What follows belongs to an exercise in optimizing a design on an open flow for small area; a production flow would make more cautious choices. The RTL was checked by simulation tests, not by an equivalence proof against the original design. Not every run is shown, and edits may drop behaviour that the tests do not exercise.

**design/flow/run.sh**
```bash
#!/bin/bash
# synth_recipe.tcl (not shown) runs the flow's synth.tcl, then flattens the netlist and writes it again
# the make line also repeats each setting of config.mk as NAME=value (left out here)
make -C /OpenROAD-flow-scripts/flow DESIGN_CONFIG=/design/flow/config.mk WORK_HOME=/design/flow/orfs CLKGATE_MAP_FILE= SYNTH_SCRIPT=/design/flow/synth_recipe.tcl finish
```
**design/flow/constraint.sdc**
```tcl
create_clock -name core_clock -period 12.0 [get_ports {clock}]
set_input_delay 2.4000 -clock core_clock [delete_from_list [all_inputs] [get_ports {clock}]]
set_output_delay 2.4000 -clock core_clock [all_outputs]
set_load 0.01 [all_outputs]
```
**design/flow/design.v**
```verilog
`timescale 1 ns/1 ns
module bBMU_213(HD1,  HD2, HD3, HD4, 
                HD5,  HD6, HD7, HD8, 
                HD9,  HD10, HD11, HD12, 
                HD13, HD14, HD15, HD16,
                Rx, le, clock, reset
               );
   output [1:0]  HD1;
   output [1:0]  HD2;
   output [1:0]  HD3;
   output [1:0]  HD4;
   output [1:0]  HD5;
   output [1:0]  HD6;
   output [1:0]  HD7;
   output [1:0]  HD8;
   output [1:0]  HD9;
   output [1:0]  HD10;
   output [1:0]  HD11;
   output [1:0]  HD12;
   output [1:0]  HD13;
   output [1:0]  HD14;
   output [1:0]  HD15;
   output [1:0]  HD16;   
   input [1:0] 	 Rx;
   input         le;
   input         clock;
   input         reset;
   reg [1:0] 	 HD1;
   reg [1:0] 	 HD2;
   reg [1:0] 	 HD3;
   reg [1:0] 	 HD4;
   reg [1:0] 	 HD5;
   reg [1:0] 	 HD6;
   reg [1:0] 	 HD7;
   reg [1:0] 	 HD8;
   reg [1:0] 	 HD9;
   reg [1:0] 	 HD10;
   reg [1:0] 	 HD11;
   reg [1:0] 	 HD12;
   reg [1:0] 	 HD13;
   reg [1:0] 	 HD14;
   reg [1:0] 	 HD15;
   reg [1:0] 	 HD16;   
   always @(posedge clock or posedge reset)
     begin
       if(reset)
         begin
            HD1 <=0; HD2 <=0; HD3 <=0; HD4 <=0;
            HD5 <=0; HD6 <=0; HD7 <=0; HD8 <=0;
            HD9 <=0; HD10<=0; HD11<=0; HD12<=0;
            HD13<=0; HD14<=0; HD15<=0; HD16<=0;
         end
       else if (le)
         begin
            case (Rx)
               2'b00: begin
                         HD1 <=2'b00; HD2 <=2'b10; HD3 <=2'b01; HD4 <=2'b01;
                         HD5 <=2'b10; HD6 <=2'b00; HD7 <=2'b01; HD8 <=2'b01;
                         HD9 <=2'b10; HD10<=2'b00; HD11<=2'b01; HD12<=2'b01;
                         HD13<=2'b00; HD14<=2'b10; HD15<=2'b01; HD16<=2'b01;
                      end
               2'b01: begin
                         HD1 <=2'b01; HD2 <=2'b01; HD3 <=2'b00; HD4 <=2'b10;
                         HD5 <=2'b01; HD6 <=2'b01; HD7 <=2'b10; HD8 <=2'b00;
                         HD9 <=2'b01; HD10<=2'b01; HD11<=2'b10; HD12<=2'b00;
                         HD13<=2'b01; HD14<=2'b01; HD15<=2'b00; HD16<=2'b10;
                      end
               2'b10: begin
                         HD1 <=2'b01; HD2 <=2'b01; HD3 <=2'b10; HD4 <=2'b00;
                         HD5 <=2'b01; HD6 <=2'b01; HD7 <=2'b00; HD8 <=2'b10;
                         HD9 <=2'b01; HD10<=2'b01; HD11<=2'b00; HD12<=2'b10;
                         HD13<=2'b01; HD14<=2'b01; HD15<=2'b10; HD16<=2'b00;
                      end
               2'b11: begin
                         HD1 <=2'b10; HD2 <=2'b00; HD3 <=2'b01; HD4 <=2'b01;
                         HD5 <=2'b00; HD6 <=2'b10; HD7 <=2'b01; HD8 <=2'b01;
                         HD9 <=2'b00; HD10<=2'b10; HD11<=2'b01; HD12<=2'b01;
                         HD13<=2'b10; HD14<=2'b00; HD15<=2'b01; HD16<=2'b01;
                      end
          endcase  
      end
  end
endmodule 
`timescale 1 ns/1 ns
module bACS_213 (acs_ppm_out, acs_Bx_out, 
                 acs_ppm_ina, HD_ina, acs_ppm_inb, HD_inb,
                 ae, clock, reset);
   output [4-1:0] acs_ppm_out;
   output [1-1:0] acs_Bx_out;
   input [4-1:0]  acs_ppm_ina;
   input [4-1:0]  acs_ppm_inb;   
   input [1:0]  HD_ina;
   input [1:0]  HD_inb;
   input        ae;
   input        clock;
   input        reset;
   reg [4-1:0]    acs_ppm_out;
   reg [1-1:0]    acs_Bx_out;
   reg [4-1:0]    suma;
   reg [4-1:0]    sumb;   
always @(posedge clock or posedge reset)
   begin
      if (reset)
        suma <=0;
      else
	begin
           if (ae && ({1'b0,acs_ppm_ina} + {3'b000,HD_ina}) > 5'd15)
	     suma <= 4'b1111;    
           else if (ae)
             suma <= acs_ppm_ina + {2'b00,HD_ina};
	end
   end
always @(posedge clock or posedge reset)
   begin
      if (reset)
         sumb <=0;
      else
	begin
           if (ae && ({1'b0,acs_ppm_inb} + {3'b000,HD_inb}) > 5'd15)
	     sumb <= 4'b1111;    
	   else if (ae)
             sumb <= acs_ppm_inb + {2'b00,HD_inb};
	end
   end
always @(*)
   begin 
      if (suma <=sumb)
         begin
            acs_ppm_out =suma;
            acs_Bx_out  =1'b0;  
         end
      else
         begin
            acs_ppm_out =sumb;
            acs_Bx_out  =1'b1;  
         end
   end
endmodule
`timescale 1 ns/1 ns
module bACSU_213(acs0_ppm_out, acs1_ppm_out, acs2_ppm_out, acs3_ppm_out, 
                 acs4_ppm_out, acs5_ppm_out, acs6_ppm_out, acs7_ppm_out,
                 acs0_Bx_out,  acs1_Bx_out,  acs2_Bx_out,  acs3_Bx_out, 
                 acs4_Bx_out,  acs5_Bx_out,  acs6_Bx_out,  acs7_Bx_out,
                 acs0_ppm_ina,  acs0_ppm_inb, HD0_ina, HD0_inb,
                 acs1_ppm_ina,  acs1_ppm_inb, HD1_ina, HD1_inb,
                 acs2_ppm_ina,  acs2_ppm_inb, HD2_ina, HD2_inb,
                 acs3_ppm_ina,  acs3_ppm_inb, HD3_ina, HD3_inb,
                 acs4_ppm_ina,  acs4_ppm_inb, HD4_ina, HD4_inb,
                 acs5_ppm_ina,  acs5_ppm_inb, HD5_ina, HD5_inb,
                 acs6_ppm_ina,  acs6_ppm_inb, HD6_ina, HD6_inb,
                 acs7_ppm_ina,  acs7_ppm_inb, HD7_ina, HD7_inb,
                 ae, clock, reset
                );
   output [4-1:0] acs0_ppm_out;
   output [4-1:0] acs1_ppm_out;
   output [4-1:0] acs2_ppm_out;
   output [4-1:0] acs3_ppm_out;
   output [4-1:0] acs4_ppm_out;
   output [4-1:0] acs5_ppm_out;
   output [4-1:0] acs6_ppm_out;
   output [4-1:0] acs7_ppm_out;
   output [1-1:0] acs0_Bx_out;
   output [1-1:0] acs1_Bx_out;
   output [1-1:0] acs2_Bx_out;
   output [1-1:0] acs3_Bx_out;
   output [1-1:0] acs4_Bx_out;
   output [1-1:0] acs5_Bx_out;
   output [1-1:0] acs6_Bx_out;
   output [1-1:0] acs7_Bx_out;
   input [4-1:0]  acs0_ppm_ina;
   input [4-1:0]  acs1_ppm_ina;
   input [4-1:0]  acs2_ppm_ina;
   input [4-1:0]  acs3_ppm_ina;
   input [4-1:0]  acs4_ppm_ina;
   input [4-1:0]  acs5_ppm_ina;
   input [4-1:0]  acs6_ppm_ina;
   input [4-1:0]  acs7_ppm_ina;
   input [4-1:0]  acs0_ppm_inb;
   input [4-1:0]  acs1_ppm_inb;
   input [4-1:0]  acs2_ppm_inb;
   input [4-1:0]  acs3_ppm_inb;
   input [4-1:0]  acs4_ppm_inb;
   input [4-1:0]  acs5_ppm_inb;
   input [4-1:0]  acs6_ppm_inb;
   input [4-1:0]  acs7_ppm_inb;
   input [1:0] 	   HD0_ina;
   input [1:0] 	   HD1_ina;
   input [1:0] 	   HD2_ina;
   input [1:0] 	   HD3_ina;
   input [1:0] 	   HD4_ina;
   input [1:0] 	   HD5_ina;
   input [1:0] 	   HD6_ina;
   input [1:0] 	   HD7_ina;
   input [1:0] 	   HD0_inb;
   input [1:0] 	   HD1_inb;
   input [1:0] 	   HD2_inb;
   input [1:0] 	   HD3_inb;
   input [1:0] 	   HD4_inb;
   input [1:0] 	   HD5_inb;
   input [1:0] 	   HD6_inb;
   input [1:0] 	   HD7_inb;   
   input ae;
   input clock;
   input reset;
bACS_213 ACS0 (.acs_ppm_out(acs0_ppm_out), 
               .acs_Bx_out(acs0_Bx_out),
               .acs_ppm_ina(acs0_ppm_ina), 
               .HD_ina(HD0_ina), 
               .acs_ppm_inb(acs0_ppm_inb), 
               .HD_inb(HD0_inb),
               .ae(ae),
               .clock(clock),
               .reset(reset)
              );
bACS_213 ACS1 (.acs_ppm_out(acs1_ppm_out),
               .acs_Bx_out(acs1_Bx_out), 
               .acs_ppm_ina(acs1_ppm_ina), 
               .HD_ina(HD1_ina), 
               .acs_ppm_inb(acs1_ppm_inb), 
               .HD_inb(HD1_inb),
               .ae(ae),
               .clock(clock),
               .reset(reset)
              );
bACS_213 ACS2 (.acs_ppm_out(acs2_ppm_out), 
               .acs_Bx_out(acs2_Bx_out),
               .acs_ppm_ina(acs2_ppm_ina), 
               .HD_ina(HD2_ina),
               .acs_ppm_inb(acs2_ppm_inb), 
               .HD_inb(HD2_inb),
               .ae(ae),
               .clock(clock),
               .reset(reset)
              );
bACS_213 ACS3 (.acs_ppm_out(acs3_ppm_out), 
               .acs_Bx_out(acs3_Bx_out),
               .acs_ppm_ina(acs3_ppm_ina), 
               .HD_ina(HD3_ina),
               .acs_ppm_inb(acs3_ppm_inb), 
               .HD_inb(HD3_inb),
               .ae(ae),
               .clock(clock),
               .reset(reset)
              );
bACS_213 ACS4 (.acs_ppm_out(acs4_ppm_out), 
               .acs_Bx_out(acs4_Bx_out),
               .acs_ppm_ina(acs4_ppm_ina), 
               .HD_ina(HD4_ina),
               .acs_ppm_inb(acs4_ppm_inb), 
               .HD_inb(HD4_inb),
               .ae(ae),
               .clock(clock),
               .reset(reset)
              );
bACS_213 ACS5 (.acs_ppm_out(acs5_ppm_out), 
               .acs_Bx_out(acs5_Bx_out),
               .acs_ppm_ina(acs5_ppm_ina), 
               .HD_ina(HD5_ina),
               .acs_ppm_inb(acs5_ppm_inb), 
               .HD_inb(HD5_inb),               
               .ae(ae),
               .clock(clock),
               .reset(reset)
               );
bACS_213 ACS6 (.acs_ppm_out(acs6_ppm_out), 
               .acs_Bx_out(acs6_Bx_out),
               .acs_ppm_ina(acs6_ppm_ina), 
               .HD_ina(HD6_ina),
               .acs_ppm_inb(acs6_ppm_inb), 
               .HD_inb(HD6_inb),
               .ae(ae),
               .clock(clock),
               .reset(reset)
              );
bACS_213 ACS7 (.acs_ppm_out(acs7_ppm_out), 
               .acs_Bx_out(acs7_Bx_out),
               .acs_ppm_ina(acs7_ppm_ina), 
               .HD_ina(HD7_ina),
               .acs_ppm_inb(acs7_ppm_inb), 
               .HD_inb(HD7_inb),
               .ae(ae),
               .clock(clock),
               .reset(reset)
              );
endmodule 
`timescale 1 ns/1 ns
module bTBDECISION_213 (best_state,
                        in0, in1, in2, in3, in4, in5, in6, in7);
   output [3-1:0] best_state;
   input [4-1:0]  in0;
   input [4-1:0]  in1;
   input [4-1:0]  in2;
   input [4-1:0]  in3;
   input [4-1:0]  in4;
   input [4-1:0]  in5;
   input [4-1:0]  in6;
   input [4-1:0]  in7;
   reg [3-1:0]    best_state;
   reg [4-1:0]    min_01;
   reg [4-1:0]    min_23;
   reg [4-1:0]    min_45;
   reg [4-1:0]    min_67;
   reg [4-1:0]    min_0123;
   reg [4-1:0]    min_4567;
   reg [4-1:0]    min_metric;   
always @(in0 or in1 or in2 or in3 or in4 or in5 or in6 or in7)
  begin
     if (in0 <=in1)
       min_01=in0;
     else
       min_01=in1;
     if (in2 <=in3)
       min_23=in2;
     else
       min_23=in3;
     if (in4 <=in5)
       min_45=in4;
     else
       min_45=in5;
     if (in6 <=in7)
       min_67=in6;
     else
       min_67=in7;
     if (min_01 <= min_23)
       min_0123 = min_01;
     else
       min_0123 = min_23;
     if (min_45 <= min_67)
       min_4567 = min_45;
     else
       min_4567 = min_67;
     if (min_0123 <= min_4567)
       min_metric = min_0123;
     else
       min_metric = min_4567;
  end 
always @ (in0 or in1 or in2 or in3 or in4 or in5 or in6 or in7 or min_metric)
  begin
     if (in0==min_metric)
       best_state = 3'b000;
     else if (in1==min_metric)
       best_state = 3'b001;
     else if (in2==min_metric)
       best_state = 3'b010;
     else if (in3==min_metric)
       best_state = 3'b011;
     else if (in4==min_metric)
       best_state = 3'b100;
     else if (in5==min_metric)
       best_state = 3'b101;
     else if (in6==min_metric)
       best_state = 3'b110;
     else 
       best_state = 3'b111;
  end
endmodule
`timescale 1 ns/1 ns
module bSYNCERR_213  (error, stage, we, metric, reset, clock
                 );
   output error;
   input [3:0] stage;
   input [2:0] metric;
   input       we;
   input       reset;
   input       clock;
   reg 	       error;
always @(posedge clock or posedge reset)
  begin
     if (reset)
       error <=1'b0;
     else
       begin
          if (we && stage >=4'b0011 && {1'b0,metric} >4'b1000)
            error <=1'b1;
	  else
	    error <=1'b0;
       end
  end
endmodule 
`timescale 1 ns/1 ns
module bCONTROL_213 (Dx, oe, le, ae, sync_error,
                     A0_out, A1_out, A2_out, A3_out, A4_out, A5_out, A6_out, A7_out,
                     A0_in,  A1_in,  A2_in,  A3_in,  A4_in,  A5_in,  A6_in,  A7_in,
                     P0_in,  P1_in,  P2_in,  P3_in,  P4_in,  P5_in,  P6_in,  P7_in,
                     seq_ready, reset, clock 
                    );
   output [1-1:0] Dx;
   output          oe;
   output          le;
   output          ae;
   output          sync_error;
   output [4-1:0] A0_out;
   output [4-1:0] A1_out;
   output [4-1:0] A2_out;
   output [4-1:0] A3_out;
   output [4-1:0] A4_out;
   output [4-1:0] A5_out;
   output [4-1:0] A6_out;
   output [4-1:0] A7_out;
   input [4-1:0] A0_in;
   input [4-1:0] A1_in;
   input [4-1:0] A2_in;
   input [4-1:0] A3_in;
   input [4-1:0] A4_in;
   input [4-1:0] A5_in;
   input [4-1:0] A6_in;
   input [4-1:0] A7_in;
   input [1-1:0] P0_in;
   input [1-1:0] P1_in;
   input [1-1:0] P2_in;
   input [1-1:0] P3_in;
   input [1-1:0] P4_in;
   input [1-1:0] P5_in;
   input [1-1:0] P6_in;
   input [1-1:0] P7_in;
   input 	  seq_ready;
   input 	  reset;
   input 	  clock;
   reg [15-1:0]   P0;
   reg [15-1:0]   P1;
   reg [15-1:0]   P2;
   reg [15-1:0]   P3;
   reg [15-1:0]   P4;
   reg [15-1:0]   P5;
   reg [15-1:0]   P6;
   reg [15-1:0]   P7;
   reg [4-1:0]   A0;
   reg [4-1:0]   A1;
   reg [4-1:0]   A2;
   reg [4-1:0]   A3;
   reg [4-1:0]   A4;
   reg [4-1:0]   A5;
   reg [4-1:0]   A6;
   reg [4-1:0]   A7;
   reg [8:0] 	  symbol_count;
   reg [3:0] 	  write_ptr;
   reg [3:0] 	  trace_ptr;
   reg [2:0] 	  tb_reg;
   reg 		  le;
   reg 		  ae;
   reg 		  we;
   reg 		  te;
   reg 		  oe;
   parameter [6:0] 
                   IDLE           =7'b0000001,
                   LOAD_HD        =7'b0000010,
                   ADD_HD         =7'b0000100,
                   WRITE_METRICS  =7'b0001000,
                   BEST_STATE     =7'b0010000,
                   TRACEBACK      =7'b0100000,
		   OUTPUT_DX      =7'b1000000;
   reg [6:0] NEXT_STATE;
   wire [2:0] min_state;
   bTBDECISION_213 TB_1 (.best_state(min_state), 
                         .in0(A0_out), .in1(A1_out), .in2(A2_out), .in3(A3_out), 
                         .in4(A4_out), .in5(A5_out), .in6(A6_out), .in7(A7_out));
   bSYNCERR_213  SE_1 (.error(sync_error), .stage(write_ptr), .we(we), .metric(min_state), .reset(reset), .clock(clock));
   assign Dx = (oe) ? tb_reg[0] : 1'b0;
   assign A0_out = (write_ptr>0) ? A0_in:A0;
   assign A1_out = (write_ptr>0) ? A1_in:A1;
   assign A2_out = (write_ptr>0) ? A2_in:A2;
   assign A3_out = (write_ptr>0) ? A3_in:A3;
   assign A4_out = (write_ptr>0) ? A4_in:A4;
   assign A5_out = (write_ptr>0) ? A5_in:A5;
   assign A6_out = (write_ptr>0) ? A6_in:A6;
   assign A7_out = (write_ptr>0) ? A7_in:A7;
   always @(posedge clock or posedge reset)
     begin
	if (reset)
	  begin
	     P0 <=0; P1 <=0; P2 <=0; P3 <=0; P4 <=0; P5 <=0; P6 <=0; P7 <=0;
	  end
	else
	  begin
             if (we && write_ptr>0)
               begin
                  P0   <={P0_in, P0[15-1:1]};
                  P1   <={P1_in, P1[15-1:1]};
                  P2   <={P2_in, P2[15-1:1]};
                  P3   <={P3_in, P3[15-1:1]};
                  P4   <={P4_in, P4[15-1:1]};
                  P5   <={P5_in, P5[15-1:1]};
                  P6   <={P6_in, P6[15-1:1]};
                  P7   <={P7_in, P7[15-1:1]};		  
               end
	  end
     end
   always @(posedge clock or posedge reset)
     begin
	if (reset)
	  begin
	     A0 <=0;       A1 <=4'b1111; A2 <=4'b1111; A3 <=4'b1111; 
             A4 <=4'b1111; A5 <=4'b1111; A6 <=4'b1111; A7 <=4'b1111;
	  end
	else
	  begin
             if (we)
               begin
                  A0 <=A0_in; A1 <=A1_in; A2 <=A2_in; A3 <=A3_in; 
                  A4 <=A4_in; A5 <=A5_in; A6 <=A6_in; A7 <=A7_in;
               end
	  end
     end
   always @(posedge clock or posedge reset)
     begin
	if (reset)
	  tb_reg <=0;
	else
	  begin
	     if (NEXT_STATE==WRITE_METRICS)
	        tb_reg <=min_state;
	     else if (te)
               begin
                  case (tb_reg)
                    3'b000 : tb_reg <={P0[trace_ptr],tb_reg[2:1]};
                    3'b001 : tb_reg <={P1[trace_ptr],tb_reg[2:1]};
                    3'b010 : tb_reg <={P2[trace_ptr],tb_reg[2:1]};
                    3'b011 : tb_reg <={P3[trace_ptr],tb_reg[2:1]};
                    3'b100 : tb_reg <={P4[trace_ptr],tb_reg[2:1]};
                    3'b101 : tb_reg <={P5[trace_ptr],tb_reg[2:1]};
                    3'b110 : tb_reg <={P6[trace_ptr],tb_reg[2:1]};
                    3'b111 : tb_reg <={P7[trace_ptr],tb_reg[2:1]};
                  endcase
	       end
	  end
     end
   always @ (posedge clock or posedge reset)
     begin
        if (reset)
          begin
             le <=0; ae <=0; we <=0; te <=0; oe <=0;
	     write_ptr    <=0;
	     trace_ptr    <=0;
	     symbol_count <=0;
             NEXT_STATE   <= IDLE;
          end
        else
          begin
             case(NEXT_STATE) 
               IDLE:      begin
		             if (seq_ready)
			       begin
                                  le <=0; ae <=0; we <=0; te <=0; oe <=0;
                                  NEXT_STATE <=LOAD_HD;
			       end
		             else
			       NEXT_STATE <=IDLE;
                           end  
               LOAD_HD:    begin
                              le <=1; ae <=0; we <=0; te <=0; oe <=0;
                              NEXT_STATE   <= ADD_HD;
                           end  
               ADD_HD:        begin
                              le <=0; ae <=1; we <=0; te <=0; oe <=0;
                              NEXT_STATE   <= WRITE_METRICS;
                           end  
               WRITE_METRICS: begin
                                 if (write_ptr < 15-1)
                                   begin
                                      le <=0; ae <=0; we <=1; te <=0; oe <=0;
				      write_ptr <=write_ptr+1;
                                      NEXT_STATE   <= LOAD_HD;
                                   end
                                else if (write_ptr == 15-1)
                                   begin
				      le <=0; ae <=0; we <=1; te <=0; oe <=0;
				      write_ptr <=write_ptr+1;
                                      NEXT_STATE   <= BEST_STATE;
			           end
                              end  
               BEST_STATE:    begin
                                 le <=0; ae <=0; we <=0; te <=0; oe <=0;
		                 write_ptr    <=15-1;
		  		 trace_ptr    <=15-1;
                                 NEXT_STATE   <= TRACEBACK;
                              end  
               TRACEBACK:     begin
                                 if (trace_ptr >1)
                                   begin
                                      le <=0; ae <=0; we <=0; te <=1; oe <=0;
		                      trace_ptr    <=trace_ptr-1;  
                                      NEXT_STATE   <= TRACEBACK;
                                   end	    
                                 else if (trace_ptr == 1) 
                                   begin
                                      le <=0; ae <=0; we <=0; te <=0; oe <=0;
                                      NEXT_STATE   <= OUTPUT_DX;
	                           end
                              end  
               OUTPUT_DX:     begin
                                 if (symbol_count <=15 + 3)
                                   begin
                                      le <=0; ae <=0; we <=0; te <=0; oe <=1;
	                              symbol_count <=symbol_count+1;				   
                                      NEXT_STATE   <= LOAD_HD;
				   end
	                         else if (symbol_count <20+3)
				   begin
				      le <=0; ae <=0; we <=0; te <=0; oe <=1;
                                      symbol_count  <=symbol_count+1;
                                      NEXT_STATE   <= BEST_STATE;
				   end
		                 else
				   begin
				      le <=0; ae <=0; we <=0; te <=0; oe <=0;
                                      NEXT_STATE   <= IDLE;
				   end
                              end  
	    endcase  
	 end  
   end  
endmodule
`timescale 1 ns/1 ns
module bVITERBI_213 (Dx,            
                     oe,            
                     sync_error,    
                     Rx,            
		     seq_ready,     
                     clock,
                     reset);
   output [1-1:0] Dx;
   output          oe;
   output          sync_error;
   input [2-1:0]  Rx;
   input           seq_ready;
   input           reset;
   input           clock;
   wire [4-1:0] A0_out;
   wire [4-1:0] A1_out;
   wire [4-1:0] A2_out;
   wire [4-1:0] A3_out;
   wire [4-1:0] A4_out;
   wire [4-1:0] A5_out;
   wire [4-1:0] A6_out;
   wire [4-1:0] A7_out;   
   wire [4-1:0] acs0_ppm_out;
   wire [4-1:0] acs1_ppm_out;
   wire [4-1:0] acs2_ppm_out;
   wire [4-1:0] acs3_ppm_out;
   wire [4-1:0] acs4_ppm_out;
   wire [4-1:0] acs5_ppm_out;   
   wire [4-1:0] acs6_ppm_out;   
   wire [4-1:0] acs7_ppm_out;
   wire [1-1:0] acs0_Bx_out;
   wire [1-1:0] acs1_Bx_out;
   wire [1-1:0] acs2_Bx_out;
   wire [1-1:0] acs3_Bx_out;
   wire [1-1:0] acs4_Bx_out;
   wire [1-1:0] acs5_Bx_out;
   wire [1-1:0] acs6_Bx_out;
   wire [1-1:0] acs7_Bx_out;   
   wire [1:0] 	 HD1;
   wire [1:0] 	 HD2;
   wire [1:0] 	 HD3;
   wire [1:0] 	 HD4;
   wire [1:0] 	 HD5;
   wire [1:0] 	 HD6;
   wire [1:0] 	 HD7;
   wire [1:0] 	 HD8;
   wire [1:0] 	 HD9;
   wire [1:0] 	 HD10;
   wire [1:0] 	 HD11;
   wire [1:0] 	 HD12;
   wire [1:0] 	 HD13;
   wire [1:0] 	 HD14;
   wire [1:0] 	 HD15;
   wire [1:0] 	 HD16;  
   wire          le;
   wire          ae;
bBMU_213 U1 (.HD1(HD1),   .HD2(HD2),   .HD3(HD3),   .HD4(HD4),   
             .HD5(HD5),   .HD6(HD6),   .HD7(HD7),   .HD8(HD8),   
             .HD9(HD9),   .HD10(HD10), .HD11(HD11), .HD12(HD12), 
             .HD13(HD13), .HD14(HD14), .HD15(HD15), .HD16(HD16), 
             .Rx(Rx), .le(le), .reset(reset), .clock(clock)
            );
bACSU_213 U2 (.acs0_ppm_out(acs0_ppm_out), .acs1_ppm_out(acs1_ppm_out), 
              .acs2_ppm_out(acs2_ppm_out), .acs3_ppm_out(acs3_ppm_out), 
              .acs4_ppm_out(acs4_ppm_out), .acs5_ppm_out(acs5_ppm_out), 
              .acs6_ppm_out(acs6_ppm_out), .acs7_ppm_out(acs7_ppm_out),
              .acs0_Bx_out(acs0_Bx_out),   .acs1_Bx_out(acs1_Bx_out), 
              .acs2_Bx_out(acs2_Bx_out),   .acs3_Bx_out(acs3_Bx_out), 
              .acs4_Bx_out(acs4_Bx_out),   .acs5_Bx_out(acs5_Bx_out), 
              .acs6_Bx_out(acs6_Bx_out),   .acs7_Bx_out(acs7_Bx_out),
              .acs0_ppm_ina(A0_out),  .acs0_ppm_inb(A4_out), .HD0_ina(HD1), .HD0_inb(HD9),
              .acs1_ppm_ina(A0_out),  .acs1_ppm_inb(A4_out), .HD1_ina(HD2), .HD1_inb(HD10),
              .acs2_ppm_ina(A1_out),  .acs2_ppm_inb(A5_out), .HD2_ina(HD3), .HD2_inb(HD11),
              .acs3_ppm_ina(A1_out),  .acs3_ppm_inb(A5_out), .HD3_ina(HD4), .HD3_inb(HD12),
              .acs4_ppm_ina(A2_out),  .acs4_ppm_inb(A6_out), .HD4_ina(HD5), .HD4_inb(HD13),
              .acs5_ppm_ina(A2_out),  .acs5_ppm_inb(A6_out), .HD5_ina(HD6), .HD5_inb(HD14),
              .acs6_ppm_ina(A3_out),  .acs6_ppm_inb(A7_out), .HD6_ina(HD7), .HD6_inb(HD15),
              .acs7_ppm_ina(A3_out),  .acs7_ppm_inb(A7_out), .HD7_ina(HD8), .HD7_inb(HD16),
	      .ae(ae), .reset(reset), .clock(clock)
              );
bCONTROL_213 U3 (.Dx(Dx), .oe(oe), .le(le), .ae(ae), .sync_error(sync_error), 
                 .A0_out(A0_out), .A1_out(A1_out), .A2_out(A2_out), .A3_out(A3_out), 
                 .A4_out(A4_out), .A5_out(A5_out), .A6_out(A6_out), .A7_out(A7_out),
                 .A0_in(acs0_ppm_out), .A1_in(acs1_ppm_out), .A2_in(acs2_ppm_out), .A3_in(acs3_ppm_out),  
                 .A4_in(acs4_ppm_out), .A5_in(acs5_ppm_out), .A6_in(acs6_ppm_out), .A7_in(acs7_ppm_out),
                 .P0_in(acs0_Bx_out), .P1_in(acs1_Bx_out), .P2_in(acs2_Bx_out), .P3_in(acs3_Bx_out), 
                 .P4_in(acs4_Bx_out), .P5_in(acs5_Bx_out), .P6_in(acs6_Bx_out), .P7_in(acs7_Bx_out),
                 .seq_ready(seq_ready), .reset(reset), .clock(clock)
                );
endmodule
```
**design/flow/config.mk**
```make
export PLATFORM = sky130hd
export DESIGN_NAME = bVITERBI_213
export DESIGN_NICKNAME = bVITERBI_213
export VERILOG_FILES = /design/flow/design.v
export SDC_FILE = /design/flow/constraint.sdc
export NUM_CORES = 4
export LEC_CHECK = 0
export CAP_MARGIN = 20
export CORE_MARGIN = 2
export CORE_UTILIZATION = 40
export SLEW_MARGIN = 20
```
**Run 1: routed metal, one color a layer**

The bar under the picture is 50 µm long. Two of the layers only.
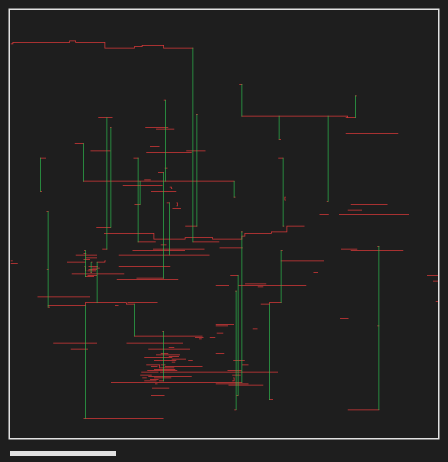
red -> M3  # wire length 1580 µm
green -> M4  # wire length 1060 µm
DRT Wirelength: 37.9 mm
wire length per cell: 18.3 µm

**Run 1: clock nets**

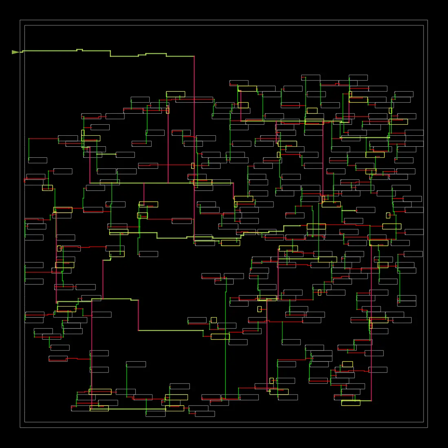
sequential cell count: 254

==> impl_metrics.ini, run 1 <==
[sta]
timing.final.ws_setup_ns = 3.34
maxSlewHeadroom_pct = 31.1
slew_violations = 0
hold_viol_final = 0
setup_viol = 0

[global_route]
grt_pass1_wl_mm = 62.2
grt_max_degree = 125
grt-ovfl-total = 0

[drt]
dr.pass1.iters = 5
drtIter0Drc = 720
via_per_inst = 5.52

[logic_synthesis]
synth-async-reset-ratio_pct = 100
syn_area_mm2 = 0.0156
synth_cell_types = 79
synthAdderAreaFrac_pct = 9.62
ys_warn_count = 5
avgSynthCellArea_um2 = 9.96
yosys.cell_count.top_type = dfrtp_1
yosysTopAreaCellShare_pct = 36.2
syn_inst = 1562

[worst_setup_path]
crit_end = U3.tb_reg[2]
ff2ff_setup_slack_ns = 3.34
required_ns = 12.51
max_stage_delay_ns = 0.54
crit_path_end_kind = flip-flop
path_depth = 37
arrival_ns = 9.17
worstReg2RegStart = U2.ACS0.sumb[1]
startpoint = U2.ACS0.sumb[1]
r2r_end = U3.tb_reg[2]
startpoint_type = flip-flop

[clocking]
cts_tree = yes
cts_made_buffers = 29
postCtsSetupBuffers = 0

[die]
die-area_mm2 = 0.0405
core_mm2 = 0.0386
rows = 72
die_h_um = 201

[status]
status = no timing/DRC/antenna violations

[cells_and_area]
fillers = 3722
seq_area_mm2 = 0.00640
layout-drive-gt1-share_pct = 17.2

[placement]
gp_congestion = 0.923
dpl_cell_area_mm2 = 0.0161

[min_path]
hold-path-cell-count = 0
hp-class = reg2reg
**Run 1: selected gate families**

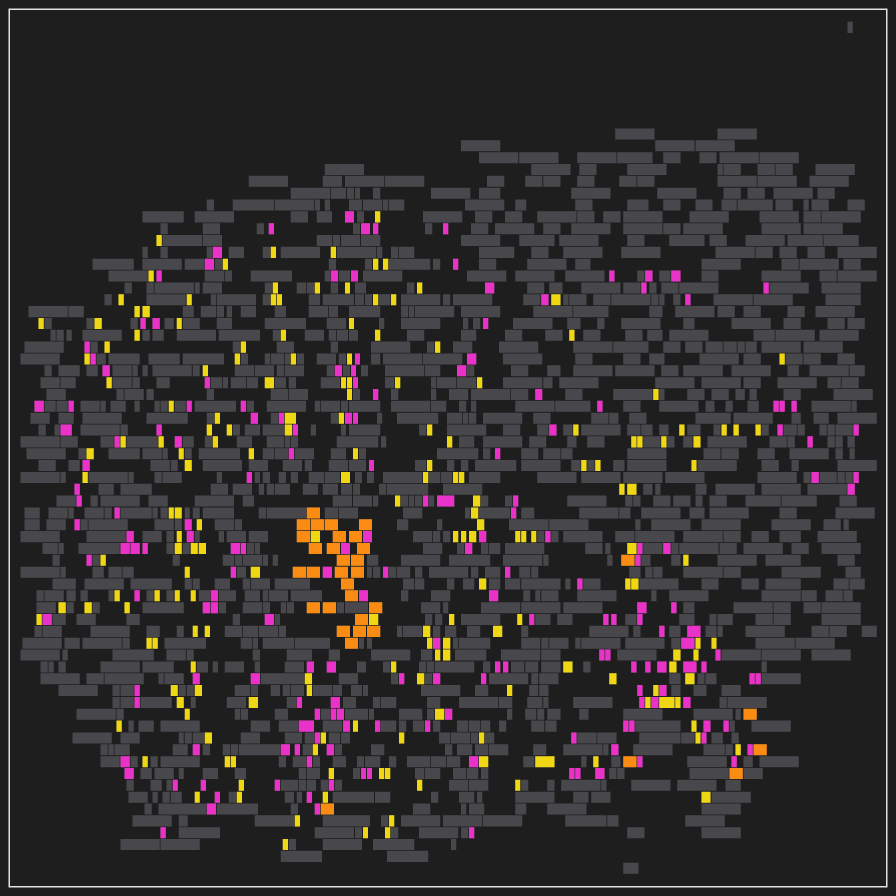
magenta -> nand cells  # cells 181
yellow -> nor cells  # cells 185
orange -> xor and xnor cells  # cells 33
commonest non-fill, non-tap cell in the layout: dfrtp_1
fin cells: 2075
multi-input combinational area share: 49.8%

**Run 1: met1 routing**

Supply wires on this layer in gray.
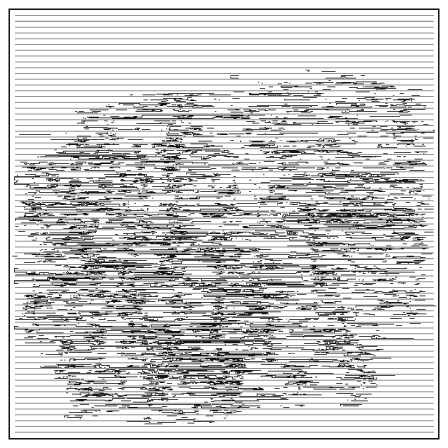
nets with wire on the layer = 1573
share of all routed wire = 46%
longest straight run = 49.7 µm
grt met1 use: 25.4%
total number of vias: 11500

-- run 1: metrics by stage --
stage | util, % | hold WS, ns | std cells
final | 44.2 | 0.377 | 2075
after detailed placement | 41.7 | 0.367 | 2021
after CTS | 44.2 | 0.382 | 2075
after global placement | 41.7 | 0.366 | 2021
after floorplan | - | 0.429 | 1562
after global routing | 44.2 | 0.394 | 2075
-- run 1: final cells by class --
class | instances | share of cell area, %
clock buffers | 46 | 5.04
clock inverters | 8 | 0.631
inverters | 103 | 2.31
multi-input cells | 1128 | 49.8
flip-flops and latches | 254 | 37.6
well taps | 518 | 3.80
repair buffers | 18 | 0.881
-- run 1: metal layers --
| metal | track usage, % | share of wire (%) | up-vias |
|---|---|---|---|
| li1 | - | - | 5534 |
| met1 | 25.4 | 46 | 5605 |
| met2 | 31.7 | 47 | 259 |
| met3 | 2.70 | 4.2 | 65 |
| met4 | 5.75 | 2.8 | 0 |
| met5 | 0 | 0 | - |
**Run 1: I/O nets highlighted**

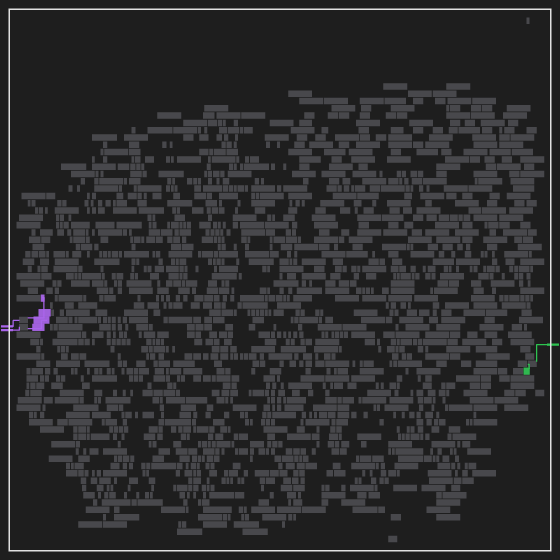

==> run 2: a larger rewrite; changed files in full <==
==> design/flow/design.v <==
`timescale 1 ns/1 ns
module bBMU_213 (hd, Rx, c);
   output [1:0] hd;
   input  [1:0] Rx;
   input  [1:0] c;
   wire [1:0] x = Rx ^ c;
   assign hd = {x[1] & x[0], x[1] ^ x[0]};
endmodule
`timescale 1 ns/1 ns
module bACS_213 (ppm_out, Bx_out, ppm_a, hd_a, ppm_b, hd_b);
   output [3:0] ppm_out;
   output       Bx_out;
   input  [3:0] ppm_a;
   input  [1:0] hd_a;
   input  [3:0] ppm_b;
   input  [1:0] hd_b;
   function [3:0] satadd;
      input [3:0] p;
      input [1:0] h;
      reg   [3:0] c;     
      reg   [3:0] s;
      begin
         s[0] = p[0] ^ h[0];
         c[0] = p[0] & h[0];
         s[1] = p[1] ^ h[1] ^ c[0];
         c[1] = (p[1] & h[1]) | (p[1] & c[0]) | (h[1] & c[0]);
         s[2] = p[2] ^ c[1];
         c[2] = p[2] & c[1];
         s[3] = p[3] ^ c[2];
         c[3] = p[3] & c[2];
         satadd = s | {4{c[3]}};
      end
   endfunction
   function gt4;
      input [3:0] a;
      input [3:0] b;
      begin
         gt4 = (a[3] & ~b[3]) |
               (~(a[3] ^ b[3]) & ((a[2] & ~b[2]) |
               (~(a[2] ^ b[2]) & ((a[1] & ~b[1]) |
               (~(a[1] ^ b[1]) & (a[0] & ~b[0]))))));
      end
   endfunction
   wire [3:0] sa = satadd(ppm_a, hd_a);
   wire [3:0] sb = satadd(ppm_b, hd_b);
   assign Bx_out  = gt4(sa, sb);
   assign ppm_out = Bx_out ? sb : sa;
endmodule
`timescale 1 ns/1 ns
module bACSU_213 (m_out, d_out, m_in, Rx);
   output [31:0] m_out;    
   output [7:0]  d_out;    
   input  [31:0] m_in;
   input  [1:0]  Rx;
   localparam [15:0] CA = {2'b01,2'b10,2'b00,2'b11,2'b10,2'b01,2'b11,2'b00};
   localparam [15:0] CB = {2'b10,2'b01,2'b11,2'b00,2'b01,2'b10,2'b00,2'b11};
   genvar s;
   generate
      for (s = 0; s < 8; s = s + 1) begin : g
         wire [1:0] hda, hdb;
         bBMU_213 BA (.hd(hda), .Rx(Rx), .c(CA[2*s+1:2*s]));
         bBMU_213 BB (.hd(hdb), .Rx(Rx), .c(CB[2*s+1:2*s]));
         bACS_213 ACS (.ppm_out(m_out[4*s+3:4*s]), .Bx_out(d_out[s]),
                       .ppm_a(m_in[4*(s/2)+3:4*(s/2)]),   .hd_a(hda),
                       .ppm_b(m_in[4*(s/2)+19:4*(s/2)+16]), .hd_b(hdb));
      end
   endgenerate
endmodule
`timescale 1 ns/1 ns
module bTBDECISION_213 (best_state, m);
   output [2:0]  best_state;
   input  [31:0] m;       
   wire [7:0] m3, m2, m1, m0;
   genvar i;
   generate
      for (i = 0; i < 8; i = i + 1) begin : g
         assign m3[i] = m[4*i+3];
         assign m2[i] = m[4*i+2];
         assign m1[i] = m[4*i+1];
         assign m0[i] = m[4*i];
      end
   endgenerate
   wire       a3 = ~&m3;
   wire [7:0] c3 = ~(m3 & {8{a3}});
   wire       a2 = |(c3 & ~m2);
   wire [7:0] c2 = c3 & ~(m2 & {8{a2}});
   wire       a1 = |(c2 & ~m1);
   wire [7:0] c1 = c2 & ~(m1 & {8{a1}});
   wire       a0 = |(c1 & ~m0);
   wire [7:0] c  = c1 & ~(m0 & {8{a0}});
   assign best_state[2] = ~(c[0] | c[1] | c[2] | c[3]);
   assign best_state[1] = ~(c[0] | c[1]) & (c[2] | c[3] | ~(c[4] | c[5]));
   assign best_state[0] = ~c[0] & (c[1] | ~c[2] & (c[3] | ~c[4] & (c[5] | ~c[6])));
endmodule
`timescale 1 ns/1 ns
module bSYNCERR_213 (error);
   output error;
   assign error = 1'b0;
endmodule
`timescale 1 ns/1 ns
module bCONTROL_213 (Dx, oe, Rx, seq_ready, reset, clock);
   output Dx;
   output oe;
   input [1:0] Rx;
   input       seq_ready;
   input       reset;
   input       clock;
   localparam [2:0] IDLE = 3'd0, LOAD = 3'd1, ADD = 3'd2, WRITE = 3'd3,
                    TRACE = 3'd4;
   reg [2:0]  state;
   reg [3:0]  cnt;             
   reg [4:0]  symbol_count;
   reg        oe;
   reg [2:0]  tb_reg;
   reg [31:0] metric;
   reg [13:0] P [0:7];         
   wire [31:0] m_new;
   wire [7:0]  dec;
   wire [2:0]  min_state;
   bACSU_213 ACSU (.m_out(m_new), .d_out(dec), .m_in(metric), .Rx(Rx));
   bTBDECISION_213 TB (.best_state(min_state), .m(metric));
   assign Dx = tb_reg[0];
   wire stage = (state == ADD);
   integer i;
   always @(posedge clock)
     if (stage)
       for (i = 0; i < 8; i = i + 1)
         P[i] <= {dec[i], P[i][13:1]};
   always @(posedge clock or posedge reset)
     if (reset)
       metric <= 32'hFFFF_FFF0;
     else if (stage)
       metric <= m_new;
   wire [13:0] row = P[tb_reg];
   always @(posedge clock)
     if (stage)
       tb_reg <= min_state;
     else if (state == TRACE && cnt >= 2 && cnt <= 14)
       tb_reg <= {row[4'd14 - cnt], tb_reg[2:1]};
   always @(posedge clock or posedge reset)
     if (reset) begin
        state        <= IDLE;
        cnt          <= 0;
        symbol_count <= 0;
        oe           <= 0;
     end else begin
        oe <= 0;
        case (state)
          IDLE:  if (seq_ready) state <= LOAD;
          LOAD:  state <= ADD;
          ADD:   state <= WRITE;
          WRITE: if (symbol_count != 0 || cnt == 15-1) begin
                    cnt   <= 0;
                    state <= TRACE;
                 end else begin
                    cnt   <= cnt + 1'b1;
                    state <= LOAD;
                 end
          TRACE: begin
                    cnt <= cnt + 1'b1;
                    if (cnt == 4'd15) begin
                       if (symbol_count <= 15 + 3) begin
                          oe <= 1;
                          symbol_count <= symbol_count + 1'b1;
                          state <= LOAD;
                       end else if (symbol_count < 20 + 3) begin
                          oe <= 1;
                          symbol_count <= symbol_count + 1'b1;
                       end else
                          state <= IDLE;
                    end
                 end
          default: state <= IDLE;
        endcase
     end
endmodule
`timescale 1 ns/1 ns
module bVITERBI_213 (Dx,            
                     oe,            
                     sync_error,    
                     Rx,            
                     seq_ready,     
                     clock,
                     reset);
   output [1-1:0] Dx;
   output          oe;
   output          sync_error;
   input [2-1:0]  Rx;
   input           seq_ready;
   input           reset;
   input           clock;
   bCONTROL_213 U3 (.Dx(Dx), .oe(oe), .Rx(Rx), .seq_ready(seq_ready),
                    .reset(reset), .clock(clock));
   bSYNCERR_213 SE (.error(sync_error));
endmodule
==> design/flow/config.mk <==
export PLATFORM = sky130hd
export DESIGN_NAME = bVITERBI_213
export DESIGN_NICKNAME = bVITERBI_213
export VERILOG_FILES = /design/flow/design.v
export SDC_FILE = /design/flow/constraint.sdc
export NUM_CORES = 4
export LEC_CHECK = 0
export ABC_AREA = 1
export CAP_MARGIN = 20
export CORE_MARGIN = 2
export CORE_UTILIZATION = 40
export SLEW_MARGIN = 20
**Run 2: I/O nets highlighted**

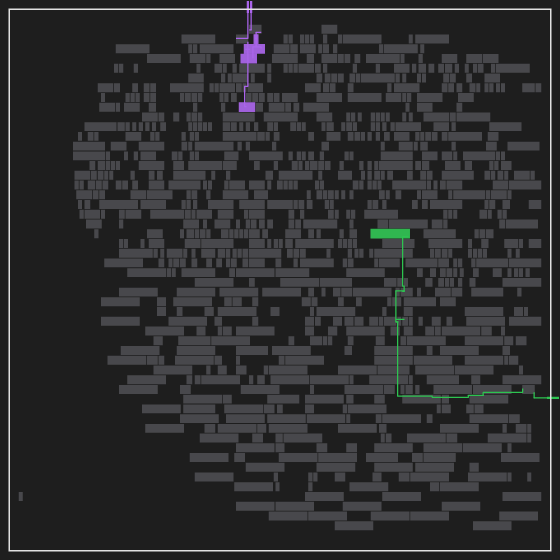
purple -> Rx  # bits 2, direction input, end cells 5, wire 48.9 µm
green -> Dx  # bits 1, direction output, end cells 1, wire 96.1 µm
IO Pins: 8
port bufs: 6

**Run 2: met1 routing**

Supply wires on this layer in gray.
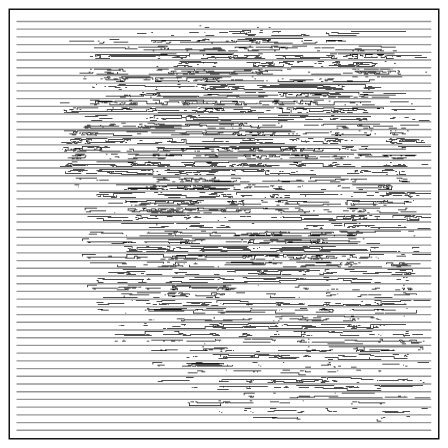
wire length on this layer = 9280 µm
share of all routed wire = 48%
main direction = horizontal
longest straight run = 47.8 µm
nets with wire on the layer = 891
DRT Wirelength: 19.1 mm
total number of vias: 6124
grt met1 use: 25.6%

**Run 2: clock nets**

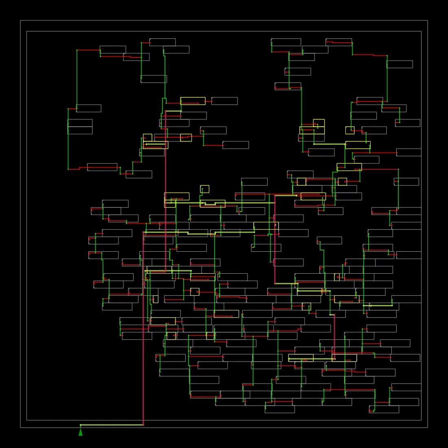
sequential cell count: 160
CTS Buf Count: 17
Sink Count: 160
Layout clock buffers: 17
Final Skew: 0.00723 ns

==> impl_metrics.ini, run 2 <==
[worst_setup_path]
startpoint_type = input pin
worstReg2RegStart = U3.metric[27]
ff2ff_setup_slack_ns = 8.64
r2r_end = U3.tb_reg[1]
startpoint = Rx[0]
path_depth = 17
crit_end = U3.metric[8]
required_ns = 12.32
max_stage_delay_ns = 0.50

[die]
core_mm2 = 0.0211
die-area_mm2 = 0.0228
rows = 53
die_h_um = 151

[logic_synthesis]
yosys.cell_count.top_type = nand2_1
synth-async-reset-ratio_pct = 28.1
ys_warn_count = 3
syn_inst = 854
avgSynthCellArea_um2 = 10.1
yosysTopAreaCellShare_pct = 40.0
syn_area_mm2 = 0.00863
synth_cell_types = 36

[global_route]
grt_max_degree = 83
grt-ovfl-total = 0
grtUsageMet2_pct = 28.0
grt-busiest-layer = met2

[cells_and_area]
postLayoutCoreUtil_pct = 45.5
final_common_cell = nand2_1
layout-drive-gt1-share_pct = 10.3
fin_cells = 1155

[drt]
dr.pass1.iters = 5
wl_met2_mm = 8.85
routedWlPerCell_um = 16.6
wl_met1_mm = 9.28
drtIter0Drc = 409
via_per_inst = 5.30
wl_met3_um = 822
highest_layer = met4

[placement]
dp_cells = 1124
gp_congestion = 0.852

[sta]
slew_violations = 0
max_clock_freq_mhz = 180
fin_hold_ws_ns = 0.444
setup_viol = 0
maxSlewHeadroom_pct = 32.1

[min_path]
hp-class = reg2reg
hold-path-cell-count = 0

[clocking]
postCtsSetupBuffers = 0

[status]
status = no timing/DRC/antenna violations
[run 2: changes by cell type after synthesis, moves of 47 or more]
cell | before | now
a21oi_1 | 130 | 59
clkbuf_1 | 60 | 13
dfrtp_1 | 225 | 17
edfxtp_1 | 0 | 115
mux2_2 | 130 | 0
mux2i_1 | 59 | 0
nand2_1 | 108 | 182
nor2_1 | 137 | 42
[run 2: logic make-up after synthesis]
group	after synthesis	synth area share, %
simple gates	289	14.2
compound gates	195	13.2
flops	160	53.4
buf+inv	123	5.45
fa+ha+maj	81	13.1
xor+xnor	5	0.507
other cells	1	0.0434
[run 2: area by class of cell]
type	count	area, µm²
clock buffers	17	425
multi-input cells	571	3580
inverters	105	398
flip-flops and latches	160	4610
well taps	275	344
repair buffers	13	113
fillers	1991	11500
clock inverters	14	121
[run 2: per-stage QoR]
step	setup slack (ns)	area, µm²
5_1_grt	6.10	9590
3_3_place_gp	6.05	9030
6_report	6.44	9590
3_5_place_dp	6.02	9040
4_1_cts	6.46	9590
2_1_floorplan	7.00	8630
**Run 2: selected gate families**

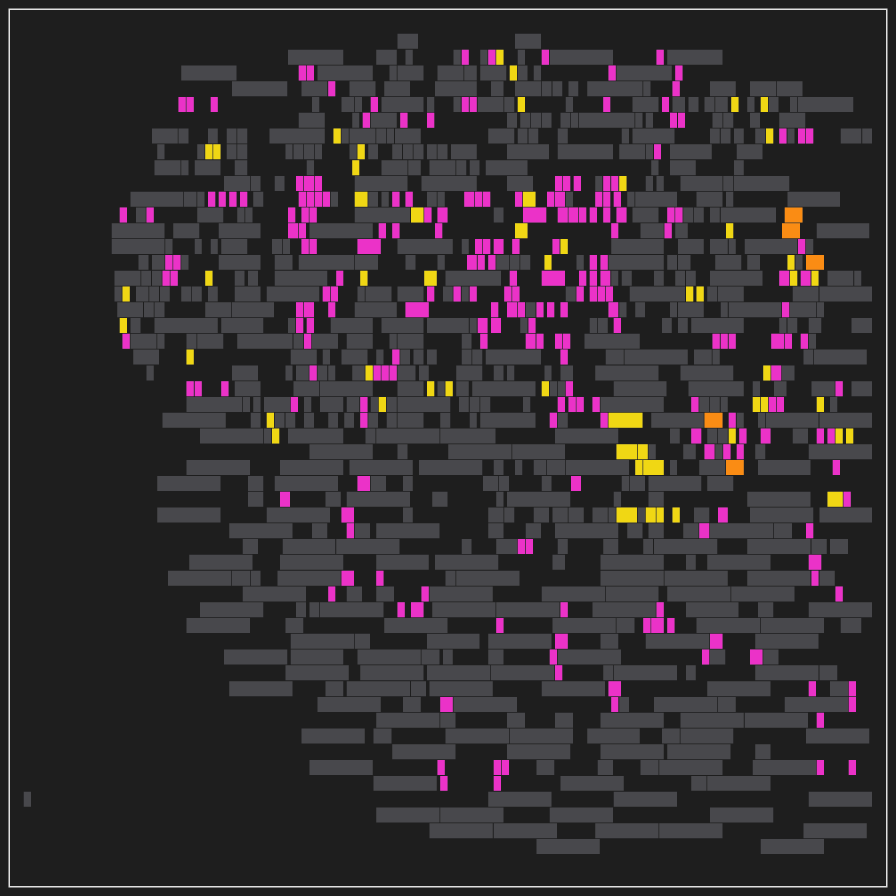

==> run 2 -> run 3 <==
--- a/design/flow/config.mk
+++ b/design/flow/config.mk
@@ -10,3 +10,3 @@
 export CORE_MARGIN = 2
-export CORE_UTILIZATION = 40
+export CORE_UTILIZATION = 70
 export SLEW_MARGIN = 20
**Run 3: selected gate families**

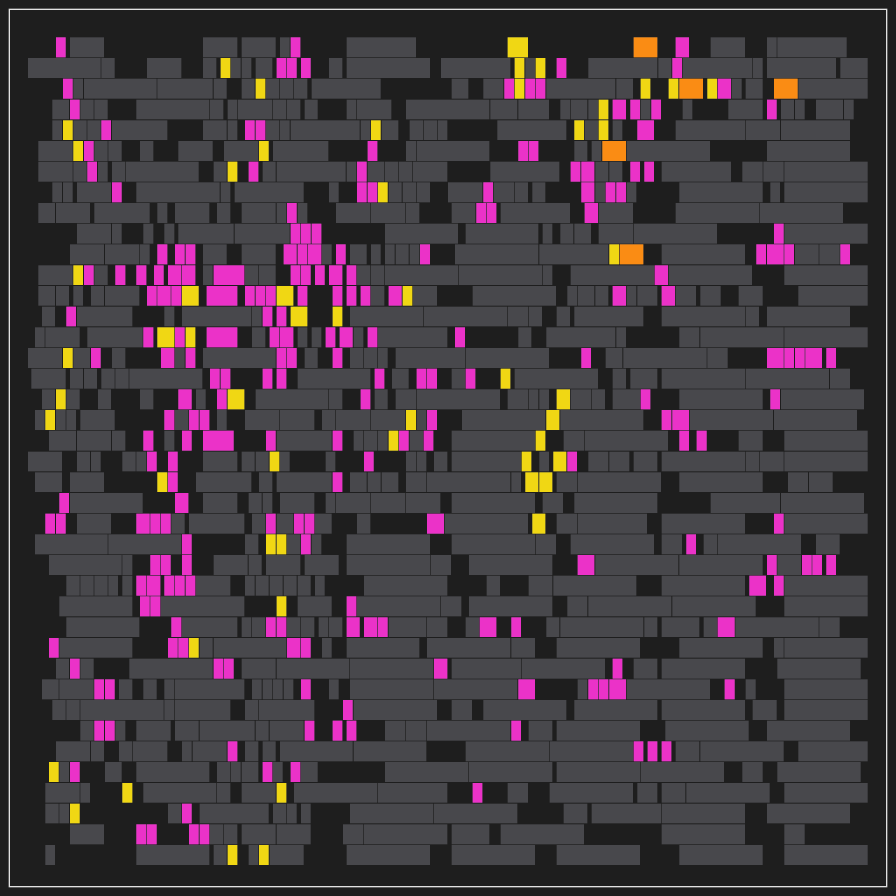
magenta -> nand cells  # cells 225, where spread over the die
yellow -> nor cells  # cells 54
orange -> xor and xnor cells  # cells 5, where north-east
commonest non-fill, non-tap cell in the layout: nand2_1
multi-input combinational area share: 37.6%
fin cells: 1029

**Run 3: sequential cells grouped by signal name**

The bar under the picture is 20 µm long. Other sequential cells in the stronger gray, the rest of the logic in the fainter gray.
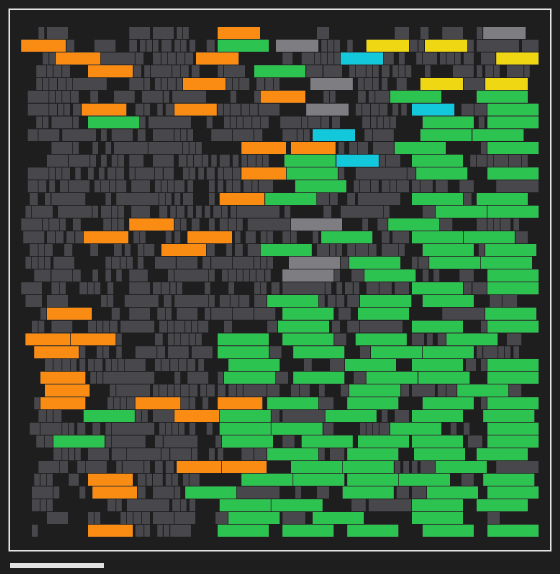
orange -> U3.metric  # sequential cells 32
cyan -> U3.cnt  # sequential cells 4
yellow -> U3.symbol_count  # sequential cells 5, where north-east
green -> U3.P  # sequential cells 112
not colored = 7
Core Util, Final: 78.7%
sequential cell area: 0.00461 mm²

==> impl_metrics.ini, run 3 <==
[worst_setup_path]
slowest_stage = clkdlybuf4s50_1
worstPathCellList = clkdlybuf4s50_1, inv_1, ha_1, inv_1, ha_1, fa_1, ha_1, a21oi_1, ha_1, a31oi_1, nor2_1, nor2_1, o21ai_1, a21oi_1, o21ai_0, o21ai_0
critPathKind = in2reg
arrival_ns = 6.09
startpoint_type = input pin
crit_path_end_kind = flip-flop
path_max_fanout = 7
max_stage_delay_ns = 0.51
cp_top_family = adder cells
critPathMostFrequentCell = ha_1
path_buf_inv = 3
required_ns = 12.35

[placement]
dpl.hpwl_mm = 13.6
gp_congestion = 0.916
dpl_cell_area_mm2 = 0.00886
dp_cells = 997
io_buffers = 6
dp_slack_ns = 5.98

[job]
drv_cap = 0

[logic_synthesis]
synth_top_family_by_area = simple AND/OR/NAND/NOR gates
synth_top_area_cell = edfxtp_1
avgSynthCellArea_um2 = 10.1
synthMuxAreaShare_pct = 0
yosys.area_share.simple_pct = 14.2
synth-async-reset-ratio_pct = 28.1
synth-xor-area-share_pct = 0.507
ys_warn_count = 3
yosysTopAreaCellShare_pct = 40.0
synthAdderAreaFrac_pct = 13.1
syn_area_mm2 = 0.00863
syn_nets = 940
synth-edff-count = 115
synth_cell_types = 36
ys_dominant_reg_cell = edfxtp_1
syn_inst = 854
ys_ff_latch = 160
yosys-top-cells-count = nand2_1, edfxtp_1, inv_1
yosys.cell_count.top_type = nand2_1
ys_seq_area_share_pct = 53.4
synth_compound_area_share_pct = 13.2
synth_area_leaders = edfxtp_1, ha_1, dfstp_2, nand2_1, dfrtp_1

[global_route]
antenna_found_initial = 0
grt_pass1_wl_mm = 31.2
grt-ovfl-total = 0
grt_max_degree = 84
grt_pass1_vias = 6322
grt_usage_pct = 31.6

[sta]
worstMarginPinSlew_ns = 0.994
finalCritPeriodShare_pct = 47.9
skew_ns = 0.00931
grt_setup_unrepaired = no
tns_ns = 0
hold_viol_final = 0
maxSlewHeadroom_pct = 33.2
setup_viol = 0
fin_hold_ws_ns = 0.445
slew_violations = 0
period_needed_ns = 5.75
max_clock_freq_mhz = 174
timing.final.ws_setup_ns = 6.25

[die]
rows = 40
die_h_um = 115
io_pins = 8
start_util_pct = 71.9
die-area_mm2 = 0.0132
core_mm2 = 0.0120
die_w_um = 115

[cells_and_area]
layout_common_cells = nand2_1, edfxtp_1, inv_1, ha_1, o21ai_0
largestRegisters = U3.P: 112 flops, U3.metric: 32 flops, U3.symbol_count: 5 flops
largest_register = U3.P
largest_reg_flops = 112
fin_nets = 955
fin_area_mm2 = 0.00945
diodes = 0
layout-drive-gt1-share_pct = 9.52
syn2layout_area_growth_pct = 9.48

[clocking]
cts_made_buffers = 17
cts_hold_buf = 0
numClockSinks = 160
clk_pin_slew_worst_paths_ns = 0.06
cts.repair.resized = 0
root_buffer = clkbuf_16
cts-htree-levels = 4
cts_tree = yes
clk_latency_ns = 0.43
ctsLongestPathBuffers = 2
postCtsSetupBuffers = 0

[drt]
ant_nets = 0
via_per_inst = 6.24
drc = 0
routedWlPerCell_um = 19.3
dr.pass1.iters = 5
drtIter0Drc = 676

[min_path]
hp-class = reg2reg

[status]
status = no timing/DRC/antenna violations
**Run 3: met1 routing**

Supply wires on this layer in gray.
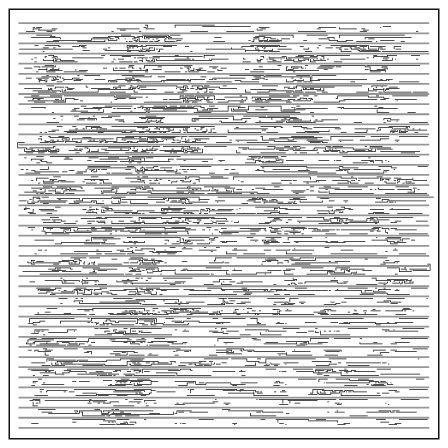
wire length on this layer = 7700 µm
share of all routed wire = 39%
DRT Wirelength: 19.8 mm
total number of vias: 6419

[run 3: cell counts after synthesis]
Identical to the previous run, type by type.
[run 3: worst paths after layout]
| check | startpoint | end | slack [ns] | cells past startpoint |
|---|---|---|---|---|
| max in group asynchronous | reset | U3.metric[1] | 8.89 | 2 |
| min in group asynchronous | reset | U3.symbol_count[1] | 2.51 | 2 |
| hold / removal | U3.P[2][10] | U3.P[2][9] | 0.44 | 0 |
| setup reg to reg | U3.metric[27] | U3.tb_reg[0] | 8.43 | 27 |
| setup / recovery | Rx[0] | U3.metric[30] | 6.25 | 16 |
| hold reg to reg | U3.P[2][10] | U3.P[2][9] | 0.44 | 0 |
[run 3: per-layer routing]
metal / wire length (µm) / global-route usage, % / vias up
met5: 0 / 0 / -
met4: 646 / 13.0 / 0
met3: 1160 / 6.59 / 54
met2: 10300 / 56.6 / 280
met1: 7700 / 37.1 / 3085
li1: - / - / 3000
[run 3: layout make-up]
class | count | area [µm²]
clock buffer | 25 | 485
timing repair buffer | 14 | 120
clock inverter | 7 | 103
tap | 147 | 184
multi-input combinational | 571 | 3550
fill | 766 | 2560
sequential | 160 | 4610
inverter | 105 | 397
**Run 3: I/O nets highlighted**

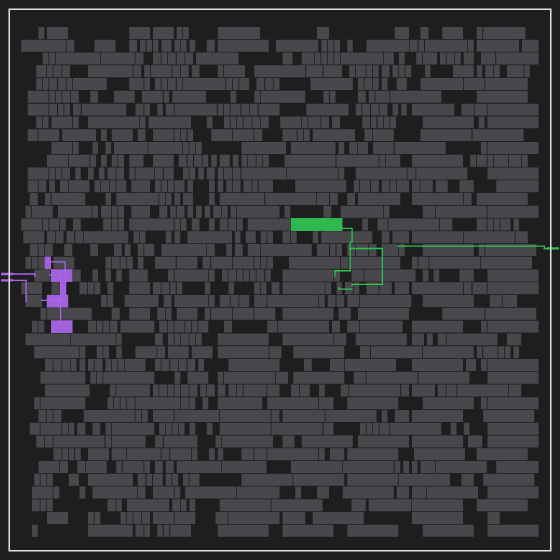

==> run 3 -> run 4 <==
--- a/design/flow/design.v
+++ b/design/flow/design.v
@@ -49,12 +49,13 @@
 `timescale 1 ns/1 ns
-module bACSU_213 (m_out, d_out, m_in, Rx);
-   output [31:0] m_out;    
-   output [7:0]  d_out;    
-   input  [31:0] m_in;
+module bACSU_213 (m_out, d_out, up, lo, Rx);
+   output [15:0] m_out;    
+   output [3:0]  d_out;    
+   input  [7:0]  up;       
+   input  [7:0]  lo;       
    input  [1:0]  Rx;
-   localparam [15:0] CA = {2'b01,2'b10,2'b00,2'b11,2'b10,2'b01,2'b11,2'b00};
-   localparam [15:0] CB = {2'b10,2'b01,2'b11,2'b00,2'b01,2'b10,2'b00,2'b11};
+   localparam [7:0] CA = {2'b10,2'b01,2'b11,2'b00};
+   localparam [7:0] CB = {2'b01,2'b10,2'b00,2'b11};
    genvar s;
    generate
-      for (s = 0; s < 8; s = s + 1) begin : g
+      for (s = 0; s < 4; s = s + 1) begin : g
          wire [1:0] hda, hdb;
@@ -63,4 +64,4 @@
          bACS_213 ACS (.ppm_out(m_out[4*s+3:4*s]), .Bx_out(d_out[s]),
-                       .ppm_a(m_in[4*(s/2)+3:4*(s/2)]),   .hd_a(hda),
-                       .ppm_b(m_in[4*(s/2)+19:4*(s/2)+16]), .hd_b(hdb));
+                       .ppm_a(up[4*(s/2)+3:4*(s/2)]), .hd_a(hda),
+                       .ppm_b(lo[4*(s/2)+3:4*(s/2)]), .hd_b(hdb));
       end
@@ -115,15 +116,27 @@
    reg [31:0] metric;
-   reg [13:0] P [0:7];         
-   wire [31:0] m_new;
-   wire [7:0]  dec;
+   reg [15:0] P [0:7];         
+   wire [15:0] m_new;
+   wire [3:0]  dec;
    wire [2:0]  min_state;
-   bACSU_213 ACSU (.m_out(m_new), .d_out(dec), .m_in(metric), .Rx(Rx));
+   reg  [7:0]  m_old;          
+   reg  [1:0]  Rx_q;           
+   wire        half = (state == WRITE);
+   wire [7:0]  up   = half ? m_old : metric[7:0];
+   wire [7:0]  lo   = half ? metric[31:24] : metric[23:16];
+   bACSU_213 ACSU (.m_out(m_new), .d_out(dec), .up(up), .lo(lo),
+                   .Rx(half ? ~Rx_q : Rx));
    bTBDECISION_213 TB (.best_state(min_state), .m(metric));
-   assign Dx = tb_reg[0];
+   assign Dx = oe & tb_reg[0];
    wire stage = (state == ADD);
+   always @(posedge clock) begin
+      m_old <= metric[15:8];
+      Rx_q  <= Rx;
+   end
    integer i;
-   always @(posedge clock)
-     if (stage)
-       for (i = 0; i < 8; i = i + 1)
-         P[i] <= {dec[i], P[i][13:1]};
+   always @(posedge clock) begin
+      for (i = 0; i < 4; i = i + 1)
+        P[i] <= {stage ? dec[i] : P[i][0], P[i][15:1]};
+      for (i = 0; i < 4; i = i + 1)
+        P[i+4] <= {P[i+4][0], half ? dec[i] : P[i+4][15], P[i+4][14:1]};
+   end
    always @(posedge clock or posedge reset)
@@ -131,5 +144,15 @@
        metric <= 32'hFFFF_FFF0;
-     else if (stage)
-       metric <= m_new;
-   wire [13:0] row = P[tb_reg];
+     else begin
+        if (stage) metric[15:0]  <= m_new;
+        if (half)  metric[31:16] <= m_new;
+     end
+   wire [15:0] row = P[tb_reg];
+   reg         tbit;
+   always @(*)
+     case (cnt[1:0])
+       2'd0: tbit = row[1];
+       2'd1: tbit = row[13];
+       2'd2: tbit = row[9];
+       default: tbit = row[5];
+     endcase
    always @(posedge clock)
@@ -138,3 +161,3 @@
      else if (state == TRACE && cnt >= 2 && cnt <= 14)
-       tb_reg <= {row[4'd14 - cnt], tb_reg[2:1]};
+       tb_reg <= {tbit, tb_reg[2:1]};
    always @(posedge clock or posedge reset)
--- a/design/flow/config.mk
+++ b/design/flow/config.mk
@@ -10,3 +10,3 @@
 export CORE_MARGIN = 2
-export CORE_UTILIZATION = 70
+export CORE_UTILIZATION = 50
 export SLEW_MARGIN = 20
**Run 4: I/O nets highlighted**

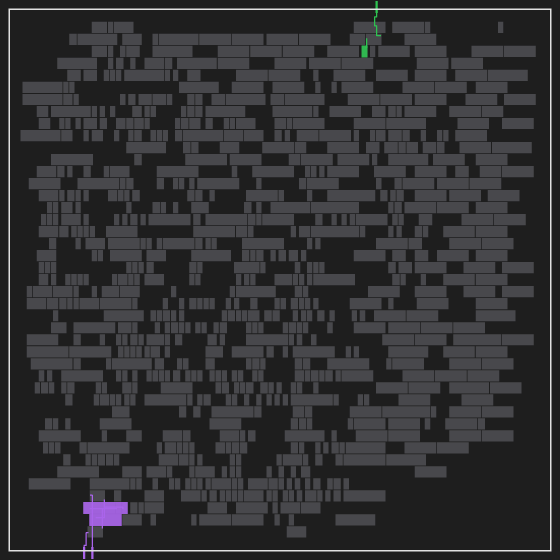
purple -> Rx  # bits 2, direction input, end cells 4, wire 37.9 µm
green -> Dx  # bits 1, direction output, end cells 1, wire 9.70 µm

**Run 4: sequential cells grouped by signal name**

The bar under the picture is 20 µm long. Other sequential cells in the stronger gray, the rest of the logic in the fainter gray.
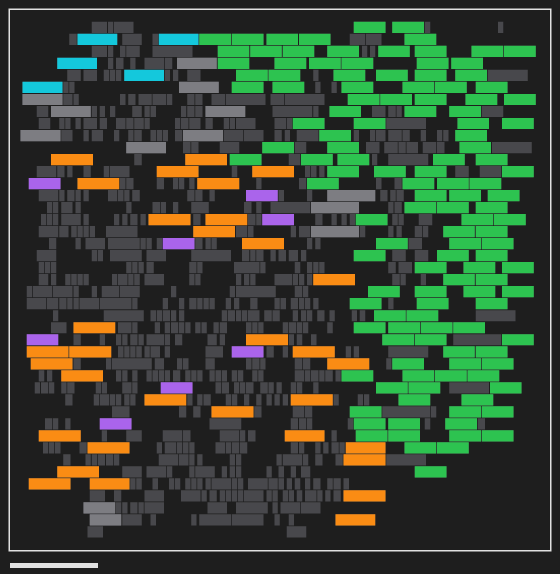
purple -> U3.m_old  # sequential cells 8
orange -> U3.metric  # sequential cells 32
cyan -> U3.symbol_count  # sequential cells 5, where north-west
green -> U3.P  # sequential cells 128
not colored = 13
Core Util, Final: 57.2%

**Run 4: met1 routing**

Supply wires on this layer in gray.
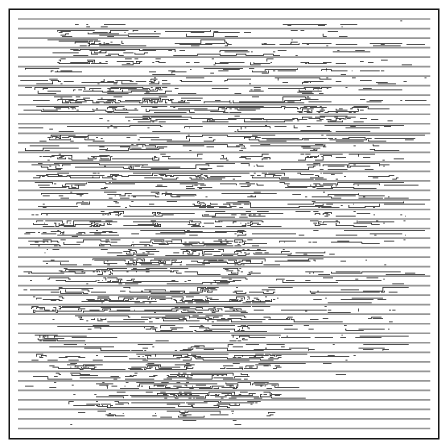
nets with wire on the layer = 787
share of all routed wire = 47%
main direction = horizontal
wire length on this layer = 6720 µm
DRT Wirelength: 14.3 mm
total number of vias: 4784
grt met1 use: 27.7%

==> impl_metrics.ini, run 4 <==
[status]
status = no timing/DRC/antenna violations

[min_path]
hold-path-cell-count = 0
hp-class = reg2reg
hold_end = U3.P[7][15]

[worst_setup_path]
path_max_fanout = 8
r2r_end = U3.metric[24]
startpoint_type = input pin
cp_top_family = compound AO/OA/AOI/OAI gates
arrival_ns = 6.37
slowest_stage = o21bai_1
worstPathCellList = clkdlybuf4s50_1, nand2_1, o21ai_0, ha_1, inv_1, ha_1, inv_1, fa_1, inv_1, ha_1, inv_1, nor2_1, nor2_1, ha_1, a31oi_1, nor2_1, nor2_1, o21bai_1, o21ai_0, o21ai_0
crit_end = U3.metric[24]
crit_path_end_kind = flip-flop
path_depth = 20
worstReg2RegStart = U3.state[1]
critPathKind = in2reg
ff2ff_setup_slack_ns = 7.33
ff2ff_path_depth = 22
required_ns = 12.35
max_stage_delay_ns = 0.64
startpoint = Rx[0]

[logic_synthesis]
yosysTopAreaCellShare_pct = 39.5
synth-xor-area-share_pct = 0.501
synth-edff-count = 3
synth-async-reset-ratio_pct = 24.2
yosys.cell_count.top_type = nand2_1
synthAdderAreaFrac_pct = 9.27
synth_top_area_cell = dfxtp_1
syn_inst = 757
syn_area_mm2 = 0.00699
synth_area_leaders = dfxtp_1, dfstp_2, nand2_1, ha_1, dfrtp_1
ys_ff_latch = 186
yosys-top-cells-count = nand2_1, dfxtp_1, inv_1
synth_cell_types = 39
synthMuxAreaShare_pct = 0.286
synth_top_family_by_area = simple AND/OR/NAND/NOR gates
synth_compound_area_share_pct = 8.84
ys_seq_area_share_pct = 57.4
avgSynthCellArea_um2 = 9.24
yosys.area_share.simple_pct = 17.3
ys_dominant_reg_cell = dfxtp_1
ys_warn_count = 3

[placement]
dp_cells = 935
dp_slack_ns = 5.65
gp_congestion = 0.835
dpl.hpwl_mm = 10.2
io_buffers = 6
dpl_cell_area_mm2 = 0.00726

[cells_and_area]
largest_reg_flops = 128
fillers = 1244
layout-drive-gt1-share_pct = 10.3
largest_register = U3.P
diodes = 0
fin_nets = 826
final_common_cell = nand2_1
fin_area_mm2 = 0.00788
largestRegisters = U3.P: 128 flops, U3.metric: 32 flops, U3.m_old: 8 flops
fin_cells = 967
multi_input_area_mm2 = 0.00253
seq_area_mm2 = 0.00401
layout_common_cells = nand2_1, dfxtp_1, inv_1, o21ai_0, nor2_1

[sta]
skew_ns = 0.00786
fin_hold_ws_ns = 0.322
worstMarginPinSlew_ns = 1.02
period_needed_ns = 6.01
hold_viol_final = 0
max_clock_freq_mhz = 166
setup_viol = 0
timing.final.ws_setup_ns = 5.99
maxSlewHeadroom_pct = 32.1
tns_ns = 0
slew_violations = 0

[global_route]
antenna_found_initial = 0
grt_pass1_wl_mm = 23.8
grt_usage_pct = 21.0
grt_pass1_vias = 4754
grt_max_degree = 46

[clocking]
clk_latency_ns = 0.43
cts_made_buffers = 17
cts_tree = yes
clk_pin_slew_worst_paths_ns = 0.07
cts.repair.resized = 0
cts_hold_buf = 0
cts-htree-levels = 4
root_buffer = clkbuf_16
numClockSinks = 186
ctsLongestPathBuffers = 2
postCtsSetupBuffers = 0

[die]
rows = 43
core_mm2 = 0.0138
die_w_um = 122
start_util_pct = 50.8
die-area_mm2 = 0.0149

[drt]
routedWlPerCell_um = 14.7
drc = 0
dr.pass1.iters = 5
drtIter0Drc = 323
via_per_inst = 4.95
ant_nets = 0

[job]
drv_cap = 0
==> run 4: cell types whose count changed after synthesis, sizes merged, moves of 5 or more <==
cell    previous run  this run
dfxtp              0       138
edfxtp           115         3
a21oi             59         8
ha                65        39
a22oi             19         1
nand2            186       199
nand4             12         2
a22o               8         0
fa                16         8
nor2              47        54
o211ai             9         2
o21bai             0         7
a31oi             12         6
o21ai             74        69
==> run 4: cell type report <==
class / count / area share, %
inverters: 107 / 5.10
repair buffers: 9 / 1.05
clock inverters: 12 / 1.94
well taps: 180 / 2.86
multi-input cells: 453 / 32.2
flip-flops and latches: 186 / 51.0
clock buffers: 20 / 5.93
==> run 4: per-layer routing <==
| layer | share of wire (%) | global-route usage (%) | vias up |
|---|---|---|---|
| met1 | 47 | 27.7 | 2215 |
| li1 | - | - | 2422 |
| met3 | 4.1 | 4.69 | 37 |
| met5 | 0 | 0 | - |
| met4 | 2.9 | 9.27 | 0 |
| met2 | 46 | 33.2 | 110 |
**Run 4: selected gate families**

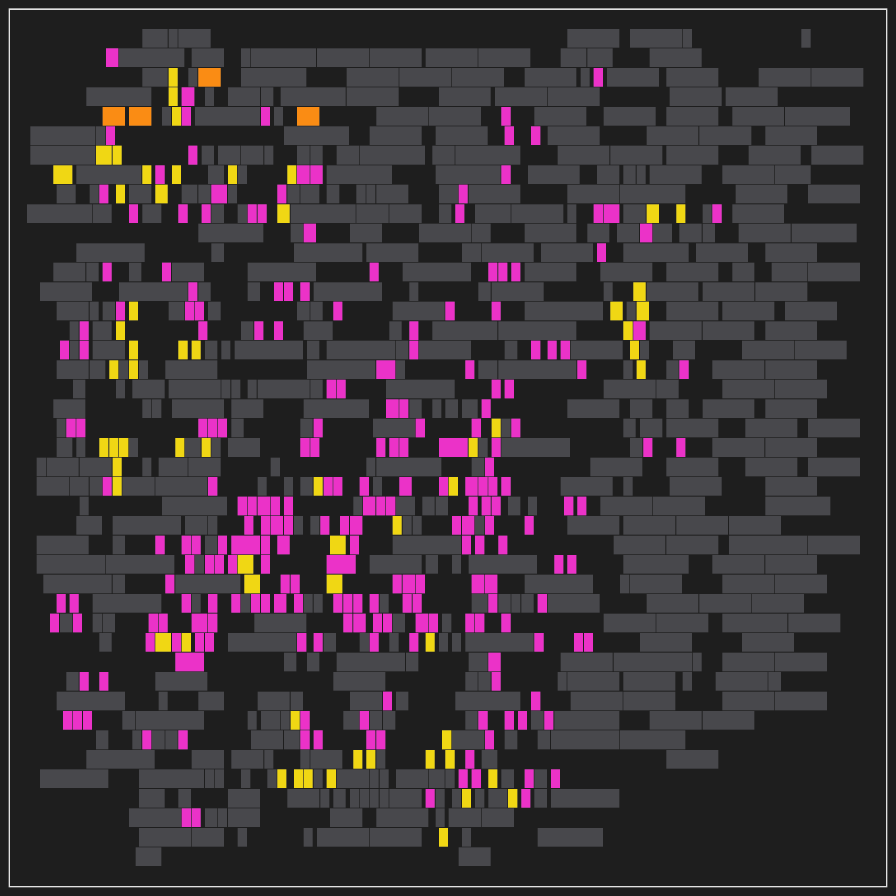

==> run 4 -> run 5 <==
--- a/design/flow/config.mk
+++ b/design/flow/config.mk
@@ -11,2 +11,3 @@
 export CORE_UTILIZATION = 50
+export CTS_BUF_LIST = sky130_fd_sc_hd__clkbuf_8
 export SLEW_MARGIN = 20
**Run 5: selected gate families**

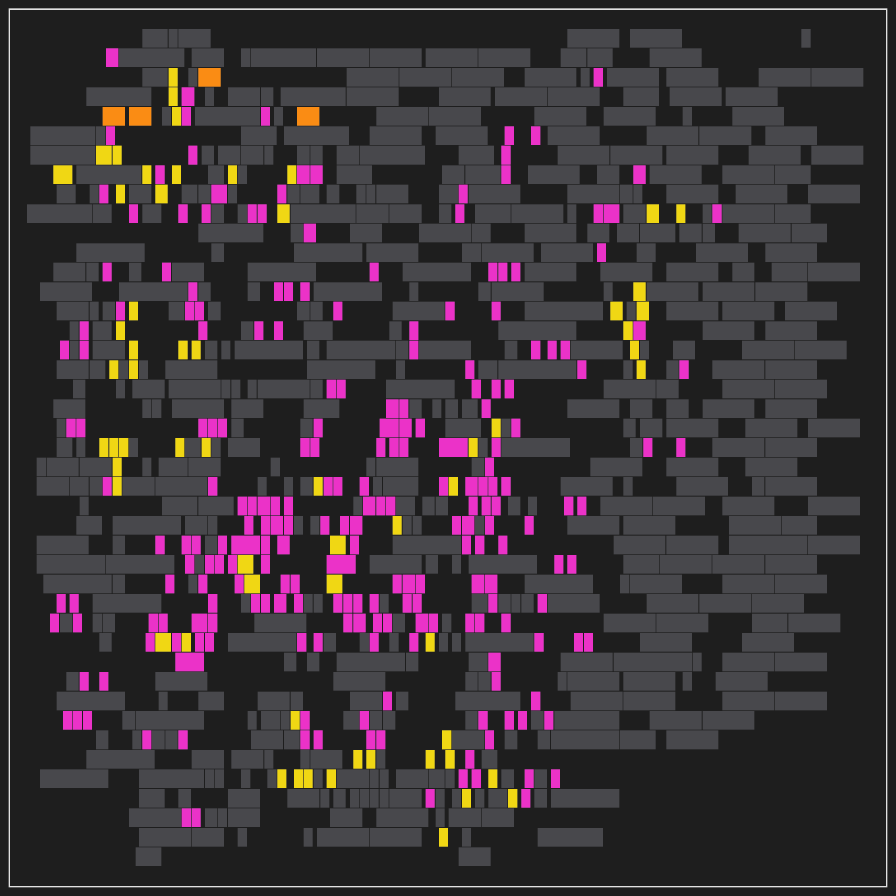
magenta -> nand cells  # cells 225
yellow -> nor cells  # cells 61
orange -> xor and xnor cells  # cells 4, where north-west
fin cells: 967
multi-input combinational area share: 33.0%

**Run 5: met1 routing**

Supply wires on this layer in gray.
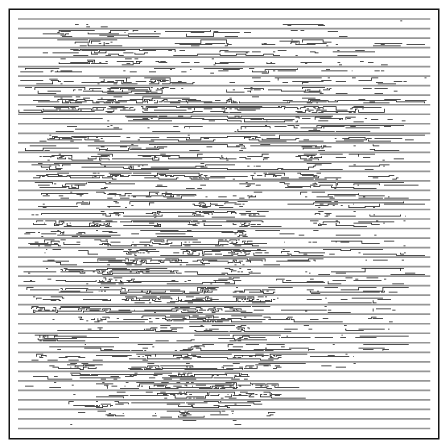
main direction = horizontal
wire length on this layer = 6730 µm
share of all routed wire = 48%
nets with wire on the layer = 787
grt met1 use: 27.7%
DRT Wirelength: 14.1 mm
total number of vias: 4747

==> impl_metrics.ini, run 5 <==
[logic_synthesis]
synth_compound_area_share_pct = 8.84
ys_warn_count = 3
yosys.cell_count.top_type = nand2_1
ys_dominant_reg_cell = dfxtp_1
synth_top_area_cell = dfxtp_1
syn_nets = 809
synth-edff-count = 3
synth_top_family_by_area = simple AND/OR/NAND/NOR gates
synth_area_leaders = dfxtp_1, dfstp_2, nand2_1, ha_1, dfrtp_1
yosysTopAreaCellShare_pct = 39.5
synth-xor-area-share_pct = 0.501
synthAdderAreaFrac_pct = 9.27
syn_area_mm2 = 0.00699
synthMuxAreaShare_pct = 0.286
yosys-top-cells-count = nand2_1, dfxtp_1, inv_1
synth_cell_types = 39
yosys.area_share.simple_pct = 17.3
syn_inst = 757
avgSynthCellArea_um2 = 9.24
ys_seq_area_share_pct = 57.4
ys_ff_latch = 186

[cells_and_area]
seq_cells = 186
multi_input_area_mm2 = 0.00253
diodes = 0
fin_nets = 826
fin_area_mm2 = 0.00768
layout-drive-gt1-share_pct = 10.3
inv_count = 107
seq_area_mm2 = 0.00401
layout_common_cells = nand2_1, dfxtp_1, inv_1, o21ai_0, nor2_1
largest_reg_flops = 128
largest_cell_class = sequential cells
largest_register = U3.P
postLayoutCoreUtil_pct = 55.8
syn2layout_area_growth_pct = 9.88
sh_seq_area_pct = 52.2
num-clock-buffers = 20
largestRegisters = U3.P: 128 flops, U3.metric: 32 flops, U3.m_old: 8 flops
clockNetworkAreaShare_pct = 5.57
final_common_cell = nand2_1

[die]
core_mm2 = 0.0138
nWellTaps = 180
die_h_um = 122
io_pins = 8
start_util_pct = 50.8

[sta]
slew_violations = 0
tns_ns = 0
hold_viol_final = 0
maxSlewHeadroom_pct = 33.1
period_needed_ns = 5.92
worstMarginPinSlew_ns = 1.00
fin_hold_ws_ns = 0.328
max_clock_freq_mhz = 169
setup_viol = 0
grt_setup_unrepaired = no

[min_path]
min_from = U3.P[7][0]
hold_end = U3.P[7][15]
hold-path-cell-count = 0

[clocking]
cts-htree-levels = 4
numClockSinks = 186
cts_made_buffers = 17
cts_hold_buf = 0
clk_latency_ns = 0.46
cts_tree = yes

[worst_setup_path]
crit_path_end_kind = flip-flop
crit_end = U3.metric[8]
startpoint = Rx[0]
arrival_ns = 6.28
required_ns = 12.37
ff2ff_path_depth = 23
r2r_end = U3.metric[8]
startpoint_type = input pin
path_max_fanout = 8
critPathKind = in2reg

[placement]
gp_congestion = 0.835
io_buffers = 6

[drt]
drc = 0
highest_layer = met4
wl_met3_um = 536
ant_nets = 0
wl_met1_mm = 6.73
via_per_inst = 4.91
wl_met2_mm = 6.49
routedWlPerCell_um = 14.6
drtIter0Drc = 323

[global_route]
grt_pass1_wl_mm = 23.6
grt_pass1_vias = 4745
grt_usage_pct = 20.8
antenna_found_initial = 0
grt.met3_usage_pct = 4.83
grtUsageMet2_pct = 33.1
grt-busiest-layer = met2

[status]
status = no timing/DRC/antenna violations
**Run 5: I/O nets highlighted**

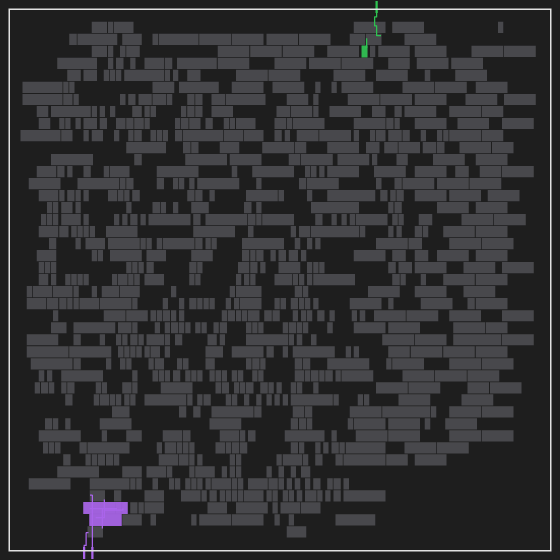
purple -> Rx  # bits 2, direction input, end cells 4, wire 37.9 µm
green -> Dx  # bits 1, direction output, end cells 1, wire 9.70 µm

-- run 5: cell counts after synthesis --
No cell type changed its count.
-- run 5: cell families (layout without fill, tap and decap cells) --
| logic type | Yosys count | count (layout) |
|---|---|---|
| and+or+nand+nor | 292 | 292 |
| DFF | 186 | 186 |
| buffers and inverters | 118 | 148 |
| AOI/OAI and AO/OA | 107 | 107 |
| adders and majority gates | 47 | 47 |
| xor gates and xnor gates | 4 | 4 |
| muxes | 2 | 2 |
| other | 1 | 1 |
-- run 5: critical path, stage by stage --
cell and delay [ns]:
clkdlybuf4s50_1 0.47, nand2_1 0.05, o21ai_0 0.17, ha_1 0.34, inv_1 0.13, ha_1 0.16
inv_1 0.07, fa_1 0.36, inv_1 0.06, ha_1 0.15, inv_1 0.04, nor2_1 0.18
nor2_1 0.08, ha_1 0.28, a31oi_1 0.09, nor2_1 0.09, nor2_1 0.05, o21bai_1 0.61
nand2_1 0.17, o21ai_0 0.19, o21ai_0 0.13
-- run 5: stage by stage --
stage	setup slack [ns]	instances
floorplan	6.90	757
global placement	5.75	935
detailed placement	5.65	935
CTS	6.15	967
global route	5.68	967
finish	6.08	967
**Run 5: sequential cells grouped by signal name**

The bar under the picture is 20 µm long. Other sequential cells in the stronger gray, the rest of the logic in the fainter gray.
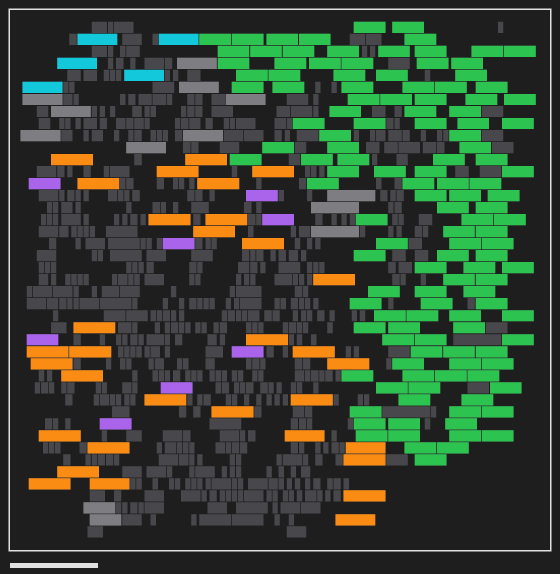

==> run 5 -> run 6 <==
--- a/design/flow/design.v
+++ b/design/flow/design.v
@@ -115,3 +115,3 @@
    reg [2:0]  tb_reg;
-   reg [31:0] metric;
+   reg [3:0]  XA, XB, YA, YB, O1, O2, O3, O4;    
    reg [15:0] P [0:7];         
@@ -120,16 +120,26 @@
    wire [2:0]  min_state;
-   reg  [7:0]  m_old;          
    reg  [1:0]  Rx_q;           
-   wire        half = (state == WRITE);
-   wire [7:0]  up   = half ? m_old : metric[7:0];
-   wire [7:0]  lo   = half ? metric[31:24] : metric[23:16];
-   bACSU_213 ACSU (.m_out(m_new), .d_out(dec), .up(up), .lo(lo),
+   wire        stage = (state == ADD);      
+   wire        half  = (state == WRITE);    
+   bACSU_213 ACSU (.m_out(m_new), .d_out(dec), .up({XB, XA}), .lo({YB, YA}),
                    .Rx(half ? ~Rx_q : Rx));
-   bTBDECISION_213 TB (.best_state(min_state), .m(metric));
+   bTBDECISION_213 TB (.best_state(min_state),
+                       .m({O4, O3, YB, YA, O2, O1, XB, XA}));
    assign Dx = oe & tb_reg[0];
-   wire stage = (state == ADD);
-   always @(posedge clock) begin
-      m_old <= metric[15:8];
-      Rx_q  <= Rx;
-   end
+   always @(posedge clock)
+      Rx_q <= Rx;
+   always @(posedge clock or posedge reset)
+     if (reset) begin
+        XA <= 4'd0;  XB <= 4'd15; O1 <= 4'd15; O2 <= 4'd15;
+        YA <= 4'd15; YB <= 4'd15; O3 <= 4'd15; O4 <= 4'd15;
+     end else if (stage || half) begin
+        XA <= O1;
+        XB <= O2;
+        YA <= stage ? O3 : m_new[3:0];
+        YB <= stage ? O4 : m_new[7:4];
+        O1 <= stage ? m_new[3:0] : O3;
+        O2 <= stage ? m_new[7:4] : O4;
+        O3 <= m_new[11:8];
+        O4 <= m_new[15:12];
+     end
    integer i;
@@ -141,9 +151,2 @@
    end
-   always @(posedge clock or posedge reset)
-     if (reset)
-       metric <= 32'hFFFF_FFF0;
-     else begin
-        if (stage) metric[15:0]  <= m_new;
-        if (half)  metric[31:16] <= m_new;
-     end
    wire [15:0] row = P[tb_reg];
**Run 6: sequential cells grouped by signal name**

The bar under the picture is 20 µm long. Other sequential cells in the stronger gray, the rest of the logic in the fainter gray.
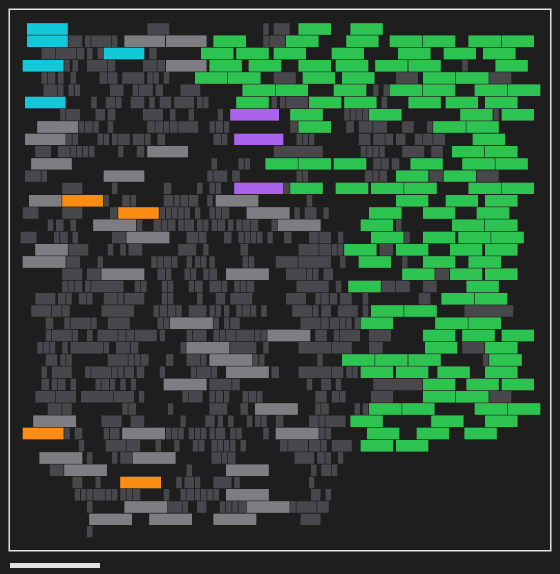
purple -> U3.tb_reg  # sequential cells 3
green -> U3.P  # sequential cells 128
orange -> U3.XA  # sequential cells 4
cyan -> U3.symbol_count  # sequential cells 5, where north-west
fraction of area in registers: 52.4%
Core Util, Final: 55.8%
sequential cell area: 0.00385 mm²

**Run 6: I/O nets highlighted**

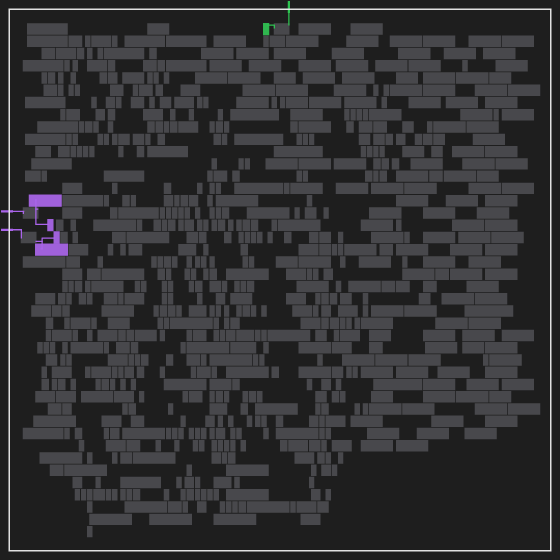
purple -> Rx  # bits 2, direction input, end cells 4, wire 22.2 µm
green -> Dx  # bits 1, direction output, end cells 1, wire 5.20 µm

==> impl_metrics.ini, run 6 <==
[status]
status = no timing/DRC/antenna violations

[placement]
io_buffers = 6
dpl.hpwl_mm = 9.79
dp_slack_ns = 5.74

[cells_and_area]
multi_input_area_mm2 = 0.00249
final-nonclk-buf-share_pct = 0.919
seq_cells = 178
largest_cell_class = sequential cells
largestRegisters = U3.P: 128 flops, U3.symbol_count: 5 flops
num-multi-input-gates = 423
layout-drive-gt1-share_pct = 11.1
final_common_cell = nand2_1
syn2layout_area_growth_pct = 9.66

[sta]
period_needed_ns = 5.91
grt_setup_unrepaired = no
skew_ns = 0.00966
maxSlewHeadroom_pct = 36.4
setup_viol = 0
max_clock_freq_mhz = 169
hold_viol_final = 0
tns_ns = 0
slew_violations = 0

[drt]
drc = 0
vias = 4605
via_per_inst = 5.13
dr.pass1.iters = 5

[die]
start_util_pct = 50.9
die_h_um = 120
core_mm2 = 0.0132
nWellTaps = 176
io_pins = 8
rows = 42

[clocking]
cts-htree-levels = 4
ctsLongestPathBuffers = 2
cts_made_buffers = 17
postCtsSetupBuffers = 0
cts_hold_buf = 0
root_buffer = clkbuf_8

[logic_synthesis]
synth_area_leaders = dfxtp_1, dfstp_2, nand2_1, ha_1, dfrtp_1
avgSynthCellArea_um2 = 9.65
ys_dominant_reg_cell = dfxtp_1
synth-edff-count = 3
ys_ff_latch = 178
ys_warn_count = 3
synth_cell_types = 42
synth_top_area_cell = dfxtp_1
yosysTopAreaCellShare_pct = 38.8
ys_seq_area_share_pct = 57.5
yosys-top-cells-count = nand2_1, dfxtp_1, inv_1

[worst_setup_path]
slowest_stage = clkinv_1
crit_end = U3.O3[2]
worstPathCellList = nand2_1, nor2_1, clkinv_1, o21ai_0, ha_1, inv_1, ha_1, fa_1, ha_1, nand2_1, inv_1, or2_2, ha_1, a31oi_1, nor2_1, nor2_1, o21bai_1, nand2_1, o211ai_1, o21ai_0
critPathKind = reg2reg
crit_path_end_kind = flip-flop
max_stage_delay_ns = 0.98
startpoint = U3.state[1]
worstReg2RegStart = U3.state[1]
path_depth = 20
startpoint_type = flip-flop
ff2ff_setup_slack_ns = 6.09
ff2ff_path_depth = 20
cp_top_family = compound AO/OA/AOI/OAI gates
critPathMostFrequentCell = ha_1
path_buf_inv = 3
arrival_ns = 6.30

[global_route]
grt_max_degree = 46
grt-ovfl-total = 0
grt-busiest-layer = met2
grt_pass1_wl_mm = 23.0
grtUsageMet2_pct = 33.1
grt.met3_usage_pct = 5.75

[job]
drv_cap = 0

[min_path]
min_from = U3.P[5][4]
**Run 6: met1 routing**

Supply wires on this layer in gray.
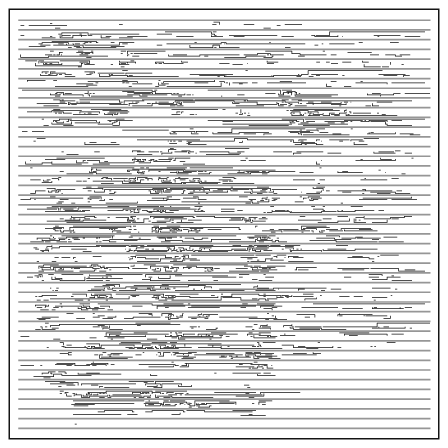
nets with wire on the layer = 715
share of all routed wire = 47%
longest straight run = 36.3 µm
wire length on this layer = 6440 µm
main direction = horizontal
grt met1 use: 28.5%
DRT Wirelength: 13.9 mm

run 6: stage by stage:
step           area [µm²]  std cells
3_5_place_dp         6940        866
3_3_place_gp         6940        866
2_1_floorplan        6710        695
5_1_grt              7360        898
6_report             7360        898
4_1_cts              7360        898
run 6: cells by family (layout without fill, tap and decap cells):
group           after synthesis  in the layout  synth area share [%]
buf+inv                      94            121                  5.47
xor+xnor                      4              4                 0.522
flops                       178            178                  57.5
simple gates                267            267                  16.9
fa+ha+maj                    47             47                  9.66
compound gates              104            104                  9.96
other cells                   1              1                0.0559
run 6: layer usage:
metal / wire length, µm / vias up
li1: - / 2289
met1: 6440 / 2157
met2: 6310 / 127
met3: 788 / 32
met4: 310 / 0
met5: 0 / -
==> run 6 -> run 7 <==
--- a/design/flow/config.mk
+++ b/design/flow/config.mk
@@ -12,2 +12,4 @@
 export CTS_BUF_LIST = sky130_fd_sc_hd__clkbuf_8
+export CTS_CLUSTER_DIAMETER = 100
+export CTS_CLUSTER_SIZE = 40
 export SLEW_MARGIN = 20
**Run 7: clock nets**

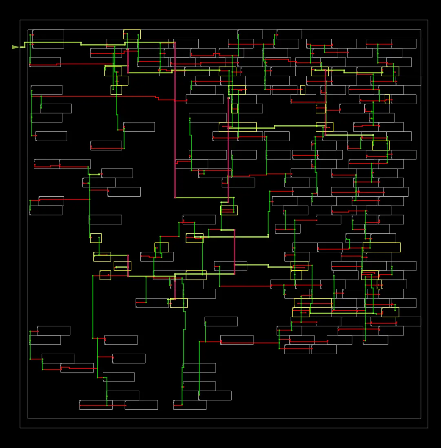
sequential cell count: 178
Final Skew: 0.00966 ns
Clk Latency, worst-skew pair: 0.46 ns
Sink Count: 178

**Run 7: selected gate families**

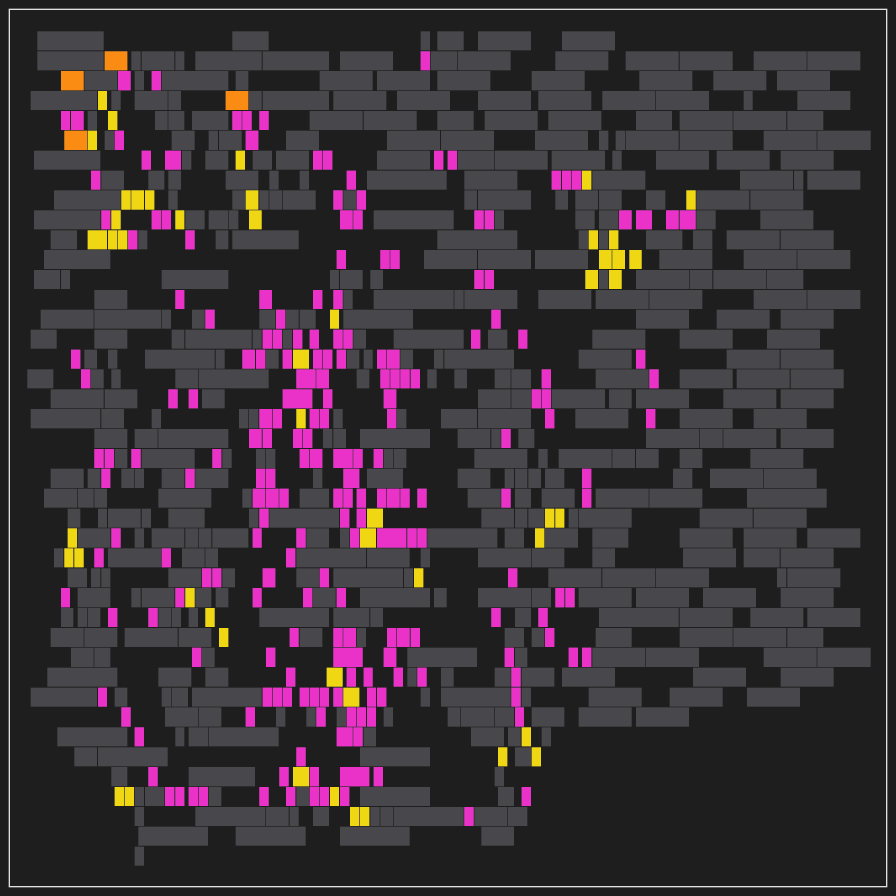
magenta -> nand cells  # cells 208
orange -> xor and xnor cells  # cells 4, where north-west
yellow -> nor cells  # cells 49
multi-input combinational area share: 33.8%
fin cells: 898

==> impl_metrics.ini, run 7 <==
[status]
status = no timing/DRC/antenna violations

[worst_setup_path]
required_ns = 12.39
r2r_end = U3.O3[2]
crit_path_end_kind = flip-flop
max_stage_delay_ns = 0.98
worstPathCellList = nand2_1, nor2_1, clkinv_1, o21ai_0, ha_1, inv_1, ha_1, fa_1, ha_1, nand2_1, inv_1, or2_2, ha_1, a31oi_1, nor2_1, nor2_1, o21bai_1, nand2_1, o211ai_1, o21ai_0
arrival_ns = 6.30

[min_path]
hold_end = U3.P[5][3]
min_from = U3.P[5][4]

[drt]
wl_met2_mm = 6.31
ant_nets = 0
via_per_inst = 5.13
dr.pass1.iters = 5
drt_wl_total_mm = 13.9
vias = 4605

[sta]
setup_viol = 0
slew_violations = 0
hold_viol_final = 0
maxSlewHeadroom_pct = 36.4
worstMarginPinSlew_ns = 0.953
max_clock_freq_mhz = 169
fin_hold_ws_ns = 0.329

[logic_synthesis]
synthMuxAreaShare_pct = 0
synth_top_family_by_area = simple AND/OR/NAND/NOR gates
yosys.area_share.simple_pct = 16.9
ys_dominant_reg_cell = dfxtp_1
avgSynthCellArea_um2 = 9.65

[die]
die-area_mm2 = 0.0144
die_h_um = 120
start_util_pct = 50.9

[global_route]
grt_pass1_wl_mm = 23.0
antenna_found_initial = 0
grt-ovfl-total = 0

[cells_and_area]
largest_reg_flops = 128
largest_register = U3.P
layout_common_cells = nand2_1, dfxtp_1, inv_1, ha_1, nor2_1
diodes = 0

[clocking]
cts.repair.resized = 0
root_buffer = clkbuf_8
cts_tree = yes

[job]
drv_cap = 0

[placement]
dpl.hpwl_mm = 9.79
dp_slack_ns = 5.74
-- run 7: worst max-delay path by stage --
| stage | to | slack [ns] | depth (start not counted) | from |
|---|---|---|---|---|
| final | U3.O3[2] | 6.09 | 20 | U3.state[1] |
| after global routing | U3.O3[2] | 5.70 | 20 | U3.state[0] |
| after CTS | U3.O4[0] | 6.25 | 19 | Rx[0] |
| after detailed placement | U3.O4[0] | 5.74 | 19 | Rx[0] |
| after global placement | U3.O3[2] | 5.85 | 19 | Rx[1] |
| after floorplan | U3.O3[0] | 6.75 | 18 | Rx[1] |
-- run 7: area by class of cell --
class                           instances  share of cell area, %
Sequential cell                       178                   52.4
Multi-Input combinational cell        423                   33.8
Inverter                               82                   4.18
Clock buffer                           17                   3.18
Tap cell                              176                   2.99
Clock inverter                         15                   2.52
Timing Repair Buffer                    7                  0.919
==> run 7 -> run 8 <==
--- a/design/flow/design.v
+++ b/design/flow/design.v
@@ -130,4 +130,4 @@
       Rx_q <= Rx;
-   always @(posedge clock or posedge reset)
-     if (reset) begin
+   always @(posedge clock)
+     if (state == IDLE) begin
         XA <= 4'd0;  XB <= 4'd15; O1 <= 4'd15; O2 <= 4'd15;
--- a/design/flow/config.mk
+++ b/design/flow/config.mk
@@ -12,4 +12,2 @@
 export CTS_BUF_LIST = sky130_fd_sc_hd__clkbuf_8
-export CTS_CLUSTER_DIAMETER = 100
-export CTS_CLUSTER_SIZE = 40
 export SLEW_MARGIN = 20
**Run 8: I/O nets highlighted**

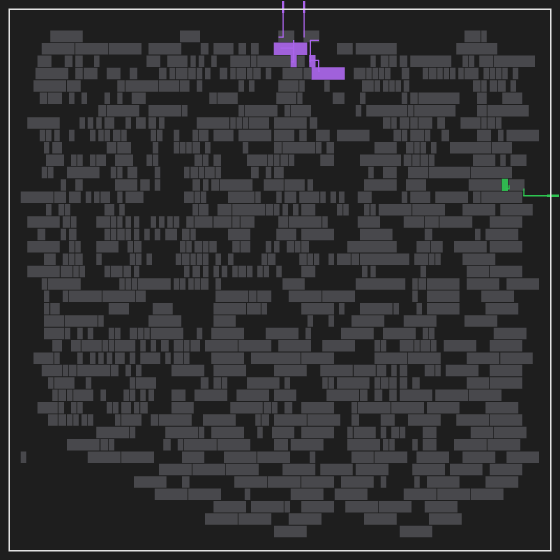
purple -> Rx  # bits 2, direction input, end cells 4, wire 31.6 µm
green -> Dx  # bits 1, direction output, end cells 1, wire 8.20 µm

**Run 8: met1 routing**

Supply wires on this layer in gray.
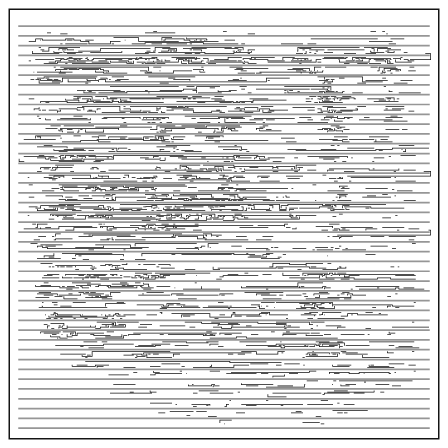
longest straight run = 44.6 µm
share of all routed wire = 49%
total number of vias: 4625
DRT Wirelength: 13.6 mm

**Run 8: selected gate families**

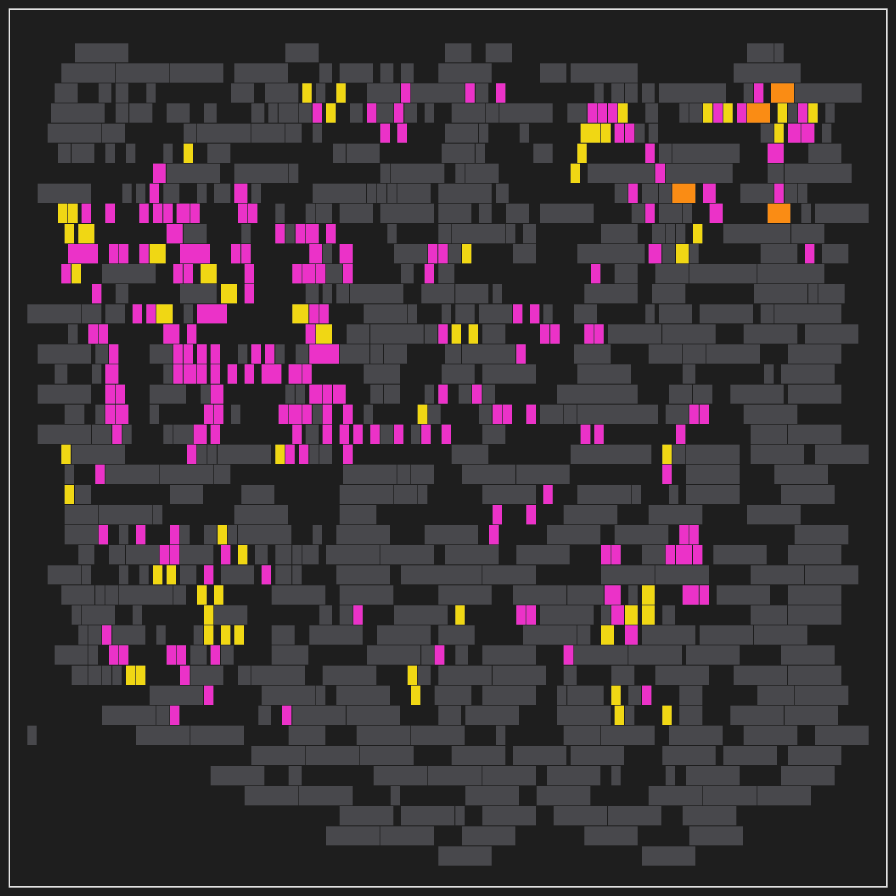
yellow -> nor cells  # cells 57, where spread over the die
magenta -> nand cells  # cells 187
orange -> xor and xnor cells  # cells 4, where north-east
multi-input combinational area share: 34.4%
commonest non-fill, non-tap cell in the layout: dfxtp_1
fin cells: 915

==> impl_metrics.ini, run 8 <==
[cells_and_area]
diodes = 0
postLayoutCoreUtil_pct = 56.5
largest_register = U3.P
seq_area_mm2 = 0.00366
fillers = 1203
syn2layout_area_growth_pct = 9.34
layout_common_cells = dfxtp_1, nand2_1, inv_1, o21ai_0, nor2_1

[drt]
drtIter0Drc = 302
drc = 0
wl_met1_mm = 6.61

[logic_synthesis]
ys_seq_area_share_pct = 55.6
synth-edff-count = 3
syn_inst = 715
synth-async-reset-ratio_pct = 7.30
synth_area_leaders = dfxtp_1, nand2_1, ha_1, inv_1, dfrtp_1
ys_warn_count = 3

[clocking]
ctsLongestPathBuffers = 2
postCtsSetupBuffers = 0
numClockSinks = 178
clk_latency_ns = 0.45
cts_made_buffers = 17
cts_tree = yes
clk_pin_slew_worst_paths_ns = 0.09

[worst_setup_path]
arrival_ns = 5.92
crit_end = U3.YA[0]
path_buf_inv = 5
worstReg2RegStart = U3.state[0]
ff2ff_path_depth = 16
ff2ff_setup_slack_ns = 6.82
cp_top_family = adder cells
path_depth = 19
max_stage_delay_ns = 0.47
startpoint = Rx[0]

[die]
io_pins = 8
rows = 41
die_w_um = 119

[sta]
timing.final.ws_setup_ns = 6.38
period_needed_ns = 5.62
worstMarginPinSlew_ns = 0.871
maxSlewHeadroom_pct = 41.5
finalCritPeriodShare_pct = 46.8
grt_setup_unrepaired = no

[global_route]
grt_use_met1_pct = 27.9
grt-busiest-layer = met2
antenna_found_initial = 0

[status]
status = no timing/DRC/antenna violations

[placement]
dp_cells = 884
dpl_cell_area_mm2 = 0.00681
run 8: area by class of cell:
cell class	count	area share (%)
Timing Repair Buffer	8	1.04
Clock inverter	13	1.79
Clock buffer	18	3.45
Inverter	104	5.43
Multi-Input combinational cell	422	34.4
Sequential cell	178	50.9
Tap cell	172	2.99
run 8: worst min path at each step:
| stage | startpoint | end | slack [ns] | cells past startpoint |
|---|---|---|---|---|
| after floorplan | U3.P[0][11] | U3.P[0][10] | 0.31 | 0 |
| after global placement | U3.P[5][8] | U3.P[5][7] | 0.31 | 0 |
| after detailed placement | U3.P[2][2] | U3.P[2][1] | 0.31 | 0 |
| after CTS | U3.P[0][14] | U3.P[0][13] | 0.32 | 0 |
| after global routing | U3.P[1][15] | U3.P[1][14] | 0.33 | 0 |
| final | U3.P[0][14] | U3.P[0][13] | 0.32 | 0 |
run 8: cell families (layout without fill, tap and decap cells):
logic type / after synthesis / after routing / share of synthesized area, %
compound gates: 120 / 120 / 11.1
xor+xnor: 4 / 4 / 0.533
fa+ha+maj: 47 / 47 / 9.86
buf+inv: 115 / 143 / 6.74
flops: 178 / 178 / 55.6
other cells: 1 / 1 / 0.0570
simple gates: 250 / 250 / 16.1

==> notes/layouts.md <==
Pictures saved along the way, in no particular order.

Clock nets.
(a)
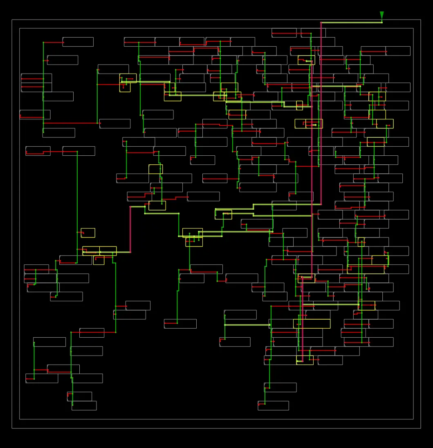
(b)
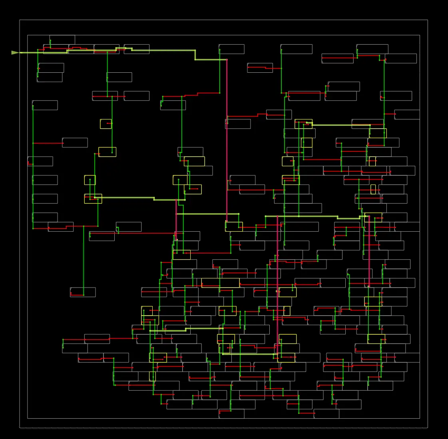
(c)
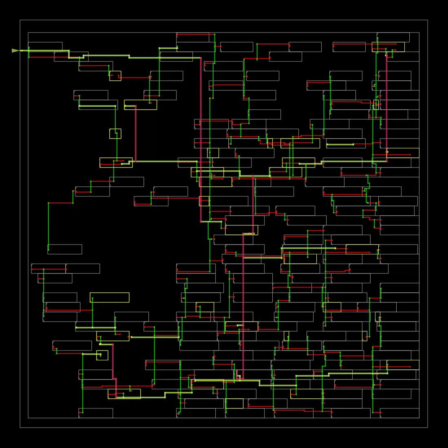
run 5: (a)
run 3: (c)
run 8: (b)

-- port drivers added, routing unchanged --
The results above use ideal ports. As a check the final layouts listed here were re-extracted and re-timed, cells and wires unchanged.
Step 1 assumes that a clkbuf_16 drives the clock port and a buf_2 every other input.
Step 2 adds t to the input delays and takes it off the output delays; t is the mean of the earliest and latest rising clock arrival at the registers after step 1. Input paths then give back, and output paths get back, about the clock's delay inside the block.
a / b / c = ideal / step 1 / step 2; a / b = the first two.
run	t (ns)	slack for setup (ns)	worst hold slack (ns)
run 1	0.627	3.340 / 3.340 / 3.340	0.377 / 0.377 / 0.377
run 2	0.466	6.444 / 6.466 / 6.000	0.444 / 0.444 / 0.444
run 3	0.472	6.255 / 6.274 / 5.803	0.445 / 0.445 / 0.445
run 4	0.464	5.987 / 6.000 / 5.536	0.322 / 0.322 / 0.322
run 5	0.489	6.084 / 6.097 / 5.607	0.328 / 0.328 / 0.328
run 6	0.497	6.089 / 6.089 / 5.632	0.329 / 0.329 / 0.329
run 7	0.497	6.089 / 6.089 / 5.632	0.329 / 0.329 / 0.329
run 8	0.484	6.384 / 6.402 / 5.917	0.323 / 0.323 / 0.323
After both steps every run listed still meets setup and hold. For run 5, which loses most, drivers alone change the setup slack by +0.013 ns; drivers and shift together by -0.477 ns.
